This is an optimization exercise on Yosys and OpenROAD, whose aim is small area, a short achievable clock period and few clock cycles, not a production implementation. RTL that was checked went through simulation tests only; none was proved equivalent to the original. Not every run is shown, and edits may drop behaviour that the tests do not exercise. The RTL of runs 5 and 6 was laid out without a check of its function.

==> flow/design.v <==
module add32 (
    input  [31:0] a,
    input  [31:0] b,
    input         cin,
    output [31:0] s
);
    wire [32:0] g [0:5];
    wire [32:0] p [0:5];
    assign g[0] = {a & b, cin};
    assign p[0] = {a ^ b, 1'b0};
    genvar l, i;
    generate
        for (l = 0; l < 5; l = l + 1) begin : g_lvl
            for (i = 0; i < 33; i = i + 1) begin : g_bit
                if (i >= (1 << l)) begin : g_op
                    assign g[l+1][i] = g[l][i] | (p[l][i] & g[l][i - (1 << l)]);
                    assign p[l+1][i] = p[l][i] & p[l][i - (1 << l)];
                end else begin : g_pass
                    assign g[l+1][i] = g[l][i];
                    assign p[l+1][i] = p[l][i];
                end
            end
        end
    endgenerate
    assign s = (a ^ b) ^ g[5][31:0];
endmodule
module alu (
    input      [31:0] a,
    input      [31:0] b,
    input             sub,      
    input             s_add,    
    input             s_and,
    input             s_or,
    input             s_xor,
    input             s_slt,
    input             s_sh,     
    input             sh_left,
    input             sh_arith,
    output     [31:0] y
);
    wire [31:0] sum;
    add32 add (
        .a   (a),
        .b   (b ^ {32{sub}}),
        .cin (sub),
        .s   (sum)
    );
    wire [31:0] a_rev;
    genvar k;
    generate
        for (k = 0; k < 32; k = k + 1) begin : g_rev
            assign a_rev[k] = a[31-k];
        end
    endgenerate
    wire [31:0] sh_in = sh_left ? a_rev : a;
    wire        fill  = sh_arith & a[31];
    wire [63:0] sh_ext = {{32{fill}}, sh_in};
    wire [31:0] sh_r = sh_ext >> b[4:0];
    wire [31:0] sh_out;
    generate
        for (k = 0; k < 32; k = k + 1) begin : g_rev2
            assign sh_out[k] = sh_left ? sh_r[31-k] : sh_r[k];
        end
    endgenerate
    assign y = ({32{s_add}} & sum)
             | ({32{s_and}} & (a & b))
             | ({32{s_or}}  & (a | b))
             | ({32{s_xor}} & (a ^ b))
             | ({32{s_slt}} & {31'd0, sum[31]})
             | ({32{s_sh}}  & sh_out);
endmodule
module register_file (
    input             clk,
    input             rst_n,
    input             we,
    input      [4:0]  wa,
    input      [31:0] wd,
    input      [4:0]  ra1,
    input      [4:0]  ra2,
    output     [31:0] rd1,
    output     [31:0] rd2
);
    reg [31:0] r [1:31];
    reg [31:1] ok;
    integer i;
    always @(posedge clk) begin
        for (i = 1; i < 32; i = i + 1)
            if (we && wa == i) r[i] <= wd;
    end
    always @(posedge clk) begin
        if (!rst_n) ok <= 31'd0;
        else if (we) ok[wa] <= 1'b1;
    end
    reg [31:0] v1, v2;
    always @(*) begin
        v1 = 32'd0;
        v2 = 32'd0;
        for (i = 1; i < 32; i = i + 1) begin
            v1 = v1 | ({32{ra1 == i && ok[i]}} & r[i]);
            v2 = v2 | ({32{ra2 == i && ok[i]}} & r[i]);
        end
    end
    assign rd1 = (we && wa == ra1) ? wd : v1;
    assign rd2 = (we && wa == ra2) ? wd : v2;
endmodule
module RISCV_Pipeline #(
    parameter IB  = 3,    
    parameter DSB = 1,    
    parameter DW  = 2     
) (
    input          clk,
    input          rst_n,
    output         mem_read_I,
    output [27:0]  mem_addr_I,
    input  [127:0] mem_rdata_I,
    input          mem_ready_I,
    output         mem_read_D,
    output         mem_write_D,
    output [27:0]  mem_addr_D,
    output [127:0] mem_wdata_D,
    input  [127:0] mem_rdata_D,
    input          mem_ready_D,
    output         st_en,
    output [29:0]  st_addr,
    output [31:0]  st_data,
    output [31:0]  pc_out
);
    function [31:0] bswap;
        input [31:0] w;
        bswap = {w[7:0], w[15:8], w[23:16], w[31:24]};
    endfunction
    function [4:0] rs1_of;
        input [31:0] i;
        if (&i[1:0])
            rs1_of = (i[6:2] == 5'b11011) ? 5'd0 : i[19:15];
        else case ({i[1:0], i[15:13]})
            5'b00_010, 5'b00_110, 5'b01_100, 5'b01_110, 5'b01_111: rs1_of = {2'b01, i[9:7]};
            5'b01_000, 5'b10_000: rs1_of = i[11:7];
            5'b10_100: rs1_of = (i[6:2] == 5'd0 || i[12]) ? i[11:7] : 5'd0;
            default: rs1_of = 5'd0;
        endcase
    endfunction
    function [4:0] rs2_of;
        input [31:0] i;
        if (&i[1:0])
            rs2_of = (i[6:2] == 5'b01100 || i[6:2] == 5'b01000 || i[6:2] == 5'b11000) ? i[24:20] : 5'd0;
        else case ({i[1:0], i[15:13]})
            5'b00_110: rs2_of = {2'b01, i[4:2]};
            5'b10_100: rs2_of = i[6:2];
            default: rs2_of = 5'd0;
        endcase
    endfunction
    reg  [31:0] pc;
    reg  [9:0]  fl;           
    reg  [15:0] stash;        
    reg         stash_v;
    reg         ifid_v;
    reg  [31:0] ifid_ins;
    reg  [31:0] ifid_pc;
    reg  [4:0]  ifid_rs1, ifid_rs2;
    reg         ifid_bp;      
    reg         idex_v;
    reg  [31:0] idex_a, idex_b, idex_t;
    reg  [4:0]  idex_rd;
    reg         idex_rw, idex_ld, idex_st, idex_br, idex_bne, idex_pred, idex_link, idex_jalr;
    reg         idex_sub, idex_sadd, idex_sand, idex_sor, idex_sxor, idex_sslt, idex_ssh, idex_shl, idex_sha;
    reg         idex_fa_ex, idex_fa_wb, idex_fb_ex, idex_fb_wb, idex_ft_ex, idex_ft_wb, idex_fs_late;
    reg         exmem_v;
    reg  [31:0] exmem_res;
    reg  [31:0] exmem_sd;     
    reg  [4:0]  exmem_rd;
    reg         exmem_rw, exmem_ld, exmem_st, exmem_wen;
    reg         memwb_v;
    reg  [4:0]  memwb_rd;
    reg  [31:0] memwb_val;
    wire        freeze;       
    wire        ex_redir;
    wire        ex_taken;     
    wire        id_hold;      
    wire        sj;           
    wire        if_adv;       
    wire [31:0] ex_tgt;
    wire        ld_use;
    wire        id_redir_raw, id_redir;
    wire [31:0] id_tgt;
    wire [31:0] d_rdata;      
    wire [2:0]  off       = pc[3:1];
    wire        at7       = &off;
    wire        use_stash = at7 & stash_v;
    wire        stash32   = &stash[1:0];
    wire        ihit;
    wire [127:0] iline_m;     
    wire [127:0] iline;       
    wire [127:0] vline_m;     
    wire [127:0] vline;
    genvar gw;
    generate
        for (gw = 0; gw < 4; gw = gw + 1) begin : g_iw
            assign iline[32*gw +: 32] = bswap(iline_m[32*gw +: 32]);
            assign vline[32*gw +: 32] = bswap(vline_m[32*gw +: 32]);
        end
    endgenerate
    wire [15:0] h_off  = iline[16*off +: 16];
    wire [2:0]  offn   = off + 3'd1;
    wire [15:0] h_next = iline[16*offn +: 16];
    wire [15:0] hw0    = use_stash ? stash : h_off;
    wire [15:0] hw1    = h_next;
    wire        is32   = &hw0[1:0];
    wire        split_wait = at7 & ~stash_v;
    wire        if_ok  = ihit & ~split_wait;
    wire        if_jal = (hw0[6:0] == 7'b1101111) | ((hw0[14:13] == 2'b01) & (hw0[1:0] == 2'b01));
    wire [15:0] v_off  = vline[16*off +: 16];
    wire [15:0] vh0    = use_stash ? stash : v_off;
    wire        v_jal  = (vh0[6:0] == 7'b1101111) | ((vh0[14:13] == 2'b01) & (vh0[1:0] == 2'b01));
    wire [9:0]  pcl1   = pc[13:4] + 10'd1;
    wire [31:0] pc2    = pc + 32'd2;
    wire [31:0] pc4    = pc + 32'd4;
    wire        pc_hi  = |pc[31:14];
    cache_read_only I_cache (
        .clk       (clk),
        .rst_n     (rst_n),
        .fl        (fl),
        .pc_hi     (pc[31:14]),
        .hi        (pc_hi),
        .acc       (~ex_taken & ~id_redir_raw),
        .hit       (ihit),
        .line      (iline_m),
        .vline     (vline_m),
        .mem_read  (mem_read_I),
        .mem_addr  (mem_addr_I),
        .mem_rdata (mem_rdata_I),
        .mem_ready (mem_ready_I)
    );
    wire go_if = freeze ? ~ifid_v : ~id_hold;
    localparam BK = 2;
    reg  [BK-1:0] bv;
    reg  [13:0]   btag [0:BK-1];
    reg  [13:0]   btgt [0:BK-1];
    reg           bptr;
    wire [13:0]   f_tag = {pc_hi, pc[13:1]};
    reg           bhit;
    reg  [13:0]   bt;
    integer bk;
    always @(*) begin
        bhit = 1'b0;
        bt   = 14'd0;
        for (bk = 0; bk < BK; bk = bk + 1)
            if (bv[bk] && btag[bk] == f_tag) begin
                bhit = 1'b1;
                bt   = bt | btgt[bk];
            end
    end
    wire [31:0] b_tgt = {pc[31:14], bt};
    always @(posedge clk) begin
        if (!rst_n) begin
            pc      <= 32'd0;
            fl      <= 10'd0;
            stash_v <= 1'b0;
        end else if (!freeze & ex_redir) begin
            pc      <= ex_tgt;
            fl      <= ex_tgt[13:4];
            stash_v <= 1'b0;
        end else if (!freeze & id_redir) begin
            pc      <= id_tgt;
            fl      <= id_tgt[13:4];
            stash_v <= 1'b0;
        end else if (go_if & ~ex_taken) begin
            if (if_adv & bhit) begin
                pc      <= b_tgt;
                fl      <= bt[13:4];
                stash_v <= 1'b0;
            end else if (if_adv) begin
                pc <= is32 ? pc4 : pc2;
                if (!at7) begin
                    if (off == 3'd6 && is32) begin
                        stash_v <= 1'b0;
                        fl      <= pcl1;
                    end else begin
                        stash_v <= 1'b1;
                        if ((off == 3'd6) || (off == 3'd5 && is32)) fl <= pcl1;
                    end
                end else begin
                    stash_v <= stash32;
                end
            end else if (split_wait & ihit) begin
                stash_v <= 1'b1;
                fl      <= pcl1;
            end
        end
    end
    always @(posedge clk) begin
        if (go_if & ~ex_taken & ihit & (if_adv | split_wait)) stash <= iline[127:112];
    end
    always @(posedge clk) begin
        if (!rst_n) begin
            ifid_v <= 1'b0;
        end else if (!freeze & (ex_taken | id_redir)) begin
            ifid_v <= 1'b0;
        end else if (go_if) begin
            ifid_v <= if_adv;
        end
    end
    always @(posedge clk) begin
        if (go_if) begin
            ifid_bp  <= bhit;
            ifid_ins <= {hw1, hw0};
            ifid_rs1 <= rs1_of({hw1, hw0});
            ifid_rs2 <= rs2_of({hw1, hw0});
        end
        if (go_if & ~id_redir_raw) ifid_pc <= pc;
    end
    wire [31:0] ins = ifid_ins;
    wire        cmp = ~&ins[1:0];
    wire [2:0]  cf3 = ins[15:13];
    wire [4:0]  r_rd  = ins[11:7];
    wire [4:0]  r_rs1 = ins[19:15];
    wire [4:0]  r_rs2 = ins[24:20];
    wire [4:0]  c_r   = ins[11:7];
    wire [4:0]  c_r2  = ins[6:2];
    wire [4:0]  c_rp2 = {2'b01, ins[4:2]};
    wire [4:0]  c_rp1 = {2'b01, ins[9:7]};
    wire [31:0] imm_i  = {{20{ins[31]}}, ins[31:20]};
    wire [31:0] imm_s  = {{20{ins[31]}}, ins[31:25], ins[11:7]};
    wire [31:0] imm_b  = {{20{ins[31]}}, ins[7], ins[30:25], ins[11:8], 1'b0};
    wire [31:0] imm_j  = {{12{ins[31]}}, ins[19:12], ins[20], ins[30:21], 1'b0};
    wire [31:0] imm_cl = {25'd0, ins[5], ins[12:10], ins[6], 2'b00};
    wire [31:0] imm_ci = {{27{ins[12]}}, ins[6:2]};
    wire [31:0] imm_cj = {{21{ins[12]}}, ins[8], ins[10:9], ins[6], ins[7], ins[2], ins[11], ins[5:3], 1'b0};
    wire [31:0] imm_cb = {{24{ins[12]}}, ins[6:5], ins[2], ins[11:10], ins[4:3], 1'b0};
    reg  [4:0]  d_rs1, d_rs2, d_rd;
    reg  [31:0] d_imm;
    reg         d_ld, d_st, d_br, d_bne, d_jal, d_jalr, d_imm_b;
    reg  [2:0]  d_op;       
    reg         d_shl, d_sha;
    always @(*) begin
        d_rs1 = 5'd0; d_rs2 = 5'd0; d_rd = 5'd0; d_imm = imm_i;
        d_ld = 1'b0; d_st = 1'b0; d_br = 1'b0; d_bne = 1'b0; d_jal = 1'b0; d_jalr = 1'b0;
        d_imm_b = 1'b1; d_op = 3'd0; d_shl = 1'b0; d_sha = 1'b0;
        if (!cmp) begin
            case (ins[6:2])
                5'b01100: begin  
                    d_rs1 = r_rs1; d_rs2 = r_rs2; d_rd = r_rd; d_imm_b = 1'b0;
                    case (ins[14:12])
                        3'b000: d_op = ins[30] ? 3'd1 : 3'd0;
                        3'b111: d_op = 3'd2;
                        3'b110: d_op = 3'd3;
                        3'b100: d_op = 3'd4;
                        3'b010: d_op = 3'd5;
                        3'b001: begin d_op = 3'd6; d_shl = 1'b1; end
                        default: begin d_op = 3'd6; d_sha = ins[30]; end
                    endcase
                end
                5'b00100: begin  
                    d_rs1 = r_rs1; d_rd = r_rd;
                    case (ins[14:12])
                        3'b000: d_op = 3'd0;
                        3'b111: d_op = 3'd2;
                        3'b110: d_op = 3'd3;
                        3'b100: d_op = 3'd4;
                        3'b010: d_op = 3'd5;
                        3'b001: begin d_op = 3'd6; d_shl = 1'b1; end
                        default: begin d_op = 3'd6; d_sha = ins[30]; end
                    endcase
                end
                5'b00000: begin  
                    d_rs1 = r_rs1; d_rd = r_rd; d_ld = 1'b1;
                end
                5'b01000: begin  
                    d_rs1 = r_rs1; d_rs2 = r_rs2; d_st = 1'b1; d_imm = imm_s;
                end
                5'b11000: begin  
                    d_rs1 = r_rs1; d_rs2 = r_rs2; d_br = 1'b1; d_bne = ins[12]; d_imm = imm_b; d_imm_b = 1'b0;
                end
                5'b11011: begin  
                    d_rd = r_rd; d_jal = 1'b1; d_imm = imm_j;
                end
                5'b11001: begin  
                    d_rs1 = r_rs1; d_rd = r_rd; d_jalr = 1'b1;
                end
                default: ;
            endcase
        end else begin
            case ({ins[1:0], cf3})
                5'b00_010: begin  
                    d_rs1 = c_rp1; d_rd = c_rp2; d_ld = 1'b1; d_imm = imm_cl;
                end
                5'b00_110: begin  
                    d_rs1 = c_rp1; d_rs2 = c_rp2; d_st = 1'b1; d_imm = imm_cl;
                end
                5'b01_000: begin  
                    d_rs1 = c_r; d_rd = c_r; d_imm = imm_ci;
                end
                5'b01_001: begin  
                    d_rd = 5'd1; d_jal = 1'b1; d_imm = imm_cj;
                end
                5'b01_101: begin  
                    d_jal = 1'b1; d_imm = imm_cj;
                end
                5'b01_100: begin  
                    d_rs1 = c_rp1; d_rd = c_rp1; d_imm = imm_ci;
                    case (ins[11:10])
                        2'b00: d_op = 3'd6;
                        2'b01: begin d_op = 3'd6; d_sha = 1'b1; end
                        default: d_op = 3'd2;
                    endcase
                end
                5'b01_110: begin  
                    d_rs1 = c_rp1; d_br = 1'b1; d_imm = imm_cb; d_imm_b = 1'b0;
                end
                5'b01_111: begin  
                    d_rs1 = c_rp1; d_br = 1'b1; d_bne = 1'b1; d_imm = imm_cb; d_imm_b = 1'b0;
                end
                5'b10_000: begin  
                    d_rs1 = c_r; d_rd = c_r; d_imm = imm_ci; d_op = 3'd6; d_shl = 1'b1;
                end
                5'b10_100: begin
                    if (c_r2 == 5'd0) begin  
                        d_rs1 = c_r; d_rd = {4'd0, ins[12]}; d_jalr = 1'b1; d_imm = 32'd0;
                    end else begin           
                        d_rs1 = ins[12] ? c_r : 5'd0; d_rs2 = c_r2; d_rd = c_r; d_imm_b = 1'b0;
                    end
                end
                default: ;
            endcase
        end
    end
    wire        d_rw   = |d_rd;
    wire [31:0] rf1, rf2;
    register_file register_file (
        .clk   (clk),
        .rst_n (rst_n),
        .we    (memwb_v),
        .wa    (memwb_rd),
        .wd    (memwb_val),
        .ra1   (ifid_rs1),
        .ra2   (ifid_rs2),
        .rd1   (rf1),
        .rd2   (rf2)
    );
    wire [31:0] id_link = ifid_pc + (cmp ? 32'd2 : 32'd4);
    wire [31:0] tgt32, tgt16;
    add32 add_t32 (.a(ifid_pc), .b(ins[2]  ? imm_j  : imm_b),  .cin(1'b0), .s(tgt32));
    add32 add_t16 (.a(ifid_pc), .b(ins[14] ? imm_cb : imm_cj), .cin(1'b0), .s(tgt16));
    assign      id_tgt  = cmp ? tgt16 : tgt32;
    wire        d_pred  = 1'b0;    
    wire        d_brj   = d_br | d_jalr;
    wire p1_ex = idex_v & idex_rw & (idex_rd == ifid_rs1);
    wire p2_ex = idex_v & idex_rw & (idex_rd == ifid_rs2);
    wire p1_wb = exmem_v & exmem_rw & (exmem_rd == ifid_rs1);
    wire p2_wb = exmem_v & exmem_rw & (exmem_rd == ifid_rs2);
    assign ld_use = ifid_v & idex_ld & (p1_ex | (p2_ex & ~d_st));
    assign sj      = ifid_v & d_brj & ihit & if_jal;
    assign if_adv  = if_ok & ~sj;
    wire   brj_hold = ifid_v & d_brj & ~if_ok & ~sj;
    assign id_hold = ld_use | brj_hold;
    assign id_redir_raw = ifid_v & ~ifid_bp & (d_jal | d_pred);
    assign id_redir = id_redir_raw & ~id_hold & ~ex_taken;
    reg bpend;
    always @(posedge clk) begin
        if (!rst_n) begin
            bv    <= {BK{1'b0}};
            bptr  <= 1'b0;
            bpend <= 1'b0;
        end else begin
            bpend <= ~freeze & id_redir;
            if (bpend && (pc_hi == (|ifid_pc[31:14]))) begin
                bv[bptr]   <= 1'b1;
                btag[bptr] <= {|ifid_pc[31:14], ifid_pc[13:1]};
                btgt[bptr] <= pc[13:0];
                bptr       <= ~bptr;
            end
        end
    end
    always @(posedge clk) begin
        if (!rst_n) begin
            idex_v <= 1'b0;
        end else if (!freeze) begin
            idex_v <= ifid_v & ~id_hold & ~ex_taken;
        end
    end
    always @(posedge clk) begin
        if (!freeze) begin
            idex_a    <= rf1;
            idex_b    <= d_imm_b ? d_imm : rf2;
            idex_t    <= d_st ? rf2 : ((d_br & ~d_pred) ? id_tgt : id_link);
            idex_rd   <= d_rd;
            idex_rw   <= d_rw;
            idex_ld   <= d_ld;
            idex_st   <= d_st;
            idex_br   <= d_br;
            idex_bne  <= d_bne;
            idex_pred <= d_pred;
            idex_link <= d_jal | d_jalr;
            idex_jalr <= d_jalr;
            idex_sub  <= (d_op == 3'd1) | (d_op == 3'd5);
            idex_sadd <= (d_op == 3'd0) | (d_op == 3'd1);
            idex_sand <= (d_op == 3'd2);
            idex_sor  <= (d_op == 3'd3);
            idex_sxor <= (d_op == 3'd4);
            idex_sslt <= (d_op == 3'd5);
            idex_ssh  <= (d_op == 3'd6);
            idex_shl  <= d_shl;
            idex_sha  <= d_sha;
            idex_fa_ex <= p1_ex;
            idex_fa_wb <= ~p1_ex & p1_wb;
            idex_fb_ex <= ~d_imm_b & p2_ex;
            idex_fb_wb <= ~d_imm_b & ~p2_ex & p2_wb;
            idex_ft_ex <= d_st & p2_ex & ~idex_ld;
            idex_ft_wb <= d_st & ~p2_ex & p2_wb;
            idex_fs_late <= d_st & p2_ex & idex_ld;
        end
    end
    wire [31:0] ex_a = idex_fa_ex ? exmem_res : idex_fa_wb ? memwb_val : idex_a;
    wire [31:0] ex_b = idex_fb_ex ? exmem_res : idex_fb_wb ? memwb_val : idex_b;
    wire [31:0] ex_t = idex_ft_ex ? exmem_res : idex_ft_wb ? memwb_val : idex_t;
    wire [31:0] alu_y;
    alu alu (
        .a        (ex_a),
        .b        (ex_b),
        .sub      (idex_sub),
        .s_add    (idex_sadd),
        .s_and    (idex_sand),
        .s_or     (idex_sor),
        .s_xor    (idex_sxor),
        .s_slt    (idex_sslt),
        .s_sh     (idex_ssh),
        .sh_left  (idex_shl),
        .sh_arith (idex_sha),
        .y        (alu_y)
    );
    wire ex_eq    = (ex_a == ex_b);
    wire ex_cond  = ex_eq ^ idex_bne;
    assign ex_taken = idex_v & ((idex_br & ex_cond) | idex_jalr);
    wire   e1       = ex_taken & ifid_v & d_brj & v_jal;
    assign ex_redir = ex_taken & ~e1;
    assign ex_tgt   = idex_jalr ? alu_y : idex_t;
    always @(posedge clk) begin
        if (!rst_n) begin
            exmem_v   <= 1'b0;
            exmem_wen <= 1'b0;
        end else if (!freeze) begin
            exmem_v   <= idex_v;
            exmem_wen <= idex_v & idex_st;
        end
    end
    always @(posedge clk) begin
        if (!freeze) begin
            exmem_res     <= idex_link ? idex_t : alu_y;
            exmem_sd      <= idex_fs_late ? d_rdata : bswap(ex_t);
            exmem_rd      <= idex_rd;
            exmem_rw      <= idex_rw;
            exmem_ld      <= idex_ld;
            exmem_st      <= idex_st;
        end
    end
    assign st_en   = exmem_wen;
    assign st_addr = exmem_res[31:2];
    assign st_data = exmem_sd;
    cache #(.SB(DSB), .W(DW)) D_cache (
        .clk       (clk),
        .rst_n     (rst_n),
        .req       (exmem_v & (exmem_ld | exmem_st)),
        .st        (exmem_st),
        .addr      (exmem_res[31:2]),
        .wdata     (st_data),
        .stall     (freeze),
        .rdata     (d_rdata),
        .mem_read  (mem_read_D),
        .mem_write (mem_write_D),
        .mem_addr  (mem_addr_D),
        .mem_wdata (mem_wdata_D),
        .mem_rdata (mem_rdata_D),
        .mem_ready (mem_ready_D)
    );
    always @(posedge clk) begin
        if (!rst_n) begin
            memwb_v <= 1'b0;
        end else if (!freeze) begin
            memwb_v <= exmem_v & exmem_rw;
        end
    end
    always @(posedge clk) begin
        if (!freeze) begin
            memwb_rd  <= exmem_rd;
            memwb_val <= exmem_ld ? bswap(d_rdata) : exmem_res;
        end
    end
    assign pc_out = ifid_pc;
endmodule
module cache #(
    parameter SB = 1,
    parameter W  = 2
) (
    input              clk,
    input              rst_n,
    input              req,       
    input              st,        
    input      [31:2]  addr,
    input      [31:0]  wdata,     
    output             stall,
    output     [31:0]  rdata,     
    output reg         mem_read,
    output reg         mem_write,
    output reg [27:0]  mem_addr,
    output reg [127:0] mem_wdata,
    input      [127:0] mem_rdata,
    input              mem_ready
);
    localparam S  = 1 << SB;
    localparam N  = S * W;
    localparam TW = 11 - SB;
    reg [127:0]  data  [0:N-1];
    reg [TW-1:0] tag   [0:N-1];
    reg [N-1:0]  valid;
    reg [N-1:0]  dirty;
    reg [S-1:0]  lru;             
    reg          vway;
    reg [17:0]   hipage;
    reg          wbp;             
    reg [27:0]   wb_addr;
    wire [31:0]   ba   = {addr, 2'b00};
    wire [SB-1:0] idx  = ba[4+SB-1:4];
    wire [1:0]    off  = ba[3:2];
    wire          hi   = |ba[31:14];
    wire [TW-1:0] ltag = {hi, ba[13:4+SB]};
    wire [SB:0] e0 = {1'b0, idx};
    wire [SB:0] e1 = {1'b1, idx};
    wire h0 = valid[e0] & (tag[e0] == ltag);
    wire h1 = (W == 2) ? (valid[e1] & (tag[e1] == ltag)) : 1'b0;
    wire dhit = h0 | h1;
    wire fill_now = mem_read & mem_ready;
    assign stall = req & ~dhit & ~fill_now;
    wire [127:0] hline = h1 ? data[e1] : data[e0];
    wire [127:0] sline = fill_now ? mem_rdata : hline;
    assign rdata = sline[32*off +: 32];
    wire vw = (W == 2) ? (~valid[e0] ? 1'b0 : ~valid[e1] ? 1'b1 : lru[idx]) : 1'b0;
    wire [SB:0] ev = {vw, idx};
    wire [SB:0] ef = {vway, idx};
    wire [TW-1:0] vtag = tag[ev];
    wire [27:0] vaddr = {vtag[TW-1] ? hipage : 18'd0, vtag[TW-2:0], idx};
    wire free  = (~mem_read & ~mem_write) | mem_ready;
    wire start = free & ~wbp & stall;
    reg [127:0] wbus;
    reg [3:0]   wsel;             
    integer w;
    always @(*) begin
        for (w = 0; w < 4; w = w + 1) begin
            wbus[32*w +: 32] = (fill_now & ~(st & off == w)) ? mem_rdata[32*w +: 32] : wdata;
            wsel[w] = fill_now | (off == w);
        end
    end
    wire [SB:0] eh = {h1, idx};
    wire [SB:0] ew = fill_now ? ef : eh;          
    wire        wr = fill_now | (req & st & dhit);
    always @(posedge clk) begin
        for (w = 0; w < 4; w = w + 1)
            if (wr & wsel[w]) data[ew][32*w +: 32] <= wbus[32*w +: 32];
        if (fill_now) tag[ef] <= ltag;
        if (wr) dirty[ew] <= st;
    end
    always @(posedge clk) begin
        if (start) begin
            vway <= vw;
            if (hi) hipage <= ba[31:14];
            if (valid[ev] & dirty[ev]) begin
                mem_wdata <= data[ev];
                wb_addr   <= vaddr;
            end
        end
    end
    always @(posedge clk) begin
        if (!rst_n) begin
            valid     <= {N{1'b0}};
            lru       <= {S{1'b0}};
            mem_read  <= 1'b0;
            mem_write <= 1'b0;
            wbp       <= 1'b0;
        end else begin
            if (fill_now) begin
                valid[ef] <= 1'b1;
                if (W == 2) lru[idx] <= ~vway;
            end else if (req & dhit) begin
                if (W == 2) lru[idx] <= ~h1;
            end
            if (mem_ready) begin
                mem_read  <= 1'b0;
                mem_write <= 1'b0;
            end
            if (free & wbp) begin
                mem_write <= 1'b1;
                mem_addr  <= wb_addr;
                wbp       <= 1'b0;
            end else if (start) begin
                mem_read <= 1'b1;
                mem_addr <= ba[31:4];
                wbp      <= valid[ev] & dirty[ev];
            end
        end
    end
endmodule
module cache_read_only (
    input              clk,
    input              rst_n,
    input      [9:0]   fl,        
    input      [17:0]  pc_hi,     
    input              hi,        
    input              acc,       
    output             hit,       
    output     [127:0] line,
    output     [127:0] vline,     
    output reg         mem_read,
    output reg [27:0]  mem_addr,
    input      [127:0] mem_rdata,
    input              mem_ready
);
    reg [127:0] data0 [0:3];
    reg [127:0] data1 [0:3];
    reg [8:0]   tag0  [0:3];
    reg [8:0]   tag1  [0:3];
    reg [3:0]   v0, v1;
    reg [3:0]   recent;
    reg         dem;              
    reg         sb_v;             
    reg [10:0]  sb_a;             
    reg [127:0] sb_d;
    wire [1:0] s    = fl[1:0];
    wire [8:0] ltag = {hi, fl[9:2]};
    wire [8:0] t1   = v1[s] ? tag1[s] : 9'd0;       
    wire       way  = (ltag == t1);
    wire       h0   = v0[s] & (tag0[s] == ltag);
    wire       h1   = v1[s] & (tag1[s] == ltag);
    wire       chit = h0 | h1;
    wire       dbusy = mem_read & dem;
    wire       sb_hit = sb_v & (sb_a == {hi, fl});
    assign vline = way ? (v1[s] ? data1[s] : 128'd0) : (v0[s] ? data0[s] : 128'd0);
    assign hit   = (chit | sb_hit) & ~dbusy;
    assign line  = chit ? vline : sb_d;
    wire       miss   = acc & ~dbusy & ~chit;
    wire       ffill  = miss & sb_hit;              
    wire       mfill  = mem_read & mem_ready & dem;
    wire       pfill  = mem_read & mem_ready & ~dem;
    wire [1:0]   fs = ffill ? s : mem_addr[1:0];
    wire         fw = ~recent[fs];                   
    wire [8:0]   ft = ffill ? ltag : {|mem_addr[27:10], mem_addr[9:2]};
    wire [127:0] fd = ffill ? sb_d : mem_rdata;
    wire         fill = ffill | mfill;
    always @(posedge clk) begin
        if (fill & ~fw) begin
            data0[fs] <= fd;
            tag0[fs]  <= ft;
        end
        if (fill & fw) begin
            data1[fs] <= fd;
            tag1[fs]  <= ft;
        end
    end
    wire [9:0] nl   = fl + 10'd1;
    wire [1:0] ns   = nl[1:0];
    wire [8:0] ntag = {hi, nl[9:2]};
    wire       n_in = (v0[ns] & (tag0[ns] == ntag)) | (v1[ns] & (tag1[ns] == ntag));
    wire       n_sb = sb_v & (sb_a == {hi, nl});
    wire       free = ~mem_read | mem_ready;
    wire       pf   = acc & chit & ~&fl & ~n_in & ~n_sb &
                      ~(mem_read & ~dem & (mem_addr[9:0] == nl));
    always @(posedge clk) begin
        if (pfill) begin
            sb_d <= mem_rdata;
            sb_a <= {|mem_addr[27:10], mem_addr[9:0]};
        end
    end
    always @(posedge clk) begin
        if (!rst_n) begin
            v0       <= 4'd0;
            v1       <= 4'd0;
            recent   <= 4'd0;
            mem_read <= 1'b0;
            dem      <= 1'b0;
            sb_v     <= 1'b0;
        end else begin
            if (fill & ~fw) v0[fs] <= 1'b1;
            if (fill & fw)  v1[fs] <= 1'b1;
            if (fill) recent[fs] <= fw;
            if (acc & ~dbusy & chit) recent[s] <= way;
            if (pfill) sb_v <= 1'b1;
            else if (ffill) sb_v <= 1'b0;
            if (miss & ~sb_hit & free & ~(mem_read & ~dem & (mem_addr[9:0] == fl))) begin
                mem_read <= 1'b1;
                mem_addr <= {pc_hi, fl};
                dem      <= 1'b1;
            end else if (pf & free) begin
                mem_read <= 1'b1;
                mem_addr <= {pc_hi, nl};
                dem      <= 1'b0;
            end else if (mem_ready) begin
                mem_read <= 1'b0;
            end
        end
    end
endmodule
module CHIP (	clk,
				rst_n,
				mem_read_D,
				mem_write_D,
				mem_addr_D,
				mem_wdata_D,
				mem_rdata_D,
				mem_ready_D,
				mem_read_I,
				mem_write_I,
				mem_addr_I,
				mem_wdata_I,
				mem_rdata_I,
				mem_ready_I,
				DCACHE_addr,
				DCACHE_wdata,
				DCACHE_wen,
				PC
			);
input			clk, rst_n;
output			mem_read_D;
output			mem_write_D;
output	[31:4]	mem_addr_D;
output	[127:0]	mem_wdata_D;
input	[127:0]	mem_rdata_D;
input			mem_ready_D;
output			mem_read_I;
output			mem_write_I;
output	[31:4]	mem_addr_I;
output	[127:0]	mem_wdata_I;
input	[127:0]	mem_rdata_I;
input			mem_ready_I;
output	[29:0]	DCACHE_addr;
output	[31:0]	DCACHE_wdata;
output			DCACHE_wen;
output	[31:0]	PC;
	assign mem_write_I = 1'b0;
	assign mem_wdata_I = 128'd0;
	RISCV_Pipeline i_RISCV (
		.clk         (clk),
		.rst_n       (rst_n),
		.mem_read_I  (mem_read_I),
		.mem_addr_I  (mem_addr_I),
		.mem_rdata_I (mem_rdata_I),
		.mem_ready_I (mem_ready_I),
		.mem_read_D  (mem_read_D),
		.mem_write_D (mem_write_D),
		.mem_addr_D  (mem_addr_D),
		.mem_wdata_D (mem_wdata_D),
		.mem_rdata_D (mem_rdata_D),
		.mem_ready_D (mem_ready_D),
		.st_en       (DCACHE_wen),
		.st_addr     (DCACHE_addr),
		.st_data     (DCACHE_wdata),
		.pc_out      (PC)
	);
endmodule
==> flow/flow/run.sh <==
#!/bin/bash
# Layout flow: the standard ORFS flow (standard.sh, unchanged synthesis
# and steps) with these make variables:
#  - BUFFER_PORTS_ARGS: every port still gets its own buffer, a plain
#    sky130_fd_sc_hd__buf_4 instead of the default delay-cell buffer;
set -euo pipefail
bash standard.sh \
    SETUP_SLACK_MARGIN=8.0 \
    'BUFFER_PORTS_ARGS=-buffer_cell sky130_fd_sc_hd__buf_4' \
    CTS_CLUSTER_SIZE=20 \
    CTS_CLUSTER_DIAMETER=100 \
    finish > standard.log 2>&1
==> flow/standard.sh <==
#!/bin/bash
# synth_recipe.tcl (not shown) runs the flow's synth.tcl, then flattens the netlist and writes it again
# the make line also repeats each setting of config.mk as NAME=value (left out here)
make -C /OpenROAD-flow-scripts/flow DESIGN_CONFIG=/design/flow/config.mk WORK_HOME=/design/flow/orfs CLKGATE_MAP_FILE= SYNTH_SCRIPT=/design/flow/synth_recipe.tcl "${@:-finish}"
==> flow/config.mk <==
export PLATFORM = sky130hd
export DESIGN_NAME = CHIP
export DESIGN_NICKNAME = CHIP
export VERILOG_FILES = /design/flow/design.v
export SDC_FILE = /design/flow/constraint.sdc
export NUM_CORES = 8
export LEC_CHECK = 0
export CAP_MARGIN = 20
export CORE_MARGIN = 2
export CORE_UTILIZATION = 40
export SLEW_MARGIN = 20
==> flow/constraint.sdc <==
create_clock -name core_clock -period 13.0 [get_ports {clk}]
set_input_delay 2.6000 -clock core_clock [delete_from_list [all_inputs] [get_ports {clk}]]
set_output_delay 2.6000 -clock core_clock [all_outputs]
set_load 0.01 [all_outputs]
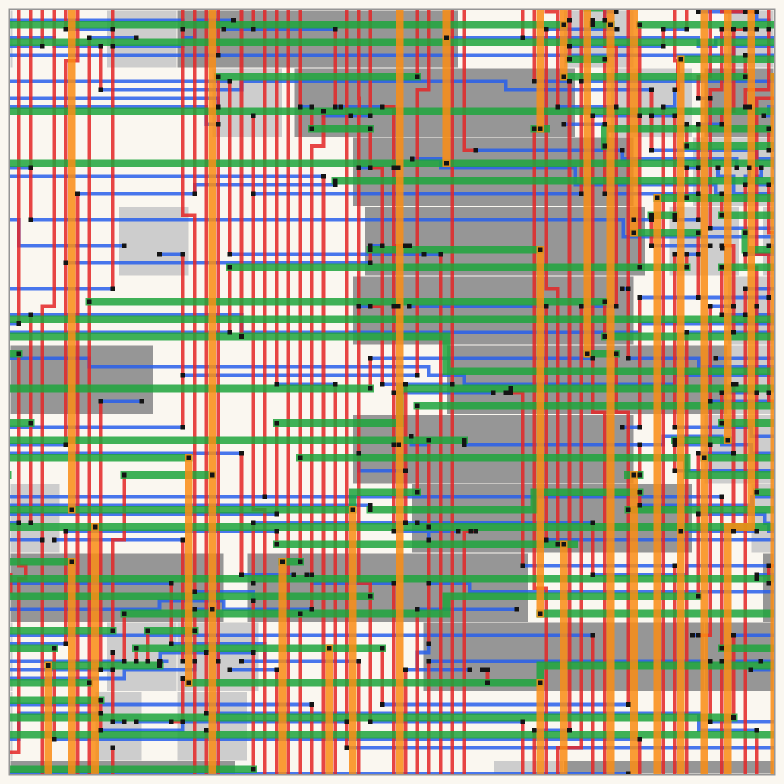
run_1/zoom.png
Region (309, 179) to (339, 209) um. Cells in gray, sequential cells in the stronger gray; small squares are vias.
color	layer
blue	met1
orange	met4
green	met3
red	met2
cells with their middle in the window	28
sequential cells in the window	12
netlist names of flops here include	`i_RISCV.register_file.r` (12)
most frequent	edfxtp_1 (12), buf_4 (5), a22oi_1 (4)

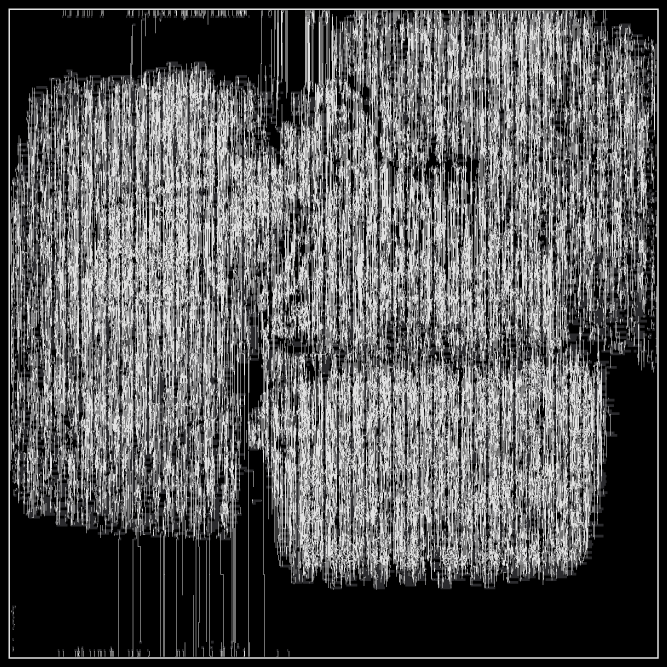
run_1/met2.png
(1 px per um)
share of all routed wire	43%
nets with wire on the layer	11,612
longest straight run	223 um
main direction	vertical
wire length on this layer	314 mm
grt met2 use: 49.95%
via count: 123,900
Routed WL: 723,700 um

==> impl_metrics.env, run 1 <==
export IMPL_status="no timing/DRC/antenna violations"
export IMPL_numCtsBuffers=204
export IMPL_worstMarginPinSlew_ps=1383
export IMPL_yosys_most_used_dff="edfxtp_1"
export IMPL_min_period_over_period_pct=44.75
export IMPL_dp_cells=17030
export IMPL_ys_warn_count=6
export IMPL_syn_to_final_growth_pct=19.71
export IMPL_hpwl_um=419700
export IMPL_via_per_inst=6.823
export IMPL_reg2reg_setup_slack_ps=7180
export IMPL_ys_types=117
export IMPL_slew_viol_final=0
export IMPL_yosys_area_share_simple_pct=6.715
export IMPL_synth_cells=11500
export IMPL_clock_sinks=3504
export IMPL_largest_register_ffs=992
export IMPL_fin_hold_ws_ps=457.6
export IMPL_clock_fmax_mhz=171.9
export IMPL_cts_hold_buf=0
export IMPL_grt_busiest_layer="met2"
export IMPL_wl_met2_um=314300
export IMPL_rows=236
export IMPL_gr_total_overflow=0
export IMPL_place_ws_ps=4755
export IMPL_gp_congestion=0.9971
export IMPL_path_clk_slew_ps=90
export IMPL_synth_top_family_by_area="multiplexers"
export IMPL_tns_ps=0
export IMPL_endpoint_kind="flip-flop"
export IMPL_grt_setup_unrepaired="yes"
export IMPL_min_path_cells=0
export IMPL_netlist_top_cells_area="edfxtp_1 62%, mux4_2 8.5%, mux2_2 2.6%"
export IMPL_yosys_area_top_type="edfxtp_1"
export IMPL_drive_above_1_share_pct=27.75
export IMPL_fill_cells=34760
export IMPL_ant_nets=0
export IMPL_min_path_type="flip-flop to flip-flop"
export IMPL_async_flop_share_pct=0
export IMPL_critPathMaxFanout=7
export IMPL_relSlewSlack_pct=7.106
Testbench counts for the RTL of run 1, summed over its fixed seeds: cycles 288,050.
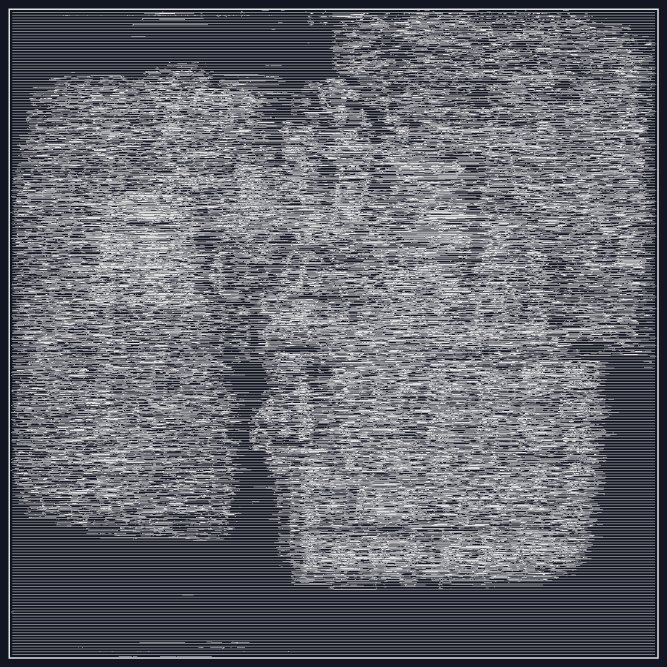
run_1/met1.png
(1 px per um) Supply wires on this layer in gray.
nets with wire on the layer	12,313
share of all routed wire	35%
wire length on this layer	250 mm
longest straight run	160 um
GR Util met1: 41.21%

-- run 1: how the worst max path moves through the flow --
stage	end	slack [ps]	depth (start not counted)
after CTS	i_RISCV.fl[4]$_SDFFE_PN0P_	7610	19
after global routing	i_RISCV.I_cache.data1[1][82]$_DFFE_PP_	7190	24
final	i_RISCV.I_cache.data1[1][69]$_DFFE_PP_	7180	25
after floorplan	i_RISCV.D_cache.mem_wdata[0]$_DFFE_PP_	-110	6
after detailed placement	i_RISCV.fl[8]$_SDFFE_PN0P_	4760	18
after global placement	i_RISCV.fl[8]$_SDFFE_PN0P_	4820	18
-- run 1: cells in the final DEF (no fill, tap or decap), types with 129 or more instances in the layout --
cell,netlist,routed
conb_1,1,129
mux2i_1,249,204
a221oi_1,306,296
nand3_1,202,194
a22o_1,311,304
ha_1,187,167
clkbuf_16,0,248
a21oi_1,566,503
inv_1,165,154
buf_4,176,1163
mux2_2,389,376
edfxtp_1,3394,3394
nand2_1,758,742
nor3_1,144,131
xnor2_1,201,194
buf_16,0,154
nor2_1,731,658
a22oi_1,472,467
buf_12,0,166
mux4_2,625,625
buf_6,10,142
o21ai_0,348,287
-- run 1: critical path, cell delays in order (launching register included) --
cell	delay, ps
edfxtp_1	410
buf_8	180
buf_16	160
buf_12	140
buf_4	130
mux2_2	290
mux2i_4	170
ha_1	290
nor4_2	320
nand4_1	190
nor2_4	210
xor2_2	110
a21o_4	250
a21oi_4	170
nand2_2	110
nor3_4	250
buf_12	160
mux2i_4	350
mux2i_2	330
buf_4	160
mux2_4	200
nor2b_4	200
buf_12	160
clkbuf_16	230
buf_12	140
clkbuf_16	160
-- run 1: layout make-up --
cell class	instances	area, um^2	area share [%]
Tap cell	5474	6849	3.458
Antenna cell	31	77.57	0.03917
Timing Repair inverter	7	101.3	0.05117
Timing Repair Buffer	1723	20170	10.19
Clock buffer	245	5365	2.709
Sequential cell	3504	104100	52.58
Inverter	177	719.4	0.3632
Clock inverter	24	341.6	0.1725
Multi-Input combinational cell	6969	60290	30.44
==> inputs of run 2 (changes only) <==
--- a/flow/design.v
+++ b/flow/design.v
@@ -38,5 +38,5 @@
     input             sh_arith,
-    output     [31:0] y
+    output     [31:0] y,
+    output     [31:0] sum       
 );
-    wire [31:0] sum;
     add32 add (
@@ -106,3 +106,2 @@
 module RISCV_Pipeline #(
-    parameter IB  = 3,    
     parameter DSB = 1,    
@@ -131,2 +130,17 @@
     endfunction
+    function hi_of_sum;
+        input [31:0] a;
+        input [31:0] b;
+        reg   [17:0] x, y;
+        reg   [14:0] lo;
+        reg          z0, z1;
+        begin
+            x  = a[31:14];
+            y  = b[31:14];
+            lo = {1'b0, a[13:0]} + {1'b0, b[13:0]};
+            z0 = ((x ^ y) == {x[16:0] | y[16:0], 1'b0});
+            z1 = (~(x ^ y) == {x[16:0] & y[16:0], 1'b0});
+            hi_of_sum = ~(lo[14] ? z1 : z0);
+        end
+    endfunction
     function [4:0] rs1_of;
@@ -163,4 +177,5 @@
     reg  [31:0] idex_a, idex_b, idex_t;
+    reg         idex_thi;     
     reg  [4:0]  idex_rd;
-    reg         idex_rw, idex_ld, idex_st, idex_br, idex_bne, idex_pred, idex_link, idex_jalr;
+    reg         idex_rw, idex_ld, idex_st, idex_br, idex_bne, idex_link, idex_jalr;
     reg         idex_sub, idex_sadd, idex_sand, idex_sor, idex_sxor, idex_sslt, idex_ssh, idex_shl, idex_sha;
@@ -186,2 +201,6 @@
     wire [31:0] d_rdata;      
+    wire [31:0] alu_y;
+    wire [31:0] alu_sum;
+    wire [31:0] ex_a;         
+    wire        id_thi;       
     wire [2:0]  off       = pc[3:1];
@@ -191,25 +210,34 @@
     wire        ihit;
-    wire [127:0] iline_m;     
-    wire [127:0] iline;       
-    wire [127:0] vline_m;     
-    wire [127:0] vline;
-    genvar gw;
-    generate
-        for (gw = 0; gw < 4; gw = gw + 1) begin : g_iw
-            assign iline[32*gw +: 32] = bswap(iline_m[32*gw +: 32]);
-            assign vline[32*gw +: 32] = bswap(vline_m[32*gw +: 32]);
+    wire [127:0] c_d0, c_d1, c_sb;     
+    wire        c_hit, c_way, c_v0, c_v1;
+    function [15:0] hw_of;
+        input [127:0] m;
+        input [2:0]   o;
+        reg   [31:0]  w;
+        begin
+            w = m[32*o[2:1] +: 32];
+            hw_of = o[0] ? {w[7:0], w[15:8]} : {w[23:16], w[31:24]};
         end
-    endgenerate
-    wire [15:0] h_off  = iline[16*off +: 16];
-    wire [2:0]  offn   = off + 3'd1;
-    wire [15:0] h_next = iline[16*offn +: 16];
-    wire [15:0] hw0    = use_stash ? stash : h_off;
-    wire [15:0] hw1    = h_next;
-    wire        is32   = &hw0[1:0];
+    endfunction
+    function is_jal16;        
+        input [15:0] h;
+        is_jal16 = (h[6:0] == 7'b1101111) | ((h[14:13] == 2'b01) & (h[1:0] == 2'b01));
+    endfunction
+    wire [2:0]  offn  = off + 3'd1;
+    wire [15:0] ho0 = hw_of(c_d0, off),  ho1 = hw_of(c_d1, off),  ho2 = hw_of(c_sb, off);
+    wire [15:0] hn0 = hw_of(c_d0, offn), hn1 = hw_of(c_d1, offn), hn2 = hw_of(c_sb, offn);
+    wire [15:0] h70 = hw_of(c_d0, 3'd7), h71 = hw_of(c_d1, 3'd7), h72 = hw_of(c_sb, 3'd7);
+    wire        s0 = c_hit & ~c_way, s1 = c_hit & c_way, s2 = ~c_hit;
+    wire [15:0] h_off = ({16{s0}} & ho0) | ({16{s1}} & ho1) | ({16{s2}} & ho2);
+    wire [15:0] h_next = ({16{s0}} & hn0) | ({16{s1}} & hn1) | ({16{s2}} & hn2);
+    wire [15:0] h_7   = ({16{s0}} & h70) | ({16{s1}} & h71) | ({16{s2}} & h72);
+    wire [15:0] hw0   = use_stash ? stash : h_off;
+    wire [15:0] hw1   = h_next;
+    wire        is32  = use_stash ? stash32 : ((s0 & (&ho0[1:0])) | (s1 & (&ho1[1:0])) | (s2 & (&ho2[1:0])));
     wire        split_wait = at7 & ~stash_v;
     wire        if_ok  = ihit & ~split_wait;
-    wire        if_jal = (hw0[6:0] == 7'b1101111) | ((hw0[14:13] == 2'b01) & (hw0[1:0] == 2'b01));
-    wire [15:0] v_off  = vline[16*off +: 16];
-    wire [15:0] vh0    = use_stash ? stash : v_off;
-    wire        v_jal  = (vh0[6:0] == 7'b1101111) | ((vh0[14:13] == 2'b01) & (vh0[1:0] == 2'b01));
+    wire        j_st   = is_jal16(stash);
+    wire        j0 = is_jal16(ho0), j1 = is_jal16(ho1), j2 = is_jal16(ho2);
+    wire        if_jal = use_stash ? j_st : ((s0 & j0) | (s1 & j1) | (s2 & j2));
+    wire        v_jal  = use_stash ? j_st : (c_way ? (c_v1 & j1) : (c_v0 & j0));
     wire [9:0]  pcl1   = pc[13:4] + 10'd1;
@@ -217,3 +245,3 @@
     wire [31:0] pc4    = pc + 32'd4;
-    wire        pc_hi  = |pc[31:14];
+    reg         pc_hi;        
     cache_read_only I_cache (
@@ -225,5 +253,12 @@
         .acc       (~ex_taken & ~id_redir_raw),
+        .bx        (idex_v & (idex_br | idex_jalr)),
+        .idr       (id_redir_raw),
         .hit       (ihit),
-        .line      (iline_m),
-        .vline     (vline_m),
+        .d0        (c_d0),
+        .d1        (c_d1),
+        .sbd       (c_sb),
+        .chit      (c_hit),
+        .way       (c_way),
+        .v0s       (c_v0),
+        .v1s       (c_v1),
         .mem_read  (mem_read_I),
@@ -256,2 +291,3 @@
             pc      <= 32'd0;
+            pc_hi   <= 1'b0;
             fl      <= 10'd0;
@@ -260,2 +296,3 @@
             pc      <= ex_tgt;
+            pc_hi   <= idex_jalr ? hi_of_sum(ex_a, idex_b) : idex_thi;
             fl      <= ex_tgt[13:4];
@@ -264,2 +301,3 @@
             pc      <= id_tgt;
+            pc_hi   <= id_thi;
             fl      <= id_tgt[13:4];
@@ -272,3 +310,4 @@
             end else if (if_adv) begin
-                pc <= is32 ? pc4 : pc2;
+                pc    <= is32 ? pc4 : pc2;
+                pc_hi <= is32 ? |pc4[31:14] : |pc2[31:14];
                 if (!at7) begin
@@ -291,3 +330,3 @@
     always @(posedge clk) begin
-        if (go_if & ~ex_taken & ihit & (if_adv | split_wait)) stash <= iline[127:112];
+        if (go_if & ~ex_taken & ihit & (if_adv | split_wait)) stash <= h_7;
     end
@@ -329,3 +368,3 @@
     wire [31:0] imm_cb = {{24{ins[12]}}, ins[6:5], ins[2], ins[11:10], ins[4:3], 1'b0};
-    reg  [4:0]  d_rs1, d_rs2, d_rd;
+    reg  [4:0]  d_rd;
     reg  [31:0] d_imm;
@@ -335,3 +374,3 @@
     always @(*) begin
-        d_rs1 = 5'd0; d_rs2 = 5'd0; d_rd = 5'd0; d_imm = imm_i;
+        d_rd = 5'd0; d_imm = imm_i;
         d_ld = 1'b0; d_st = 1'b0; d_br = 1'b0; d_bne = 1'b0; d_jal = 1'b0; d_jalr = 1'b0;
@@ -341,3 +380,3 @@
                 5'b01100: begin  
-                    d_rs1 = r_rs1; d_rs2 = r_rs2; d_rd = r_rd; d_imm_b = 1'b0;
+                    d_rd = r_rd; d_imm_b = 1'b0;
                     case (ins[14:12])
@@ -353,3 +392,3 @@
                 5'b00100: begin  
-                    d_rs1 = r_rs1; d_rd = r_rd;
+                    d_rd = r_rd;
                     case (ins[14:12])
@@ -365,9 +404,9 @@
                 5'b00000: begin  
-                    d_rs1 = r_rs1; d_rd = r_rd; d_ld = 1'b1;
+                    d_rd = r_rd; d_ld = 1'b1;
                 end
                 5'b01000: begin  
-                    d_rs1 = r_rs1; d_rs2 = r_rs2; d_st = 1'b1; d_imm = imm_s;
+                    d_st = 1'b1; d_imm = imm_s;
                 end
                 5'b11000: begin  
-                    d_rs1 = r_rs1; d_rs2 = r_rs2; d_br = 1'b1; d_bne = ins[12]; d_imm = imm_b; d_imm_b = 1'b0;
+                    d_br = 1'b1; d_bne = ins[12]; d_imm = imm_b; d_imm_b = 1'b0;
                 end
@@ -377,3 +416,3 @@
                 5'b11001: begin  
-                    d_rs1 = r_rs1; d_rd = r_rd; d_jalr = 1'b1;
+                    d_rd = r_rd; d_jalr = 1'b1;
                 end
@@ -384,9 +423,9 @@
                 5'b00_010: begin  
-                    d_rs1 = c_rp1; d_rd = c_rp2; d_ld = 1'b1; d_imm = imm_cl;
+                    d_rd = c_rp2; d_ld = 1'b1; d_imm = imm_cl;
                 end
                 5'b00_110: begin  
-                    d_rs1 = c_rp1; d_rs2 = c_rp2; d_st = 1'b1; d_imm = imm_cl;
+                    d_st = 1'b1; d_imm = imm_cl;
                 end
                 5'b01_000: begin  
-                    d_rs1 = c_r; d_rd = c_r; d_imm = imm_ci;
+                    d_rd = c_r; d_imm = imm_ci;
                 end
@@ -399,3 +438,3 @@
                 5'b01_100: begin  
-                    d_rs1 = c_rp1; d_rd = c_rp1; d_imm = imm_ci;
+                    d_rd = c_rp1; d_imm = imm_ci;
                     case (ins[11:10])
@@ -407,9 +446,9 @@
                 5'b01_110: begin  
-                    d_rs1 = c_rp1; d_br = 1'b1; d_imm = imm_cb; d_imm_b = 1'b0;
+                    d_br = 1'b1; d_imm = imm_cb; d_imm_b = 1'b0;
                 end
                 5'b01_111: begin  
-                    d_rs1 = c_rp1; d_br = 1'b1; d_bne = 1'b1; d_imm = imm_cb; d_imm_b = 1'b0;
+                    d_br = 1'b1; d_bne = 1'b1; d_imm = imm_cb; d_imm_b = 1'b0;
                 end
                 5'b10_000: begin  
-                    d_rs1 = c_r; d_rd = c_r; d_imm = imm_ci; d_op = 3'd6; d_shl = 1'b1;
+                    d_rd = c_r; d_imm = imm_ci; d_op = 3'd6; d_shl = 1'b1;
                 end
@@ -417,5 +456,5 @@
                     if (c_r2 == 5'd0) begin  
-                        d_rs1 = c_r; d_rd = {4'd0, ins[12]}; d_jalr = 1'b1; d_imm = 32'd0;
+                        d_rd = {4'd0, ins[12]}; d_jalr = 1'b1; d_imm = 32'd0;
                     end else begin           
-                        d_rs1 = ins[12] ? c_r : 5'd0; d_rs2 = c_r2; d_rd = c_r; d_imm_b = 1'b0;
+                        d_rd = c_r; d_imm_b = 1'b0;
                     end
@@ -444,3 +483,4 @@
     assign      id_tgt  = cmp ? tgt16 : tgt32;
-    wire        d_pred  = 1'b0;    
+    assign      id_thi  = cmp ? hi_of_sum(ifid_pc, ins[14] ? imm_cb : imm_cj)
+                              : hi_of_sum(ifid_pc, ins[2]  ? imm_j  : imm_b);
     wire        d_brj   = d_br | d_jalr;
@@ -455,3 +495,3 @@
     assign id_hold = ld_use | brj_hold;
-    assign id_redir_raw = ifid_v & ~ifid_bp & (d_jal | d_pred);
+    assign id_redir_raw = ifid_v & ~ifid_bp & d_jal;
     assign id_redir = id_redir_raw & ~id_hold & ~ex_taken;
@@ -484,3 +524,4 @@
             idex_b    <= d_imm_b ? d_imm : rf2;
-            idex_t    <= d_st ? rf2 : ((d_br & ~d_pred) ? id_tgt : id_link);
+            idex_t    <= d_st ? rf2 : (d_br ? id_tgt : id_link);
+            idex_thi  <= id_thi;
             idex_rd   <= d_rd;
@@ -491,3 +532,2 @@
             idex_bne  <= d_bne;
-            idex_pred <= d_pred;
             idex_link <= d_jal | d_jalr;
@@ -512,6 +552,5 @@
     end
-    wire [31:0] ex_a = idex_fa_ex ? exmem_res : idex_fa_wb ? memwb_val : idex_a;
+    assign      ex_a = idex_fa_ex ? exmem_res : idex_fa_wb ? memwb_val : idex_a;
     wire [31:0] ex_b = idex_fb_ex ? exmem_res : idex_fb_wb ? memwb_val : idex_b;
     wire [31:0] ex_t = idex_ft_ex ? exmem_res : idex_ft_wb ? memwb_val : idex_t;
-    wire [31:0] alu_y;
     alu alu (
@@ -528,3 +567,4 @@
         .sh_arith (idex_sha),
-        .y        (alu_y)
+        .y        (alu_y),
+        .sum      (alu_sum)
     );
@@ -535,3 +575,3 @@
     assign ex_redir = ex_taken & ~e1;
-    assign ex_tgt   = idex_jalr ? alu_y : idex_t;
+    assign ex_tgt   = idex_jalr ? alu_sum : idex_t;
     always @(posedge clk) begin
@@ -707,5 +747,12 @@
     input              acc,       
+    input              bx,        
+    input              idr,       
     output             hit,       
-    output     [127:0] line,
-    output     [127:0] vline,     
+    output     [127:0] d0,        
+    output     [127:0] d1,        
+    output     [127:0] sbd,       
+    output             chit,
+    output             way,       
+    output             v0s,       
+    output             v1s,
     output reg         mem_read,
@@ -728,13 +775,16 @@
     wire [8:0] t1   = v1[s] ? tag1[s] : 9'd0;       
-    wire       way  = (ltag == t1);
+    assign     way  = (ltag == t1);
     wire       h0   = v0[s] & (tag0[s] == ltag);
     wire       h1   = v1[s] & (tag1[s] == ltag);
-    wire       chit = h0 | h1;
+    assign     chit = h0 | h1;
     wire       dbusy = mem_read & dem;
     wire       sb_hit = sb_v & (sb_a == {hi, fl});
-    assign vline = way ? (v1[s] ? data1[s] : 128'd0) : (v0[s] ? data0[s] : 128'd0);
-    assign hit   = (chit | sb_hit) & ~dbusy;
-    assign line  = chit ? vline : sb_d;
-    wire       miss   = acc & ~dbusy & ~chit;
-    wire       ffill  = miss & sb_hit;              
+    assign d0  = data0[s];
+    assign d1  = data1[s];
+    assign sbd = sb_d;
+    assign v0s = v0[s];
+    assign v1s = v1[s];
+    assign hit   = (chit | (sb_hit & ~bx)) & ~dbusy;
+    wire       miss   = ~idr & ~dbusy & ~chit;
+    wire       ffill  = ~dbusy & ~chit & sb_hit & ~bx & ~idr;    
     wire       mfill  = mem_read & mem_ready & dem;
@@ -762,3 +812,3 @@
     wire       free = ~mem_read | mem_ready;
-    wire       pf   = acc & chit & ~&fl & ~n_in & ~n_sb &
+    wire       pf   = ~bx & ~idr & chit & ~&fl & ~n_in & ~n_sb &
                       ~(mem_read & ~dem & (mem_addr[9:0] == nl));
@@ -785,3 +835,3 @@
             else if (ffill) sb_v <= 1'b0;
-            if (miss & ~sb_hit & free & ~(mem_read & ~dem & (mem_addr[9:0] == fl))) begin
+            if (miss & ~bx & ~sb_hit & free & ~(mem_read & ~dem & (mem_addr[9:0] == fl))) begin
                 mem_read <= 1'b1;
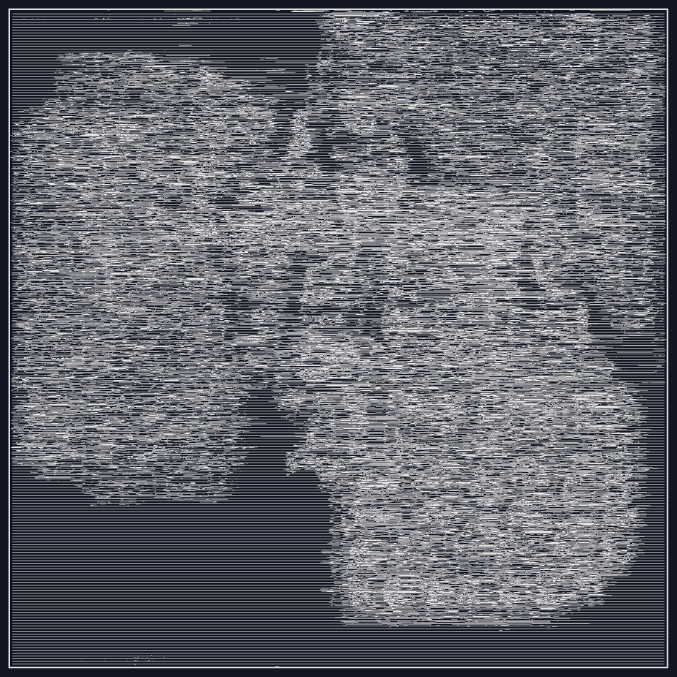
run_2/met1.png
(1 px per um) Supply wires on this layer in gray.
longest straight run	108 um
share of all routed wire	36%
main direction	horizontal
wire length on this layer	244 mm
Routed WL: 671,600 um
GR Util met1: 39.27%
via count: 119,700

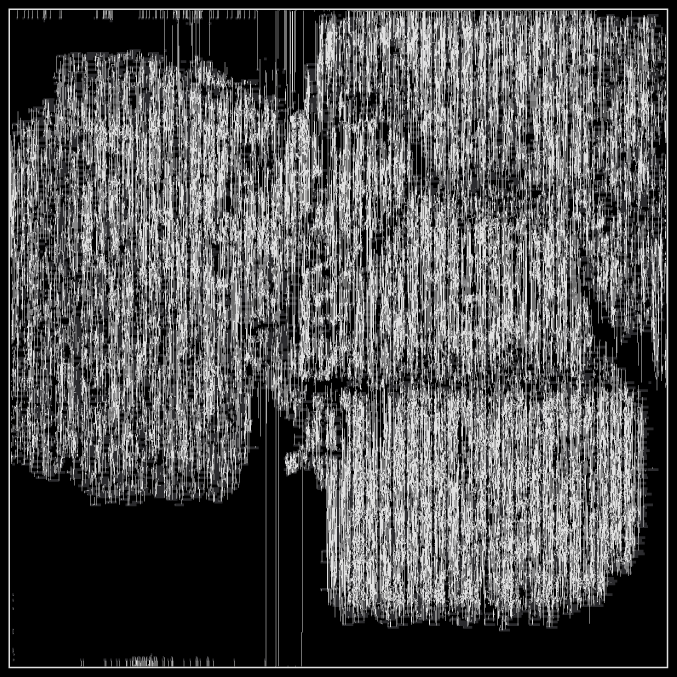
run_2/met2.png
(1 px per um)
nets with wire on the layer	11,058
share of all routed wire	45%
grt met2 use: 46.25%

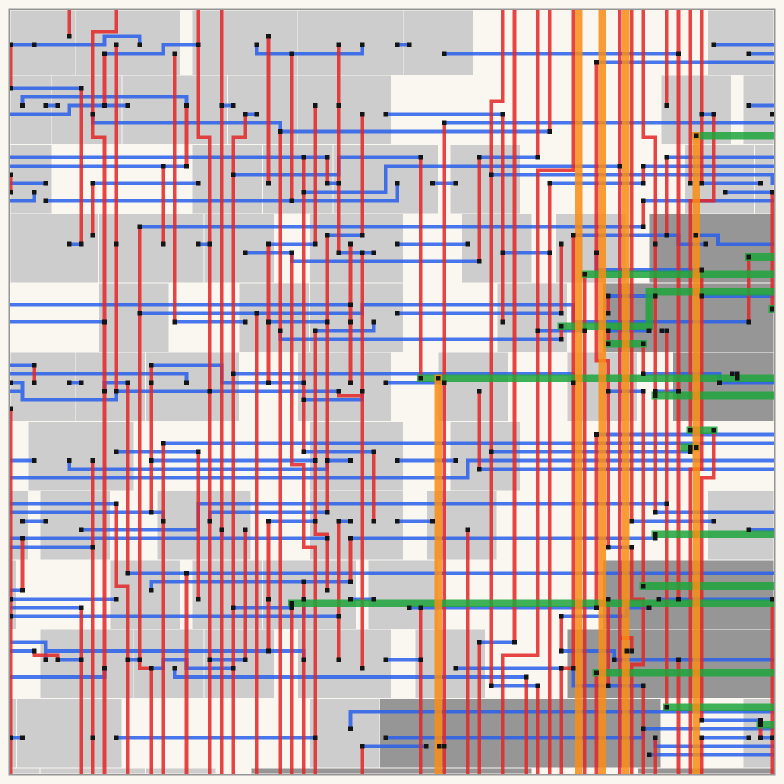
run_2/zoom.png
Region (313, 182) to (343, 212) um. Cells in gray, sequential cells in the stronger gray; small squares are vias.
color	layer
green	met3
orange	met4
blue	met1
red	met2
sequential cells in the window	4
netlist names of flops here include	`i_RISCV.register_file.r` (4)
most frequent	buf_4 (29), nor3_2 (11), nor2_4 (11)
cells with their middle in the window	56

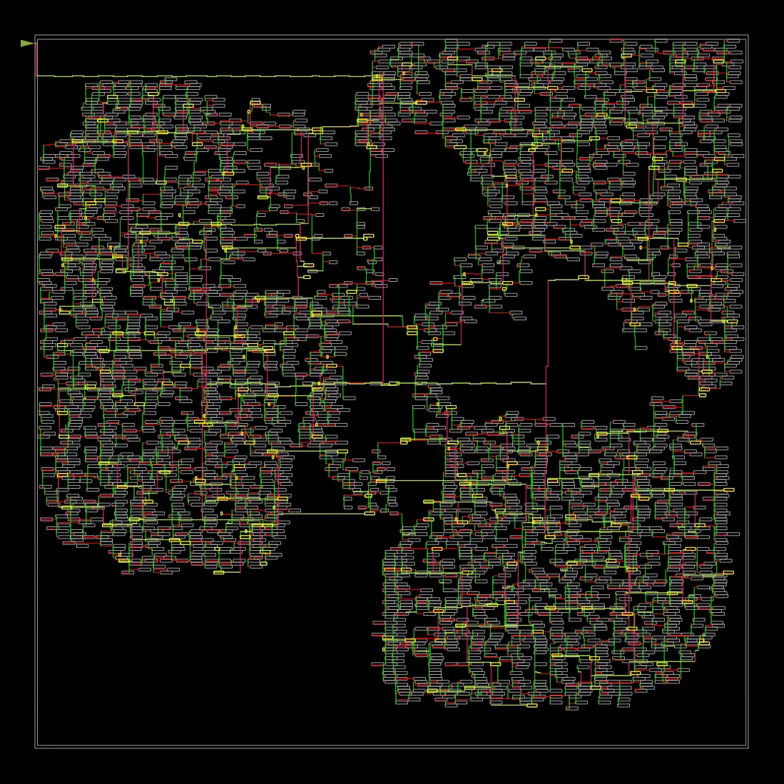
run_2/final_clocks.png
Inserted Clock Buffers: 203
CTS Sinks: 3,506
Fin Clk Skew: 135.9 ps
clock latency (worst-skew pair): 1060 ps

==> run 2 against run 1 <==
Cell area shrank 3.8%. Non-clock buffer count shrank 633. Clock skew grew 51 ps. Sequential cell count grew 2. Global-route usage shrank 2.8 points. Critical path depth shrank 8. Die area grew 3.0%. Synthesized area grew 3.0%. Final cell count shrank 0.86%. Register-to-register slack gained 800 ps. Critical path type unchanged.
==> impl_metrics.env, run 2 <==
export IMPL_status="no timing/DRC/antenna violations"
export IMPL_min_path_cells=2
export IMPL_place_ws_ps=5637
export IMPL_min_path_type="flip-flop to flip-flop"
export IMPL_clock_fmax_mhz=199.4
export IMPL_final_seq_area_um2=104200
export IMPL_ys_types=108
export IMPL_gr_total_overflow=0
export IMPL_relSlewSlack_pct=14.88
export IMPL_endpoint_kind="flip-flop"
export IMPL_critPathMaxFanout=21
export IMPL_hpwl_um=427600
export IMPL_gp_congestion=0.9826
export IMPL_tapCellCount=5663
export IMPL_min_period_over_period_pct=38.59
export IMPL_worst_path_most_repeated_cell="o211ai_1"
export IMPL_seq_area_share_pct=54.69
export IMPL_drive_above_1_share_pct=21.34
export IMPL_ys_warn_count=6
export IMPL_n_all_inverters=224
export IMPL_async_flop_share_pct=0
export IMPL_path_cells="buf_12 -> clkbuf_16 -> mux2_2 -> mux2i_4 -> ha_1 -> nor4_4 -> nand4_1 -> nor2_4 -> o211ai_1 -> buf_4 -> or3_1 -> o22ai_1 -> nand3_2 -> o21ai_1 -> buf_6 -> o211ai_1 -> o221a_2"
export IMPL_grt_setup_unrepaired="yes"
export IMPL_slowest_stage="edfxtp_1"
export IMPL_design_seq_count=3506
export IMPL_via_per_inst=6.650
export IMPL_path_clk_slew_ps=90
export IMPL_synth_cells=11770
export IMPL_fill_cells=37430
export IMPL_buf_share_pct=5.025
export IMPL_netlist_top_cells_area="edfxtp_1 60%, mux4_2 9.9%, mux2i_1 2.4%"
export IMPL_slew_viol_final=0
export IMPL_multi_input_area_share_pct=33.05
export IMPL_multi_input_comb_cells=7189
export IMPL_reg2reg_setup_slack_ps=7980
export IMPL_cp_top_family="simple AND/OR/NAND/NOR gates"
export IMPL_slowest_delay_ps=460
export IMPL_largest_class="registers"
export IMPL_fin_hold_ws_ps=479.4
export IMPL_syn_to_final_growth_pct=11.78
export IMPL_rows=239
export IMPL_clk_share_pct=3.006
export IMPL_n_antenna_cell=37
export IMPL_cp_buffers_inverters=4
export IMPL_tns_ps=0
export IMPL_buffers=1090
Testbench counts for the RTL of run 2, summed over its fixed seeds: cycles 288,146.
## run 2: cell count changes after synthesis, sizes merged, moves of 32 or more
cell    before  now
mux2i      249  415
mux2       389  242
mux4       625  760
nand2      759  892
nor2       735  606
a22oi      472  368
ha         187  270
a21oi      569  487
xnor2      201  281
o21ai      362  296
inv        172  221
nand4      128  174
a211oi      47   81
fa           3   35
## run 2: what timing repair did
item,4_1_cts,5_1_grt
cloned,19,5
gates resized for setup,243,102
hold buffers,0,0
pin swaps,26,27
setup endpoints to repair,2079,1003
setup buffers,56,68
## run 2: metrics by stage
step,std cells,cell area [um^2]
floorplan,11900,171000
global placement,17520,181200
detailed placement,17520,181300
CTS,17890,189300
global route,17990,190500
finish,18000,190500
## run 2: layer usage
metal	up-vias	GRT usage, %	routed length [um]
met5	-	0	37
met4	2	16.57	46390
met3	2069	7.160	80870
met2	9268	46.25	300200
met1	60940	39.27	244100
li1	47410	-	-
## run 2: cell families (layout without fill, tap and decap cells)
group,count (synthesis),count (layout),share of synthesized area [%]
AO/OA/AOI/OAI,2389,2389,10.06
XOR/XNOR,431,431,2.215
adder cells (fa/ha/maj),305,305,2.393
buffers and inverters,1209,1603,3.236
flip-flops,3506,3506,61.12
multiplexers,1417,1417,14.11
other,1,166,0.002200
AND/OR/NAND/NOR,2514,2518,6.869
## run 2: how the worst max path moves through the flow
stage	startpoint	endpoint	slack, ps	cells past startpoint
finish	i_RISCV.idex_fa_wb$_DFFE_PN_	i_RISCV.pc[30]$_SDFFE_PN0P_	7980	17
global route	flip-flop	i_RISCV.ifid_rs1[2]$_DFFE_PN_	7890	16
CTS	i_RISCV.idex_fa_wb$_DFFE_PN_	i_RISCV.pc[28]$_SDFFE_PN0P_	7990	18
detailed placement	flip-flop	i_RISCV.pc[9]$_SDFFE_PN0P_	5640	14
global placement	flip-flop	i_RISCV.pc[3]$_SDFFE_PN0P_	5510	14
floorplan	mem_ready_D	i_RISCV.D_cache.mem_wdata[0]$_DFFE_PP_	-310	7
==> inputs of run 3 (changes only) <==
--- a/flow/design.v
+++ b/flow/design.v
@@ -210,4 +210,4 @@
     wire        ihit;
-    wire [127:0] c_d0, c_d1, c_sb;     
-    wire        c_hit, c_way, c_v0, c_v1;
+    wire [127:0] c_line;      
+    wire [7:0]  c_vjw;        
     function [15:0] hw_of;
@@ -226,12 +226,8 @@
     wire [2:0]  offn  = off + 3'd1;
-    wire [15:0] ho0 = hw_of(c_d0, off),  ho1 = hw_of(c_d1, off),  ho2 = hw_of(c_sb, off);
-    wire [15:0] hn0 = hw_of(c_d0, offn), hn1 = hw_of(c_d1, offn), hn2 = hw_of(c_sb, offn);
-    wire [15:0] h70 = hw_of(c_d0, 3'd7), h71 = hw_of(c_d1, 3'd7), h72 = hw_of(c_sb, 3'd7);
-    wire        s0 = c_hit & ~c_way, s1 = c_hit & c_way, s2 = ~c_hit;
-    wire [15:0] h_off = ({16{s0}} & ho0) | ({16{s1}} & ho1) | ({16{s2}} & ho2);
-    wire [15:0] h_next = ({16{s0}} & hn0) | ({16{s1}} & hn1) | ({16{s2}} & hn2);
-    wire [15:0] h_7   = ({16{s0}} & h70) | ({16{s1}} & h71) | ({16{s2}} & h72);
+    wire [15:0] h_off = hw_of(c_line, off);
+    wire [15:0] h_next = hw_of(c_line, offn);
+    wire [15:0] h_7   = hw_of(c_line, 3'd7);
     wire [15:0] hw0   = use_stash ? stash : h_off;
     wire [15:0] hw1   = h_next;
-    wire        is32  = use_stash ? stash32 : ((s0 & (&ho0[1:0])) | (s1 & (&ho1[1:0])) | (s2 & (&ho2[1:0])));
+    wire        is32  = use_stash ? stash32 : (&h_off[1:0]);
     wire        split_wait = at7 & ~stash_v;
@@ -239,5 +235,4 @@
     wire        j_st   = is_jal16(stash);
-    wire        j0 = is_jal16(ho0), j1 = is_jal16(ho1), j2 = is_jal16(ho2);
-    wire        if_jal = use_stash ? j_st : ((s0 & j0) | (s1 & j1) | (s2 & j2));
-    wire        v_jal  = use_stash ? j_st : (c_way ? (c_v1 & j1) : (c_v0 & j0));
+    wire        if_jal = use_stash ? j_st : is_jal16(h_off);
+    wire        v_jal  = use_stash ? j_st : c_vjw[off];
     wire [9:0]  pcl1   = pc[13:4] + 10'd1;
@@ -256,9 +251,4 @@
         .hit       (ihit),
-        .d0        (c_d0),
-        .d1        (c_d1),
-        .sbd       (c_sb),
-        .chit      (c_hit),
-        .way       (c_way),
-        .v0s       (c_v0),
-        .v1s       (c_v1),
+        .line      (c_line),
+        .vjw       (c_vjw),
         .mem_read  (mem_read_I),
@@ -750,9 +740,4 @@
     output             hit,       
-    output     [127:0] d0,        
-    output     [127:0] d1,        
-    output     [127:0] sbd,       
-    output             chit,
-    output             way,       
-    output             v0s,       
-    output             v1s,
+    output     [127:0] line,      
+    output     [7:0]   vjw,       
     output reg         mem_read,
@@ -762,44 +747,19 @@
 );
-    reg [127:0] data0 [0:3];
-    reg [127:0] data1 [0:3];
-    reg [8:0]   tag0  [0:3];
-    reg [8:0]   tag1  [0:3];
-    reg [3:0]   v0, v1;
-    reg [3:0]   recent;
-    reg         dem;              
-    reg         sb_v;             
-    reg [10:0]  sb_a;             
-    reg [127:0] sb_d;
-    wire [1:0] s    = fl[1:0];
-    wire [8:0] ltag = {hi, fl[9:2]};
-    wire [8:0] t1   = v1[s] ? tag1[s] : 9'd0;       
-    assign     way  = (ltag == t1);
-    wire       h0   = v0[s] & (tag0[s] == ltag);
-    wire       h1   = v1[s] & (tag1[s] == ltag);
-    assign     chit = h0 | h1;
-    wire       dbusy = mem_read & dem;
-    wire       sb_hit = sb_v & (sb_a == {hi, fl});
-    assign d0  = data0[s];
-    assign d1  = data1[s];
-    assign sbd = sb_d;
-    assign v0s = v0[s];
-    assign v1s = v1[s];
-    assign hit   = (chit | (sb_hit & ~bx)) & ~dbusy;
-    wire       miss   = ~idr & ~dbusy & ~chit;
-    wire       ffill  = ~dbusy & ~chit & sb_hit & ~bx & ~idr;    
-    wire       mfill  = mem_read & mem_ready & dem;
-    wire       pfill  = mem_read & mem_ready & ~dem;
-    wire [1:0]   fs = ffill ? s : mem_addr[1:0];
-    wire         fw = ~recent[fs];                   
-    wire [8:0]   ft = ffill ? ltag : {|mem_addr[27:10], mem_addr[9:2]};
-    wire [127:0] fd = ffill ? sb_d : mem_rdata;
-    wire         fill = ffill | mfill;
-    always @(posedge clk) begin
-        if (fill & ~fw) begin
-            data0[fs] <= fd;
-            tag0[fs]  <= ft;
-        end
-        if (fill & fw) begin
-            data1[fs] <= fd;
-            tag1[fs]  <= ft;
+    function is_jal16;        
+        input [15:0] h;
+        is_jal16 = (h[6:0] == 7'b1101111) | ((h[14:13] == 2'b01) & (h[1:0] == 2'b01));
+    endfunction
+    reg [127:0] data [0:7];
+    reg [7:0]   stag [0:7];
+    reg [7:0]   sv;
+    wire [2:0] si   = fl[2:0];
+    wire [7:0] stg  = {hi, fl[9:3]};
+    assign hit  = sv[si] & (stag[si] == stg);
+    assign line = data[si];
+    wire [2:0] fi   = mem_addr[2:0];
+    wire       fill = mem_read & mem_ready;
+    always @(posedge clk) begin
+        if (fill) begin
+            data[fi] <= mem_rdata;
+            stag[fi] <= {|mem_addr[27:10], mem_addr[9:3]};
         end
@@ -807,34 +767,17 @@
     wire [9:0] nl   = fl + 10'd1;
-    wire [1:0] ns   = nl[1:0];
-    wire [8:0] ntag = {hi, nl[9:2]};
-    wire       n_in = (v0[ns] & (tag0[ns] == ntag)) | (v1[ns] & (tag1[ns] == ntag));
-    wire       n_sb = sb_v & (sb_a == {hi, nl});
+    wire [2:0] ni   = nl[2:0];
+    wire       n_in = sv[ni] & (stag[ni] == {hi, nl[9:3]});
     wire       free = ~mem_read | mem_ready;
-    wire       pf   = ~bx & ~idr & chit & ~&fl & ~n_in & ~n_sb &
-                      ~(mem_read & ~dem & (mem_addr[9:0] == nl));
-    always @(posedge clk) begin
-        if (pfill) begin
-            sb_d <= mem_rdata;
-            sb_a <= {|mem_addr[27:10], mem_addr[9:0]};
-        end
-    end
+    wire       calm = ~bx & ~idr;
+    wire       dem  = calm & ~hit & ~(mem_read & (mem_addr == {pc_hi, fl}));
+    wire       pf   = calm & hit & ~&fl & ~n_in & ~(mem_read & (mem_addr == {pc_hi, nl}));
     always @(posedge clk) begin
         if (!rst_n) begin
-            v0       <= 4'd0;
-            v1       <= 4'd0;
-            recent   <= 4'd0;
+            sv       <= 8'd0;
             mem_read <= 1'b0;
-            dem      <= 1'b0;
-            sb_v     <= 1'b0;
         end else begin
-            if (fill & ~fw) v0[fs] <= 1'b1;
-            if (fill & fw)  v1[fs] <= 1'b1;
-            if (fill) recent[fs] <= fw;
-            if (acc & ~dbusy & chit) recent[s] <= way;
-            if (pfill) sb_v <= 1'b1;
-            else if (ffill) sb_v <= 1'b0;
-            if (miss & ~bx & ~sb_hit & free & ~(mem_read & ~dem & (mem_addr[9:0] == fl))) begin
+            if (fill) sv[fi] <= 1'b1;
+            if (dem & free) begin
                 mem_read <= 1'b1;
                 mem_addr <= {pc_hi, fl};
-                dem      <= 1'b1;
             end else if (pf & free) begin
@@ -842,3 +785,2 @@
                 mem_addr <= {pc_hi, nl};
-                dem      <= 1'b0;
             end else if (mem_ready) begin
@@ -846,2 +788,46 @@
             end
+        end
+    end
+    reg [8:0] tag0 [0:3];
+    reg [8:0] tag1 [0:3];
+    reg [7:0] jw0  [0:3];
+    reg [7:0] jw1  [0:3];
+    reg [3:0] v0, v1, recent;
+    wire [1:0] s    = fl[1:0];
+    wire [8:0] ltag = {hi, fl[9:2]};
+    wire [8:0] t1   = v1[s] ? tag1[s] : 9'd0;        
+    wire       way  = (ltag == t1);
+    wire       dh   = (v0[s] & (tag0[s] == ltag)) | (v1[s] & (tag1[s] == ltag));
+    assign vjw = way ? (v1[s] ? jw1[s] : 8'd0) : (v0[s] ? jw0[s] : 8'd0);
+    reg [7:0] ljw;
+    integer k;
+    always @(*) begin
+        for (k = 0; k < 8; k = k + 1)
+            ljw[k] = is_jal16(k[0] ? {line[32*(k/2)+7 -: 8], line[32*(k/2)+15 -: 8]}
+                                   : {line[32*(k/2)+23 -: 8], line[32*(k/2)+31 -: 8]});
+    end
+    wire       da   = acc & hit;                     
+    wire       dw   = ~recent[s];                    
+    always @(posedge clk) begin
+        if (da & ~dh & ~dw) begin
+            tag0[s] <= ltag;
+            jw0[s]  <= ljw;
+        end
+        if (da & ~dh & dw) begin
+            tag1[s] <= ltag;
+            jw1[s]  <= ljw;
+        end
+    end
+    always @(posedge clk) begin
+        if (!rst_n) begin
+            v0     <= 4'd0;
+            v1     <= 4'd0;
+            recent <= 4'd0;
+        end else if (da) begin
+            if (dh) begin
+                recent[s] <= way;
+            end else begin
+                if (dw) v1[s] <= 1'b1; else v0[s] <= 1'b1;
+                recent[s] <= dw;
+            end
         end
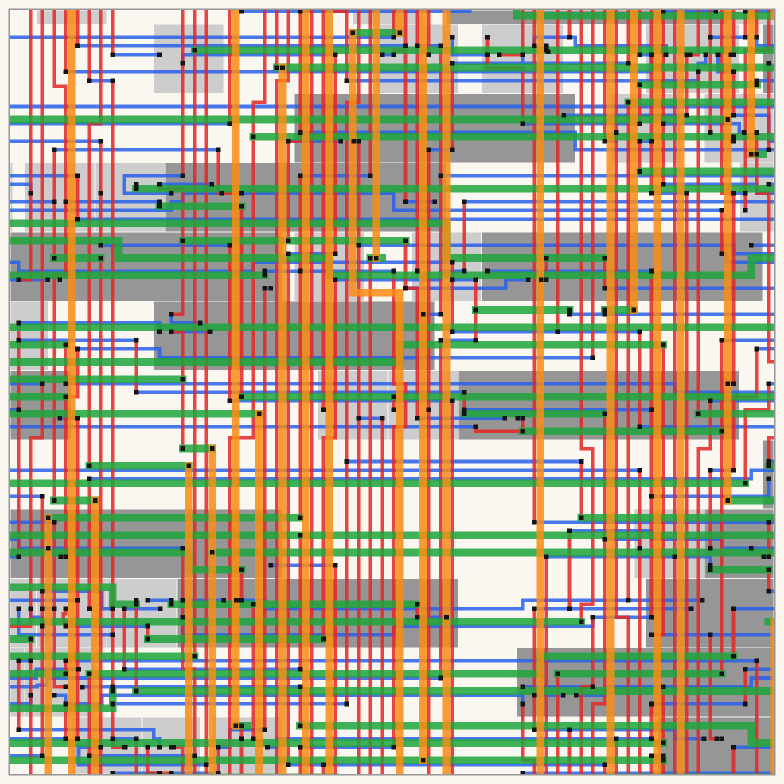
run_3/zoom.png
Region (309, 180) to (339, 210) um. Cells in gray, sequential cells in the stronger gray; small squares are vias.
color	layer
red	met2
green	met3
orange	met4
blue	met1
netlist names of flops here include	`i_RISCV.register_file.r` (9)
cells with their middle in the window	30
sequential cells in the window	9
most frequent	buf_4 (10), edfxtp_1 (9), a22oi_1 (5)

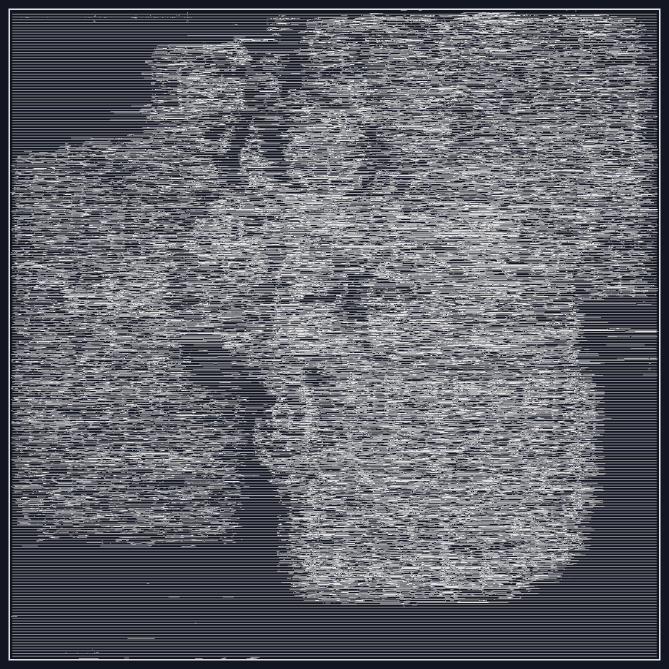
run_3/met1.png
(1 px per um) Supply wires on this layer in gray.
share of all routed wire	36%
nets with wire on the layer	11,527
wire length on this layer	235 mm
via count: 114,900
Routed WL: 644,500 um
GR Util met1: 38.31%

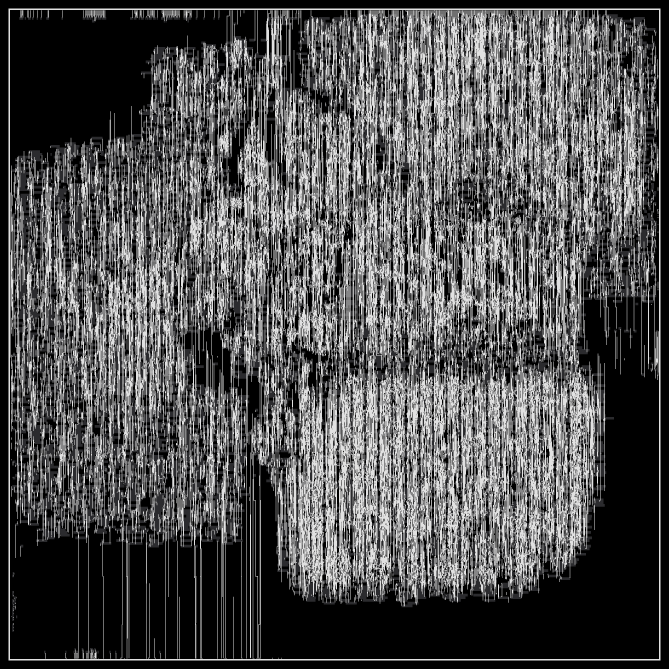
run_3/met2.png
(1 px per um)
nets with wire on the layer	10,715
share of all routed wire	44%
longest straight run	332 um
wire length on this layer	286 mm
main direction	vertical
grt met2 use: 45.05%

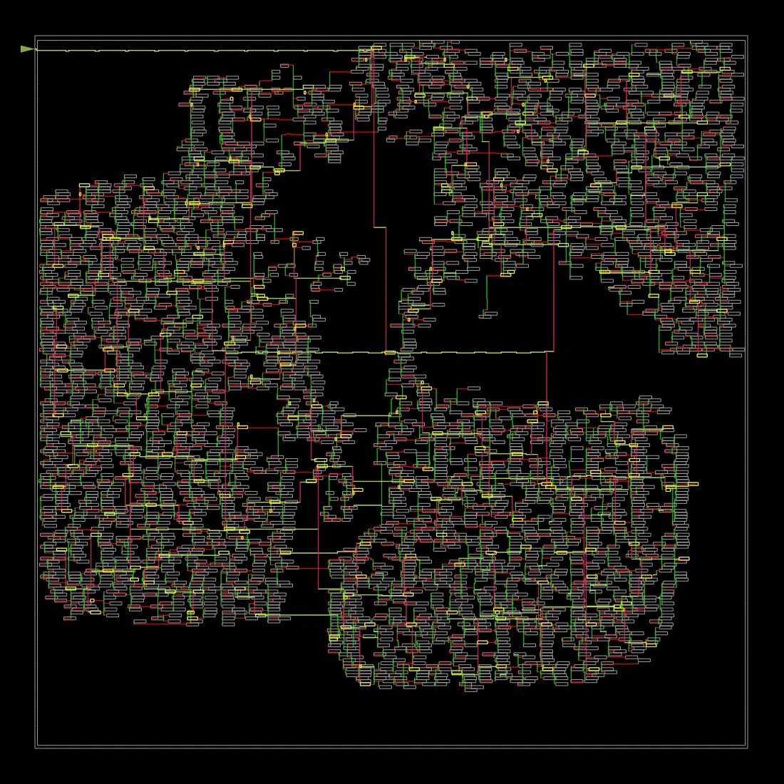
run_3/final_clocks.png
Inserted Clock Buffers: 202
Fin Clk Skew: 70.16 ps

==> run 3 against run 2 <==
Non-clock buffer count fell by 59. Via count decreased by 4.0%. Sequential cell count shrank 4. Cell area decreased by 2.9%. Still clean. Global-route usage is 0.57 points lower. Clock skew is 66 ps lower. Clock-buffer cell count fell by 23.
==> impl_metrics.env, run 3 <==
export IMPL_status="no timing/DRC/antenna violations"
export IMPL_async_flop_share_pct=0
export IMPL_fin_hold_ws_ps=466.9
export IMPL_endpoint_kind="flip-flop"
export IMPL_layout_common_cells="3,384 x edfxtp_1, 970 x buf_4, 656 x mux4_2"
export IMPL_ys_types=102
export IMPL_track_usage_pct=29.49
export IMPL_ys_warn_count=6
export IMPL_synth_cells=11290
export IMPL_relSlewSlack_pct=7.122
export IMPL_grt_pass1_vias=110800
export IMPL_cp_num_cells=18
export IMPL_reg2reg_setup_slack_ps=8000
export IMPL_drc_errors=0
export IMPL_slowest_stage="a21oi_2"
export IMPL_io_buffers=541
export IMPL_slew_viol_final=0
export IMPL_layout_commonest_cell="edfxtp_1"
export IMPL_critPathMaxFanout=28
export IMPL_cp_top_family="compound AO/OA/AOI/OAI gates"
export IMPL_hold_violations=0
export IMPL_place_ws_ps=5932
export IMPL_critPathLaunch="i_RISCV.ifid_ins[31]$_DFFE_PN_"
export IMPL_grt_setup_unrepaired="yes"
export IMPL_setup_viol=0
export IMPL_synth_most_common_cell="edfxtp_1"
export IMPL_path_clk_slew_ps=90
export IMPL_rows=236
export IMPL_grt_busiest_layer="met2"
export IMPL_via_per_inst=6.654
export IMPL_crit_end="i_RISCV.idex_t[24]$_DFFE_PN_"
export IMPL_gp_congestion=0.9928
export IMPL_min_period_over_period_pct=38.50
export IMPL_clock_fmax_mhz=199.8
export IMPL_drtPass1Iterations=10
export IMPL_final_cells=17260
export IMPL_cp_buffers_inverters=3
export IMPL_synth_edf_count=3384
export IMPL_worstMarginPinSlew_ps=1383
export IMPL_largest_register_ffs=1024
export IMPL_syn_to_final_growth_pct=11.19
export IMPL_use_met3_pct=8.964
export IMPL_yosys_area_top_type="edfxtp_1"
export IMPL_final_area_um2=185000
export IMPL_cp_arrival_ps=5700
export IMPL_ant_nets=0
export IMPL_drive_above_1_share_pct=20.73
export IMPL_gr_total_overflow=0
export IMPL_min_path_cells=2
export IMPL_clk_path_buf_depth=4
export IMPL_start_kind="flip-flop"
export IMPL_ios=671
export IMPL_fill_cells=36350
export IMPL_slowest_delay_ps=590
export IMPL_yosys_most_used_dff="edfxtp_1"
export IMPL_dp_cells=16870
export IMPL_root_buffer="clkbuf_16"
export IMPL_first_iter_violations=18460
export IMPL_place_area_um2=177100
export IMPL_path_cells="buf_6 -> clkinvlp_4 -> nor2_2 -> a21oi_1 -> inv_1 -> ha_1 -> fa_1 -> nor3_1 -> o211ai_1 -> o21ai_0 -> o2111a_1 -> nor2_1 -> a31oi_1 -> xnor2_1 -> nand2_1 -> o21ai_0 -> a21oi_2 -> o21ai_0"
export IMPL_worst_path_most_repeated_cell="o21ai_0"
export IMPL_min_path_type="flip-flop to flip-flop"
export IMPL_worstSkewPairLatency_ps=1000
export IMPL_netlist_top_cells_area="edfxtp_1 61%, mux4_2 8.9%, mux2i_1 2.5%"
export IMPL_tns_ps=0
export IMPL_hpwl_um=413400
export IMPL_clock_sinks=3502
Testbench counts for the RTL of run 3, summed over its fixed seeds: cycles 283,817.
[run 3: how the worst min path moves through the flow]
stage                                                start                                endpoint  slack, ps
floorplan                      i_RISCV.pc[16]$_SDFFE_PN0P_  i_RISCV.I_cache.mem_addr[12]$_DFFE_PP_        420
global placement    i_RISCV.I_cache.recent[1]$_SDFFE_PN0P_  i_RISCV.I_cache.recent[1]$_SDFFE_PN0P_        440
detailed placement      i_RISCV.I_cache.v0[0]$_SDFFE_PN0P_      i_RISCV.I_cache.v0[0]$_SDFFE_PN0P_        450
CTS                                              flip-flop                               flip-flop        470
global route            i_RISCV.I_cache.v0[3]$_SDFFE_PN0P_      i_RISCV.I_cache.v0[3]$_SDFFE_PN0P_        480
finish                                           flip-flop                               flip-flop        470
[run 3: cell type report]
cell class	count	area (um^2)	area share (%)
Multi-Input combinational cell	6739	59170	31.98
Clock buffer	244	5234	2.829
Timing Repair Buffer	1031	8486	4.587
Antenna cell	32	80.08	0.04328
Sequential cell	3502	104000	56.21
Timing Repair inverter	1	5.005	0.002705
Inverter	216	855.8	0.4626
Clock inverter	25	332.8	0.1799
Tap cell	5474	6849	3.702
[run 3: timing repair]
item	in CTS	in global routing
gates cloned	10	4
endpoints found under the setup margin	1263	380
pin swaps	15	10
resized for setup	166	80
buffers inserted	41	36
hold buffers	0	0
[run 3: cell families (layout without fill, tap and decap cells)]
family / after synthesis / after routing / synth area share (%)
DFF: 3502 / 3502 / 62.49
AOI/OAI and AO/OA: 2389 / 2389 / 10.36
and+or+nand+nor: 2173 / 2176 / 6.214
muxes: 1318 / 1318 / 13.08
buffers and inverters: 1176 / 1517 / 3.191
xor gates and xnor gates: 425 / 425 / 2.237
adders and majority gates: 302 / 302 / 2.429
other: 1 / 161 / 0.002254
[run 3: per-layer routing]
metal  routed length (um)  share of wire (%)
met4                39300                6.1
met3                84100                 13
met1               235000                 36
met2               285700                 44
met5                  433              0.067
==> inputs of run 4 (changes only) <==
--- a/flow/design.v
+++ b/flow/design.v
@@ -204,2 +204,3 @@
     wire [31:0] ex_a;         
+    wire        jr_hi;        
     wire        id_thi;       
@@ -286,3 +287,3 @@
             pc      <= ex_tgt;
-            pc_hi   <= idex_jalr ? hi_of_sum(ex_a, idex_b) : idex_thi;
+            pc_hi   <= idex_jalr ? jr_hi : idex_thi;
             fl      <= ex_tgt[13:4];
@@ -565,2 +566,5 @@
     assign ex_redir = ex_taken & ~e1;
+    assign jr_hi = idex_fa_ex ? hi_of_sum(exmem_res, idex_b)
+                 : idex_fa_wb ? hi_of_sum(memwb_val, idex_b)
+                              : hi_of_sum(idex_a, idex_b);
     assign ex_tgt   = idex_jalr ? alu_sum : idex_t;
--- a/flow/flow/run.sh
+++ b/flow/flow/run.sh
@@ -7,3 +7,3 @@
 bash standard.sh \
-    SETUP_SLACK_MARGIN=8.0 \
+    SETUP_SLACK_MARGIN=8.5 \
     'BUFFER_PORTS_ARGS=-buffer_cell sky130_fd_sc_hd__buf_4' \
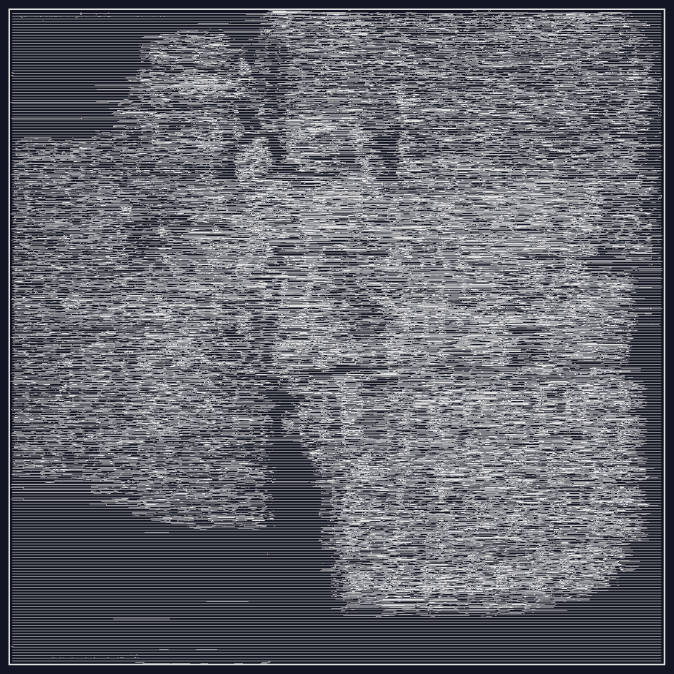
run_4/met1.png
(1 px per um) Supply wires on this layer in gray.
share of all routed wire	37%
longest straight run	179 um
nets with wire on the layer	11,900
wire length on this layer	246 mm
GR Util met1: 38.98%
via count: 116,400
Routed WL: 660,100 um

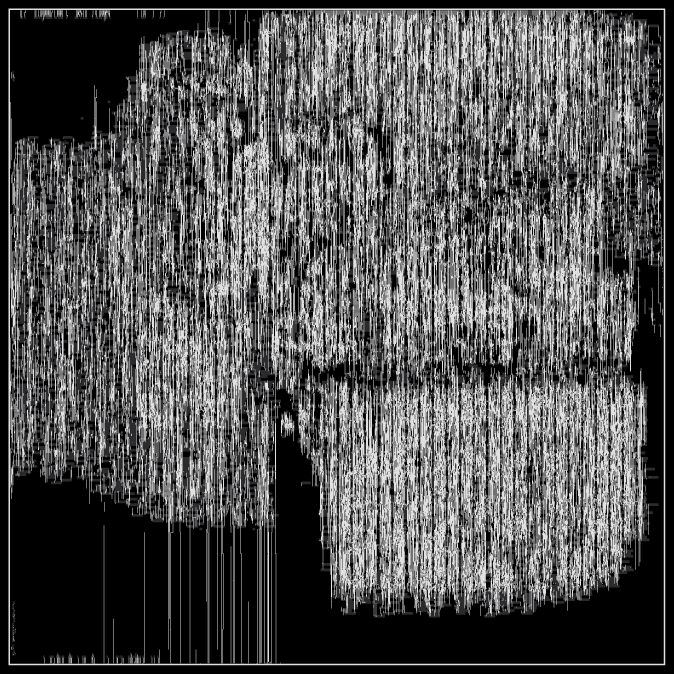
run_4/met2.png
(1 px per um)
nets with wire on the layer	11,013
wire length on this layer	294 mm
share of all routed wire	45%
longest straight run	244 um
grt met2 use: 45.48%

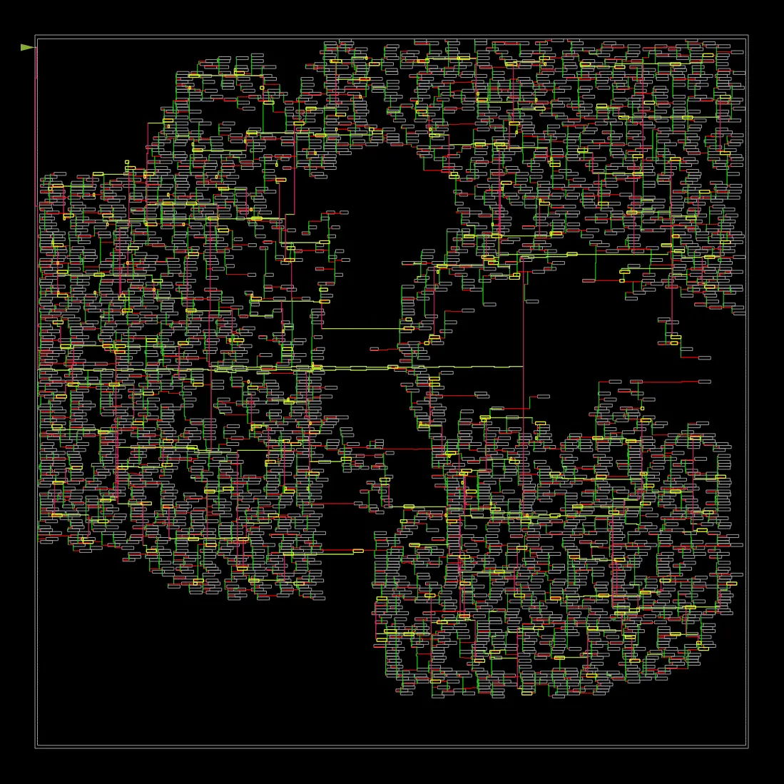
run_4/final_clocks.png
Inserted Clock Buffers: 204
num sequential: 3,502

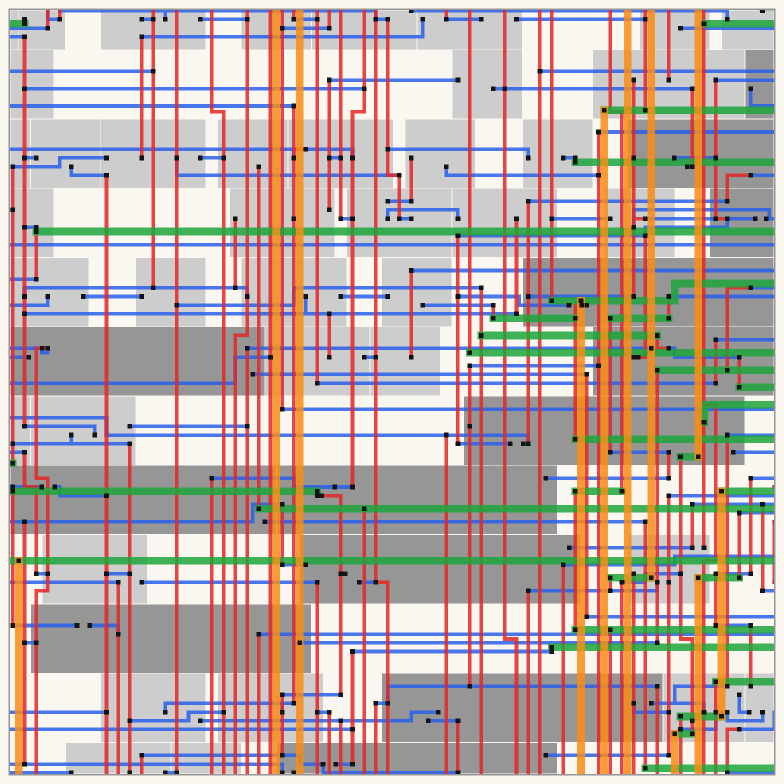
run_4/zoom.png
Region (312, 181) to (342, 211) um. Cells in gray, sequential cells in the stronger gray; small squares are vias.
color	layer
orange	met4
green	met3
blue	met1
red	met2
most frequent	nor2_4 (15), buf_4 (14), edfxtp_1 (10)
sequential cells in the window	10
cells with their middle in the window	43
netlist names of flops here include	`i_RISCV.register_file.r` (10)

==> run 4 against run 3 <==
Critical endpoint is now i_RISCV.idex_t[7]$_DFFE_PN_. Sequential cell count unchanged. Clock skew up 64 ps. Worst setup slack better by 300 ps. Global-route usage up 0.27 points. Cell area up 3.4%. Register-to-register slack better by 300 ps. Die area up 1.5%. Utilization up 0.82 points. Still clean. Non-clock buffer count up 188.
==> impl_metrics.env, run 4 <==
export IMPL_status="no timing/DRC/antenna violations"
export IMPL_worstMarginPinSlew_ps=1375
export IMPL_cp_top_family="simple AND/OR/NAND/NOR gates"
export IMPL_ant_nets=0
export IMPL_first_iter_violations=18740
export IMPL_critPathMaxFanout=19
export IMPL_synth_most_common_cell="edfxtp_1"
export IMPL_drc_errors=0
export IMPL_syn_to_final_growth_pct=13.35
export IMPL_ys_types=110
export IMPL_use_met3_pct=8.153
export IMPL_layout_common_cells="3,384 x edfxtp_1, 1,075 x buf_4, 704 x mux4_2"
export IMPL_clock_fmax_mhz=212.4
export IMPL_path_cells="and2_0 -> and3_1 -> buf_4 -> buf_4 -> a22o_1 -> a221oi_1 -> nand4_1 -> nor3_1 -> a21oi_1 -> nand2_1 -> o21ai_0"
export IMPL_path_clk_slew_ps=80
export IMPL_wl_met1_um=246000
export IMPL_fin_worst_skew_ps=134.5
export IMPL_grt_setup_unrepaired="yes"
export IMPL_wl_met3_um=79280
export IMPL_cts_setup_buffers=174
export IMPL_root_buffer="clkbuf_16"
export IMPL_gp_congestion=0.9827
export IMPL_track_usage_pct=29.76
export IMPL_reg2reg_setup_slack_ps=8290
export IMPL_worstSkewPairLatency_ps=1050
export IMPL_post_cts_resized=318
export IMPL_start_kind="flip-flop"
export IMPL_top_layer="met5"
export IMPL_via_per_inst=6.564
export IMPL_hold_violations=0
export IMPL_min_path_cells=2
export IMPL_netlist_top_cells_area="edfxtp_1 60%, mux4_2 9.3%, ha_1 2.7%"
export IMPL_cp_buffers_inverters=2
export IMPL_layout_commonest_cell="edfxtp_1"
export IMPL_slowest_stage="nor3_1"
export IMPL_synth_cells=11340
export IMPL_yosys_area_top_type="edfxtp_1"
export IMPL_ios=671
export IMPL_endpoint_kind="flip-flop"
export IMPL_clock_sinks=3502
export IMPL_yosys_most_used_dff="edfxtp_1"
export IMPL_drtPass1Iterations=11
export IMPL_tns_ps=0
export IMPL_drive_above_1_share_pct=23.86
export IMPL_cts_hold_buf=0
export IMPL_slowest_delay_ps=1060
export IMPL_place_ws_ps=5869
export IMPL_grt_busiest_layer="met2"
export IMPL_worst_path_most_repeated_cell="buf_4"
export IMPL_wl_met2_um=294200
export IMPL_min_period_over_period_pct=36.22
export IMPL_largest_register_ffs=1024
export IMPL_io_buffers=541
export IMPL_final_area_um2=191400
export IMPL_ys_warn_count=6
export IMPL_hpwl_um=414200
export IMPL_r2r_end="i_RISCV.idex_t[7]$_DFFE_PN_"
export IMPL_synth_edf_count=3384
export IMPL_cp_arrival_ps=5370
export IMPL_min_path_type="flip-flop to flip-flop"
export IMPL_setup_viol=0
export IMPL_rows=238
Testbench counts for the RTL of run 4, summed over its fixed seeds: cycles 283,817.
run 4: how the worst max path moves through the flow:
stage | to | from | slack, ps | depth (start not counted)
after CTS | i_RISCV.pc[26]$_SDFFE_PN0P_ | i_RISCV.idex_fb_wb$_DFFE_PN_ | 8290 | 20
after global routing | i_RISCV.pc_hi$_SDFFE_PN0P_ | i_RISCV.pc[2]$_SDFFE_PN0P_ | 8380 | 14
after detailed placement | i_RISCV.pc[1]$_SDFFE_PN0P_ | i_RISCV.idex_fa_ex$_DFFE_PN_ | 5870 | 16
final | i_RISCV.idex_t[7]$_DFFE_PN_ | i_RISCV.ifid_rs2[0]$_DFFE_PN_ | 8290 | 11
after floorplan | i_RISCV.D_cache.mem_wdata[0]$_DFFE_PP_ | mem_ready_D | 4110 | 5
after global placement | i_RISCV.pc[1]$_SDFFE_PN0P_ | i_RISCV.idex_fa_ex$_DFFE_PN_ | 5920 | 16
run 4: cell type report:
cell class                      count  area [um^2]
Clock inverter                     24        345.3
Antenna cell                       41        102.6
Timing Repair Buffer             1219        10910
Inverter                          282         1085
Fill cell                       36550       228800
Tap cell                         5640         7057
Sequential cell                  3502       104000
Multi-Input combinational cell   6755        62390
Timing Repair inverter              2        12.51
Clock buffer                      270         5448
run 4: per-stage QoR:
| step | hold WS [ps] | std cells |
|---|---|---|
| after global placement | 428.1 | 17080 |
| final | 465.0 | 17740 |
| after CTS | 470.5 | 17580 |
| after global routing | 489.9 | 17720 |
| after detailed placement | 446.4 | 17080 |
| after floorplan | 418.0 | 11470 |
run 4: logic make-up (layout without fill, tap and decap cells):
logic type / Yosys count / count (layout) / share of synthesized area [%]
AOI/OAI and AO/OA: 2239 / 2243 / 9.674
xor gates and xnor gates: 487 / 487 / 2.527
adders and majority gates: 397 / 397 / 3.098
buffers and inverters: 1218 / 1797 / 3.270
DFF: 3502 / 3502 / 61.59
muxes: 1397 / 1397 / 13.84
other: 1 / 170 / 0.002221
and+or+nand+nor: 2098 / 2102 / 6.000
run 4: worst min-delay path: stages, from the launching register on:
cell and delay (ps):
dfxtp_1 310, nand2_1 50, a21oi_1 60
--- run 5: outline of the changes from run 4 ---
flow/design.v: 896 -> 673 lines; modules unchanged: 1
  alu: edited, 45 -> 39 lines
  register_file: edited, 34 -> 28 lines
  RISCV_Pipeline: edited, 518 -> 400 lines
  cache: edited, 111 -> 101 lines
  cache_read_only: edited, 105 -> 48 lines
  removed: add32
==> module alu as of run 5 <==
module alu (
    input      [31:0] a,
    input      [31:0] b,
    input             sub,      
    input             s_add,    
    input             s_and,
    input             s_or,
    input             s_xor,
    input             s_slt,
    input             s_sh,     
    input             sh_left,
    input             sh_arith,
    output     [31:0] y
);
    wire [31:0] sum = a + (b ^ {32{sub}}) + {31'd0, sub};
    wire [31:0] a_rev;
    genvar k;
    generate
        for (k = 0; k < 32; k = k + 1) begin : g_rev
            assign a_rev[k] = a[31-k];
        end
    endgenerate
    wire [31:0] sh_in = sh_left ? a_rev : a;
    wire        fill  = sh_arith & a[31];
    wire [63:0] sh_ext = {{32{fill}}, sh_in};
    wire [31:0] sh_r = sh_ext >> b[4:0];
    wire [31:0] sh_out;
    generate
        for (k = 0; k < 32; k = k + 1) begin : g_rev2
            assign sh_out[k] = sh_left ? sh_r[31-k] : sh_r[k];
        end
    endgenerate
    assign y = ({32{s_add}} & sum)
             | ({32{s_and}} & (a & b))
             | ({32{s_or}}  & (a | b))
             | ({32{s_xor}} & (a ^ b))
             | ({32{s_slt}} & {31'd0, sum[31]})
             | ({32{s_sh}}  & sh_out);
endmodule
==> module cache as of run 5 <==
module cache #(
    parameter SB = 2,
    parameter W  = 2
) (
    input              clk,
    input              rst_n,
    input              req,       
    input              st,        
    input      [31:2]  addr,
    input      [31:0]  wdata,     
    output             stall,
    output     [31:0]  rdata,     
    output reg         mem_read,
    output reg         mem_write,
    output reg [27:0]  mem_addr,
    output     [127:0] mem_wdata,
    input      [127:0] mem_rdata,
    input              mem_ready
);
    localparam S  = 1 << SB;
    localparam N  = S * W;
    localparam TW = 11 - SB;
    reg [127:0]  data  [0:N-1];
    reg [TW-1:0] tag   [0:N-1];
    reg [N-1:0]  valid;
    reg [N-1:0]  dirty;
    reg [S-1:0]  lru;             
    reg          vway;
    reg [17:0]   hipage;
    wire [31:0]   ba   = {addr, 2'b00};
    wire [SB-1:0] idx  = ba[4+SB-1:4];
    wire [1:0]    off  = ba[3:2];
    wire          hi   = |ba[31:14];
    wire [TW-1:0] ltag = {hi, ba[13:4+SB]};
    wire [SB:0] e0 = {1'b0, idx};
    wire [SB:0] e1 = {1'b1, idx};
    wire h0 = valid[e0] & (tag[e0] == ltag);
    wire h1 = (W == 2) ? (valid[e1] & (tag[e1] == ltag)) : 1'b0;
    wire dhit = h0 | h1;
    wire fill_now = mem_read & mem_ready;
    wire idle = ~mem_read & ~mem_write;
    assign stall = req & ~dhit & ~fill_now;
    wire [127:0] hline = h1 ? data[e1] : data[e0];
    wire [127:0] sline = fill_now ? mem_rdata : hline;
    assign rdata = sline[32*off +: 32];
    wire vw = (W == 2) ? (~valid[e0] ? 1'b0 : ~valid[e1] ? 1'b1 : lru[idx]) : 1'b0;
    wire [SB:0] ev = {vw, idx};
    wire [SB:0] ef = {vway, idx};
    wire [TW-1:0] vtag = tag[ev];
    wire [27:0] vaddr = {vtag[TW-1] ? hipage : 18'd0, vtag[TW-2:0], idx};
    assign mem_wdata = data[ef];
    reg [127:0] fline;
    always @(*) begin
        fline = mem_rdata;
        if (st) fline[32*off +: 32] = wdata;
    end
    wire [SB:0] eh = {h1, idx};
    always @(posedge clk) begin
        if (fill_now) begin
            data[ef] <= fline;
            tag[ef]  <= ltag;
            dirty[ef] <= st;
        end else if (req & st & dhit) begin
            data[eh][32*off +: 32] <= wdata;
            dirty[eh] <= 1'b1;
        end
    end
    always @(posedge clk) begin
        if (!rst_n) begin
            valid     <= {N{1'b0}};
            lru       <= {S{1'b0}};
            mem_read  <= 1'b0;
            mem_write <= 1'b0;
        end else begin
            if (fill_now) begin
                valid[ef] <= 1'b1;
                if (W == 2) lru[idx] <= ~vway;
                mem_read <= 1'b0;
            end else if (req & dhit) begin
                if (W == 2) lru[idx] <= ~h1;
            end
            if (idle & req & ~dhit) begin
                vway <= vw;
                if (valid[ev] & dirty[ev]) begin
                    mem_write <= 1'b1;
                    mem_addr  <= vaddr;
                end else begin
                    mem_read <= 1'b1;
                    mem_addr <= ba[31:4];
                    if (hi) hipage <= ba[31:14];
                end
            end
            if (mem_write & mem_ready) begin
                mem_write <= 1'b0;
                mem_read  <= 1'b1;
                mem_addr  <= ba[31:4];
                if (hi) hipage <= ba[31:14];
            end
        end
    end
endmodule
==> module register_file as of run 5 <==
module register_file (
    input             clk,
    input             rst_n,
    input             we,
    input      [4:0]  wa,
    input      [31:0] wd,
    input      [4:0]  ra1,
    input      [4:0]  ra2,
    output     [31:0] rd1,
    output     [31:0] rd2
);
    reg [31:0] r [1:31];
    reg [31:1] ok;
    integer i;
    always @(posedge clk) begin
        for (i = 1; i < 32; i = i + 1)
            if (we && wa == i) r[i] <= wd;
    end
    always @(posedge clk) begin
        if (!rst_n) ok <= 31'd0;
        else if (we) ok[wa] <= 1'b1;
    end
    wire [31:0] okz = {ok, 1'b0};
    wire [31:0] v1 = r[ra1] & {32{okz[ra1]}};
    wire [31:0] v2 = r[ra2] & {32{okz[ra2]}};
    assign rd1 = (we && wa == ra1) ? wd : v1;
    assign rd2 = (we && wa == ra2) ? wd : v2;
endmodule
==> module cache_read_only as of run 5 <==
module cache_read_only #(
    parameter IB = 3
) (
    input              clk,
    input              rst_n,
    input      [9:0]   fl,        
    input      [17:0]  pc_hi,     
    input              hi,        
    input              want,      
    output             hit,
    output     [127:0] line,
    output reg         mem_read,
    output reg [27:0]  mem_addr,
    input      [127:0] mem_rdata,
    input              mem_ready
);
    localparam N  = 1 << IB;
    localparam TW = 11 - IB;
    reg [127:0]  data [0:N-1];
    reg [TW-1:0] tag  [0:N-1];
    reg [N-1:0]  valid;
    wire [IB-1:0] idx = fl[IB-1:0];
    wire [TW-1:0] ltag = {hi, fl[9:IB]};
    wire fill_hit = mem_read & mem_ready & (mem_addr == {pc_hi, fl});
    assign hit  = (valid[idx] & (tag[idx] == ltag)) | fill_hit;
    assign line = fill_hit ? mem_rdata : data[idx];
    wire [IB-1:0] fidx = mem_addr[IB-1:0];
    always @(posedge clk) begin
        if (mem_read & mem_ready) begin
            data[fidx] <= mem_rdata;
            tag[fidx]  <= {|mem_addr[27:10], mem_addr[9:IB]};
        end
    end
    always @(posedge clk) begin
        if (!rst_n) begin
            valid    <= {N{1'b0}};
            mem_read <= 1'b0;
        end else begin
            if (mem_read & mem_ready) valid[fidx] <= 1'b1;
            if (want & (~mem_read | mem_ready)) begin
                mem_read <= 1'b1;
                mem_addr <= {pc_hi, fl};
            end else if (mem_ready) begin
                mem_read <= 1'b0;
            end
        end
    end
endmodule
==> flow/run.sh (new file) <==
#!/bin/bash
# synth_recipe.tcl (not shown) runs the flow's synth.tcl, then flattens the netlist and writes it again
# the make line also repeats each setting of config.mk as NAME=value (left out here)
make -C /OpenROAD-flow-scripts/flow DESIGN_CONFIG=/design/flow/config.mk WORK_HOME=/design/flow/orfs CLKGATE_MAP_FILE= SYNTH_SCRIPT=/design/flow/synth_recipe.tcl finish
removed: flow/flow/run.sh
removed: flow/standard.sh
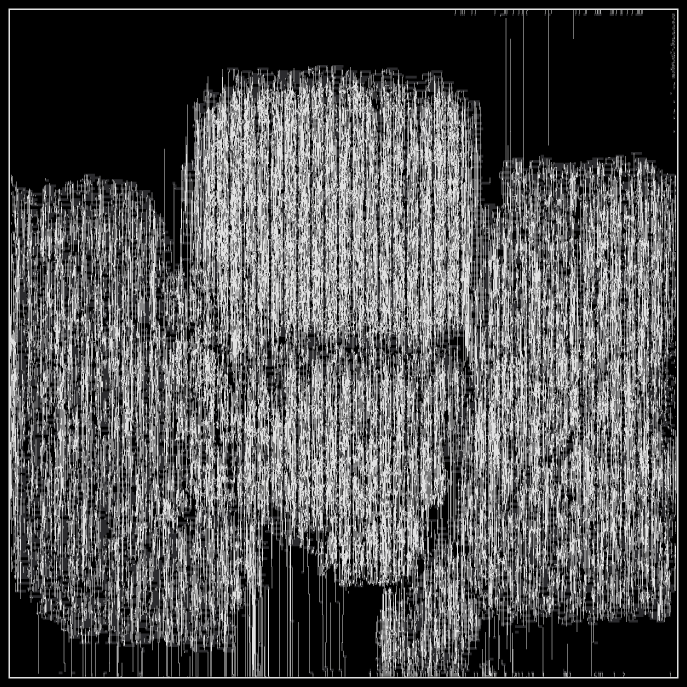
run_5/met2.png
(1 px per um)
main direction	vertical
share of all routed wire	43%
nets with wire on the layer	11,083
wire length on this layer	305 mm
longest straight run	251 um
Routed WL: 703,400 um
grt met2 use: 45.80%

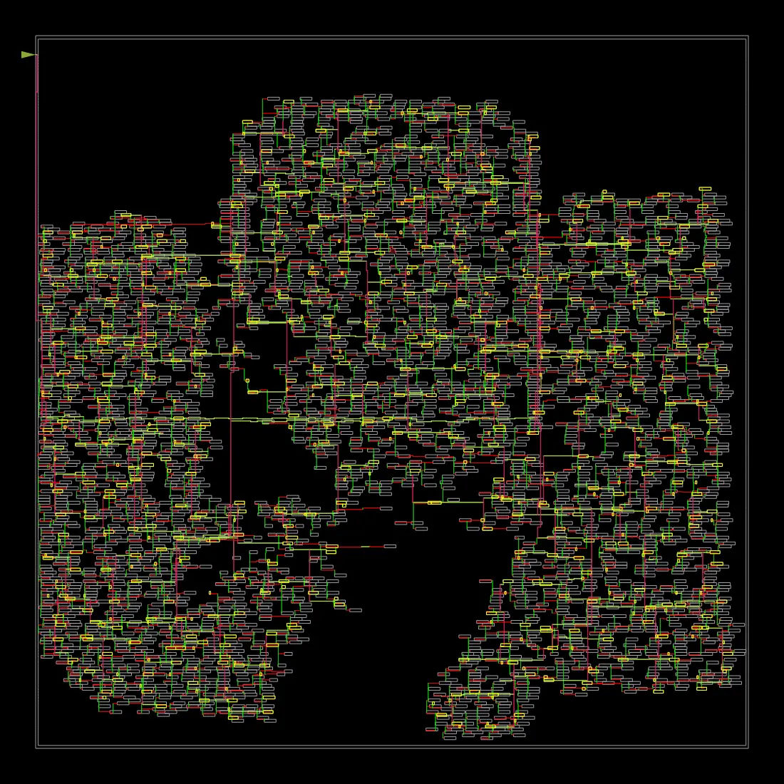
run_5/final_clocks.png
num sequential: 3,680
clock buf count: 470
Fin Clk Skew: 64.28 ps

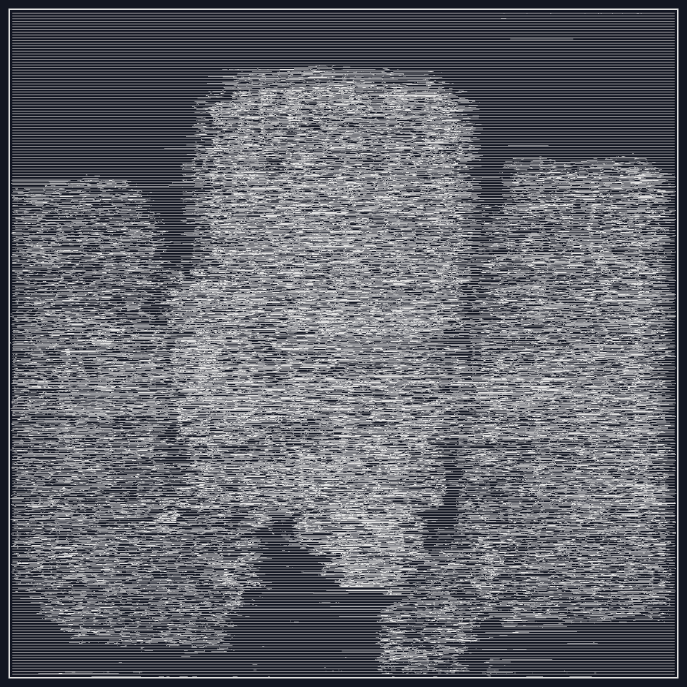
run_5/met1.png
(1 px per um) Supply wires on this layer in gray.
share of all routed wire	35%
longest straight run	150 um
main direction	horizontal
GR Util met1: 38.68%
via count: 125,000

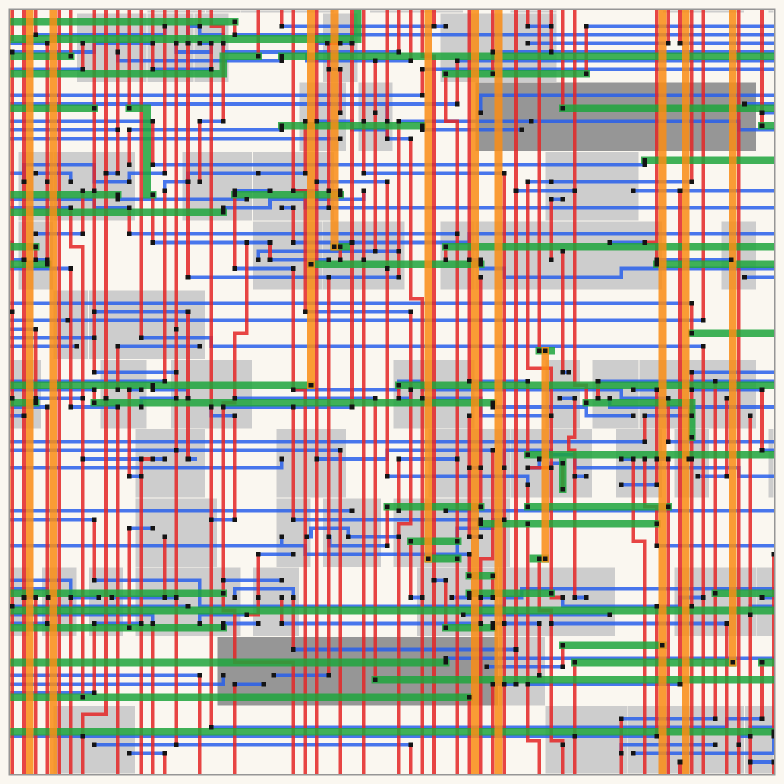
run_5/zoom.png
Region (318, 185) to (348, 215) um. Cells in gray, sequential cells in the stronger gray; small squares are vias.
color	layer
blue	met1
red	met2
green	met3
orange	met4
netlist names of flops here include	`i_RISCV.exmem_res` (2)
cells with their middle in the window	51
most frequent	xnor2_1 (6), ha_1 (6)
sequential cells in the window	2

==> run 5 against run 4 <==
Non-clock buffer count down 268. Critical endpoint is now i_RISCV.pc[25]$_SDFFE_PN0P_. Critical path depth increased by 11. Cell area grew 5.2%. Synthesized area grew 4.1%. Utilization up 0.44 points. Highest routed layer unchanged. Sequential share of layout area barely moved.
==> impl_metrics.env, run 5 <==
export IMPL_gp_congestion=1.019
export IMPL_hold_violations=0
export IMPL_use_met3_pct=10.63
export IMPL_status="no timing/DRC/antenna violations"
export IMPL_layout_common_cells="3,574 x edfxtp_1, 1,200 x nand2_1, 929 x mux4_2"
export IMPL_post_cts_resized=0
export IMPL_synth_edf_count=3574
export IMPL_synth_cells=12130
export IMPL_worstSkewPairLatency_ps=1020
export IMPL_gr_total_overflow=0
export IMPL_yosys_most_used_dff="edfxtp_1"
export IMPL_tns_ps=0
export IMPL_grt_busiest_layer="met2"
export IMPL_fill_cells=38310
export IMPL_final_cells=18700
export IMPL_synth_most_common_cell="edfxtp_1"
export IMPL_top_layer="met5"
export IMPL_ant_nets=0
export IMPL_drc_errors=0
export IMPL_first_iter_violations=21780
export IMPL_wl_met3_um=100200
export IMPL_cp_arrival_ps=8580
export IMPL_min_delay_start="i_RISCV.idex_fs_late$_DFFE_PN_"
export IMPL_start_kind="input pin"
export IMPL_syn_to_final_growth_pct=14.54
export IMPL_grt_pass1_vias=117200
export IMPL_critPathLaunch="mem_ready_I"
export IMPL_cts_setup_buffers=0
export IMPL_ios=671
export IMPL_grt_setup_unrepaired="no"
export IMPL_relSlewSlack_pct=12.38
export IMPL_hpwl_um=448700
export IMPL_layout_commonest_cell="edfxtp_1"
export IMPL_clock_fmax_mhz=130.2
export IMPL_numCtsBuffers=384
export IMPL_critPathMaxFanout=39
export IMPL_slew_viol_final=0
export IMPL_dp_cells=17960
export IMPL_io_buffers=541
## run 5: cell types whose count changed after synthesis, sizes merged, moves of 130 or more
cell / delta
mux2: -175
a21oi: +165
edfxtp: +190
a221oi: -130
nand2: +703
ha: -200
mux4: +211
o21ai: +209
xnor2: -156
a22oi: +237
## run 5: logic make-up (layout without fill, tap and decap cells)
| logic type | count (synthesis) | after routing | share of synthesized area, % |
|---|---|---|---|
| fa+ha+maj | 166 | 166 | 1.199 |
| simple gates | 2686 | 2686 | 6.762 |
| compound gates | 2691 | 2691 | 10.54 |
| mux | 1483 | 1483 | 15.11 |
| flops | 3680 | 3680 | 62.26 |
| buf+inv | 1186 | 1834 | 2.943 |
| xor+xnor | 236 | 236 | 1.176 |
| other cells | 1 | 165 | 0.002133 |
## run 5: final timing paths
check                                          to  slack, ps  cells after the start
hold reg to reg   i_RISCV.exmem_fs_late$_DFFE_PN_        440                      0
hold / removal    i_RISCV.exmem_fs_late$_DFFE_PN_        440                      0
setup / recovery      i_RISCV.pc[25]$_SDFFE_PN0P_       5320                     22
setup reg to reg     i_RISCV.idex_t[29]$_DFFE_PN_       5850                     18
## run 5: metrics by stage
stage	area (um^2)	hold WS (ps)	utilization, %
floorplan	176300	400.3	-
global placement	188800	404.2	43.11
detailed placement	188800	419.2	43.12
CTS	201100	433.7	45.94
global route	201200	444.4	45.97
finish	201300	437.0	45.98
## run 5: worst max-delay path: stages
cell             delay (ps)
clkdlybuf4s50_1         520
nand2_1                 230
nor2_1                  150
nand4_1                 110
or3_2                   510
buf_4                   320
mux2_2                  400
a221o_1                 360
or2_2                   300
o22a_1                  270
nand2_1                 230
ha_1                    230
inv_1                    70
fa_1                    430
nor2b_1                 210
nand2b_1                130
or2_2                   350
nor2_1                  270
nand4_1                 170
xnor2_1                 160
a221o_1                 310
o221a_1                 210
## run 5: final cells by class
class                           count  area, um^2  share of cell area (%)
Sequential cell                  3680      109500                   54.37
Multi-Input combinational cell   7391       62780                   31.18
Clock buffer                      470       10070                   5.000
Timing Repair Buffer              951        8737                   4.340
Tap cell                         5757        7203                   3.578
Clock inverter                    234        2292                   1.139
Inverter                          179       684.4                  0.3400
Antenna cell                       36       90.09                 0.04475
--- run 6: outline of the changes from run 5 ---
flow/design.v: 673 -> 1544 lines; modules unchanged: 0
  alu_control: new, 30 lines
  alu: edited, 39 -> 67 lines
  control: new, 29 lines
  immgen: new, 30 lines
  register_file: edited, 28 -> 44 lines
  IFID: new, 29 lines
  IDEX: new, 115 lines
  EXMEM: new, 70 lines
  MEMWB: new, 60 lines
  Forwarding_Unit: new, 22 lines
  Hazard_Detection_Unit: new, 27 lines
  decompressor: new, 96 lines
  PC_predictor: new, 20 lines
  RISCV_Pipeline: edited, 400 -> 348 lines
  cache: edited, 101 -> 242 lines
  cache_read_only: edited, 48 -> 198 lines
  CHIP: edited, 57 -> 117 lines
==> module Forwarding_Unit as of run 6 <==
module Forwarding_Unit(
    RS1addr_i,
    RS2addr_i,
    RDaddr_EXMEM_i,
    RegWrite_EXMEM_i,
    RDaddr_MEMWB_i,
    RegWrite_MEMWB_i,
    ForwardA_o,
    ForwardB_o
);
input        RegWrite_EXMEM_i, RegWrite_MEMWB_i;
input  [4:0] RDaddr_EXMEM_i, RDaddr_MEMWB_i, RS1addr_i, RS2addr_i;
output [1:0] ForwardA_o, ForwardB_o;
wire cA1 = RegWrite_EXMEM_i & (RDaddr_EXMEM_i != 5'b0) & (RDaddr_EXMEM_i == RS1addr_i);
wire cB1 = RegWrite_EXMEM_i & (RDaddr_EXMEM_i != 5'b0) & (RDaddr_EXMEM_i == RS2addr_i);
wire cA2 = RegWrite_MEMWB_i & (RDaddr_MEMWB_i != 5'b0) & (RDaddr_MEMWB_i == RS1addr_i);
wire cB2 = RegWrite_MEMWB_i & (RDaddr_MEMWB_i != 5'b0) & (RDaddr_MEMWB_i == RS2addr_i);
wire [1:0] tmpA = cA2 ? 2'b01 : 2'b00;
assign ForwardA_o = cA1 ? 2'b10 : tmpA;
wire [1:0] tmpB = cB2 ? 2'b01 : 2'b00;
assign ForwardB_o = cB1 ? 2'b10 : tmpB;
endmodule
==> module Hazard_Detection_Unit as of run 6 <==
module Hazard_Detection_Unit(
    MemRead_i,
    Jalr_ID_i,
    RDaddr_i,
    RS1addr_i,
    RS2addr_i,
    Branch_ID_i,
    Predict_wrong_i,
    Jal_IF_i,
    Jal_EX_i,
    Stall_load_use_o,
    Stall_jal_o,
    Flush_IFID_o,
    Flush_IDEX_o
);
    input        MemRead_i, Branch_ID_i, Jal_IF_i, Jal_EX_i, Jalr_ID_i, Predict_wrong_i;
    input  [4:0] RDaddr_i, RS1addr_i, RS2addr_i;
    output       Stall_load_use_o, Stall_jal_o, Flush_IFID_o, Flush_IDEX_o;
    wire RDRS1, RDRS2;
    assign RDRS1 = (RDaddr_i == RS1addr_i);
    assign RDRS2 = (RDaddr_i == RS2addr_i);
    assign tmp                 = RDRS1 | RDRS2;
    assign Stall_load_use_o    = (RDaddr_i != 5'd0) & (((MemRead_i | Jal_EX_i) & tmp));
    assign Stall_jal_o         = Jal_IF_i & (Jalr_ID_i | Branch_ID_i);
    assign Flush_IDEX_o        = Stall_load_use_o | Predict_wrong_i;
    assign Flush_IFID_o        = Stall_jal_o | Predict_wrong_i;
endmodule
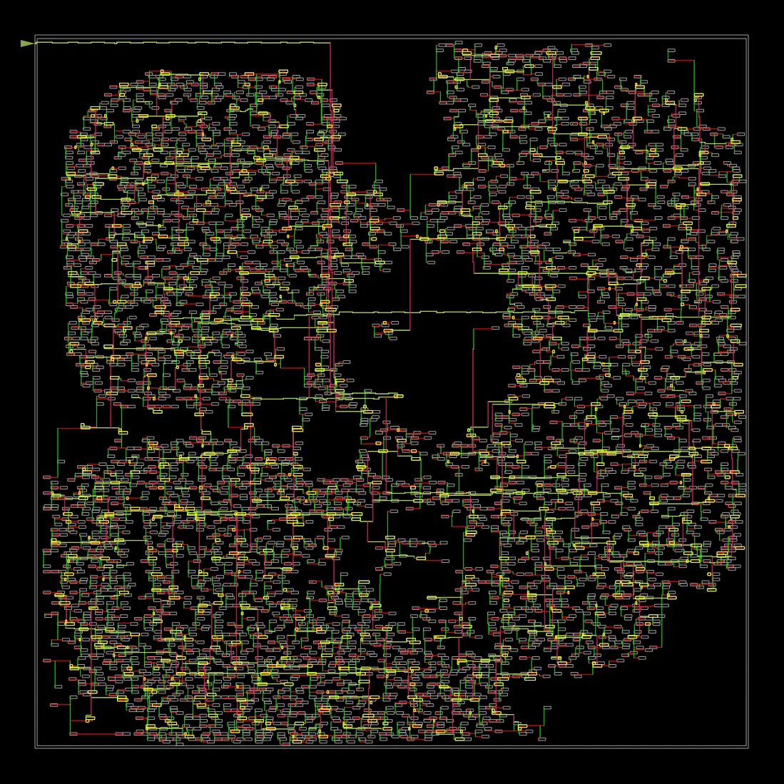
run_6/final_clocks.png
num sequential: 4,280
clock latency (worst-skew pair): 1240 ps

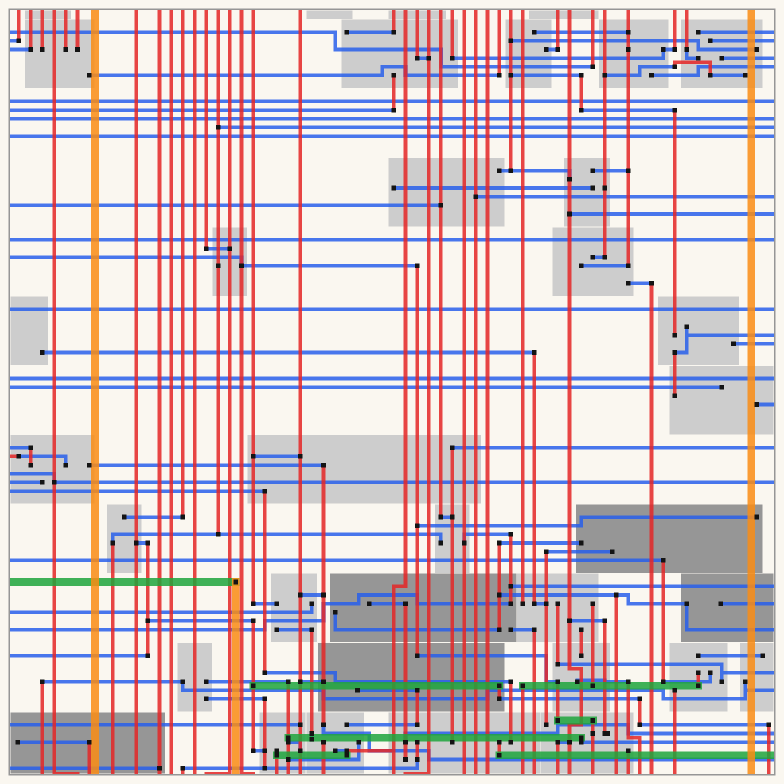
run_6/zoom.png
Region (355, 207) to (385, 237) um. Cells in gray, sequential cells in the stronger gray; small squares are vias.
color	layer
blue	met1
red	met2
orange	met4
green	met3
most frequent	nand2_1 (4), dfxtp_1 (4)
netlist names of flops here include	`i_RISCV.PC_r` (4)
sequential cells in the window	4
cells with their middle in the window	28

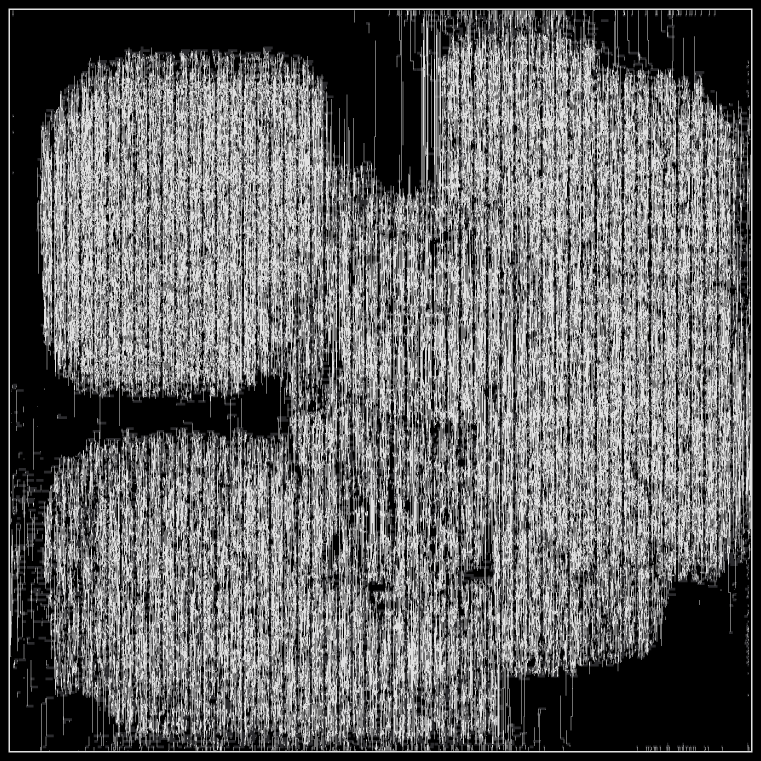
run_6/met2.png
(1 px per um)
main direction	vertical
nets with wire on the layer	21,254
share of all routed wire	39%
wire length on this layer	479 mm
longest straight run	181 um
via count: 243,100
Routed WL: 1,222,000 um
grt met2 use: 57.91%

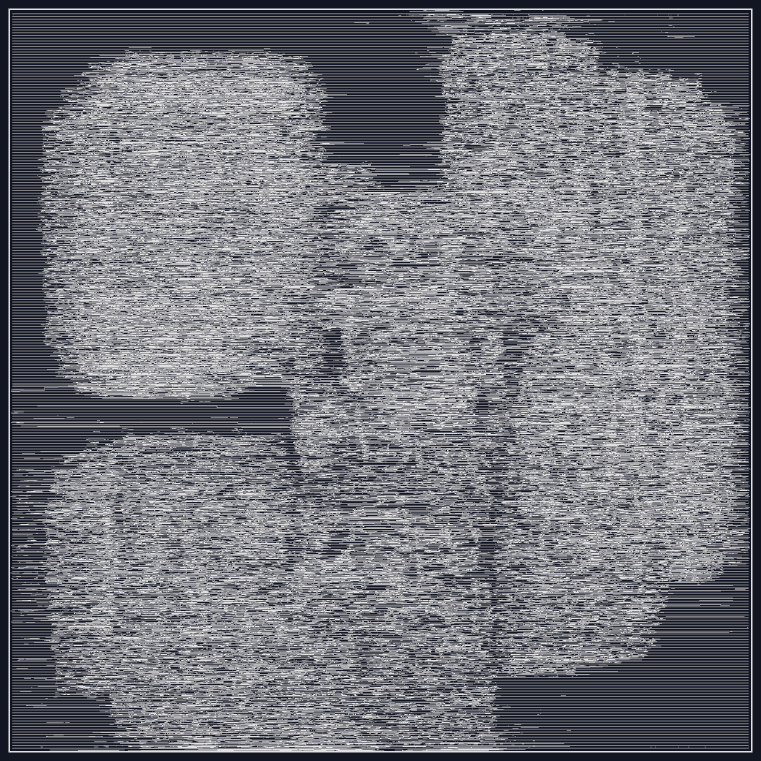
run_6/met1.png
(1 px per um) Supply wires on this layer in gray.
share of all routed wire	35%
wire length on this layer	426 mm
nets with wire on the layer	26,986
longest straight run	251 um
GR Util met1: 50.44%

==> run 6 against run 5 <==
Register-to-register slack worse by 4100 ps. Non-clock buffer count is 264 higher. Clock-buffer cell count is 225 higher. Critical path type is now flip-flop to flip-flop. Highest routed layer unchanged.
==> impl_metrics.env, run 6 <==
export IMPL_synth_xor_area_share_pct=1.100
export IMPL_status="no timing/DRC/antenna violations"
export IMPL_min_path_cells=2
export IMPL_drtPass1Iterations=17
export IMPL_io_buffers=541
export IMPL_yosys_area_top_type="dfxtp_1"
export IMPL_holdPathEnd="i_RISCV.IDEX.PC_o[14]$_SDFFE_PP0P_"
export IMPL_dp_cells=34820
export IMPL_final_area_um2=244600
export IMPL_start_kind="flip-flop"
export IMPL_post_cts_resized=0
export IMPL_place_area_um2=227300
export IMPL_gr_total_overflow=0
## run 6: changes by cell type after synthesis, sizes merged, moves of 1527 or more
cell    delta
nand2   +5634
nor2    +1527
edfxtp  -3574
o21ai   +2170
dfxtp   +4174
clkbuf  +1706
a21oi   +3823
## run 6: area by class of cell
type | instances | area, um^2
Antenna cell | 136 | 340.3
Clock inverter | 189 | 2700
Sequential cell | 4280 | 85710
Fill cell | 53640 | 296300
Inverter | 161 | 614.3
Timing Repair Buffer | 1215 | 11020
Clock buffer | 695 | 13980
Multi-Input combinational cell | 21980 | 121200
Tap cell | 7208 | 9019
## run 6: kinds of logic after synthesis
logic type,Yosys count
AO/OA/AOI/OAI,9874
XOR/XNOR,268
adder cells (fa/ha/maj),171
buffers and inverters,3085
flip-flops,4280
multiplexers,1035
other,1
AND/OR/NAND/NOR,10500

-- what the ideal ports hide --
In the flow no input, the clock included, has a driving cell. The finished layouts below were timed again as built, in two steps. Step 1, drivers: a clkbuf_16 drives clk and a buf_2 each remaining input, both assumed. Step 2 times the ports against the registers' clock, not the clock port: input delays grow and output delays shrink by t, the midpoint of the rising clock arrivals with the driver on. Slacks: ideal / step 1 / step 2; pairs: ideal / step 1.
run	t (ns)	slack for setup (ns)	hold slack, ns	latest minus earliest clock arrival (ns)
run 1	1.089	7.183 / 7.183 / 6.912	0.458 / 0.458 / 0.458	0.085 / 0.085
run 2	1.110	7.984 / 7.944 / 7.132	0.479 / 0.479 / 0.479	0.148 / 0.148
run 3	1.074	7.995 / 7.995 / 7.066	0.467 / 0.467 / 0.467	0.074 / 0.074
run 4	1.099	8.292 / 8.292 / 7.429	0.465 / 0.465 / 0.465	0.143 / 0.143
run 5	1.121	5.318 / 5.365 / 4.244	0.437 / 0.437 / 0.437	0.089 / 0.089
run 6	1.303	1.752 / 1.752 / 1.752	0.413 / 0.413 / 0.413	0.157 / 0.156
After both steps every run listed still meets setup and hold. The setup slack of run 5, which loses most, moves by +0.047 ns with the drivers and by -1.074 ns with both steps.
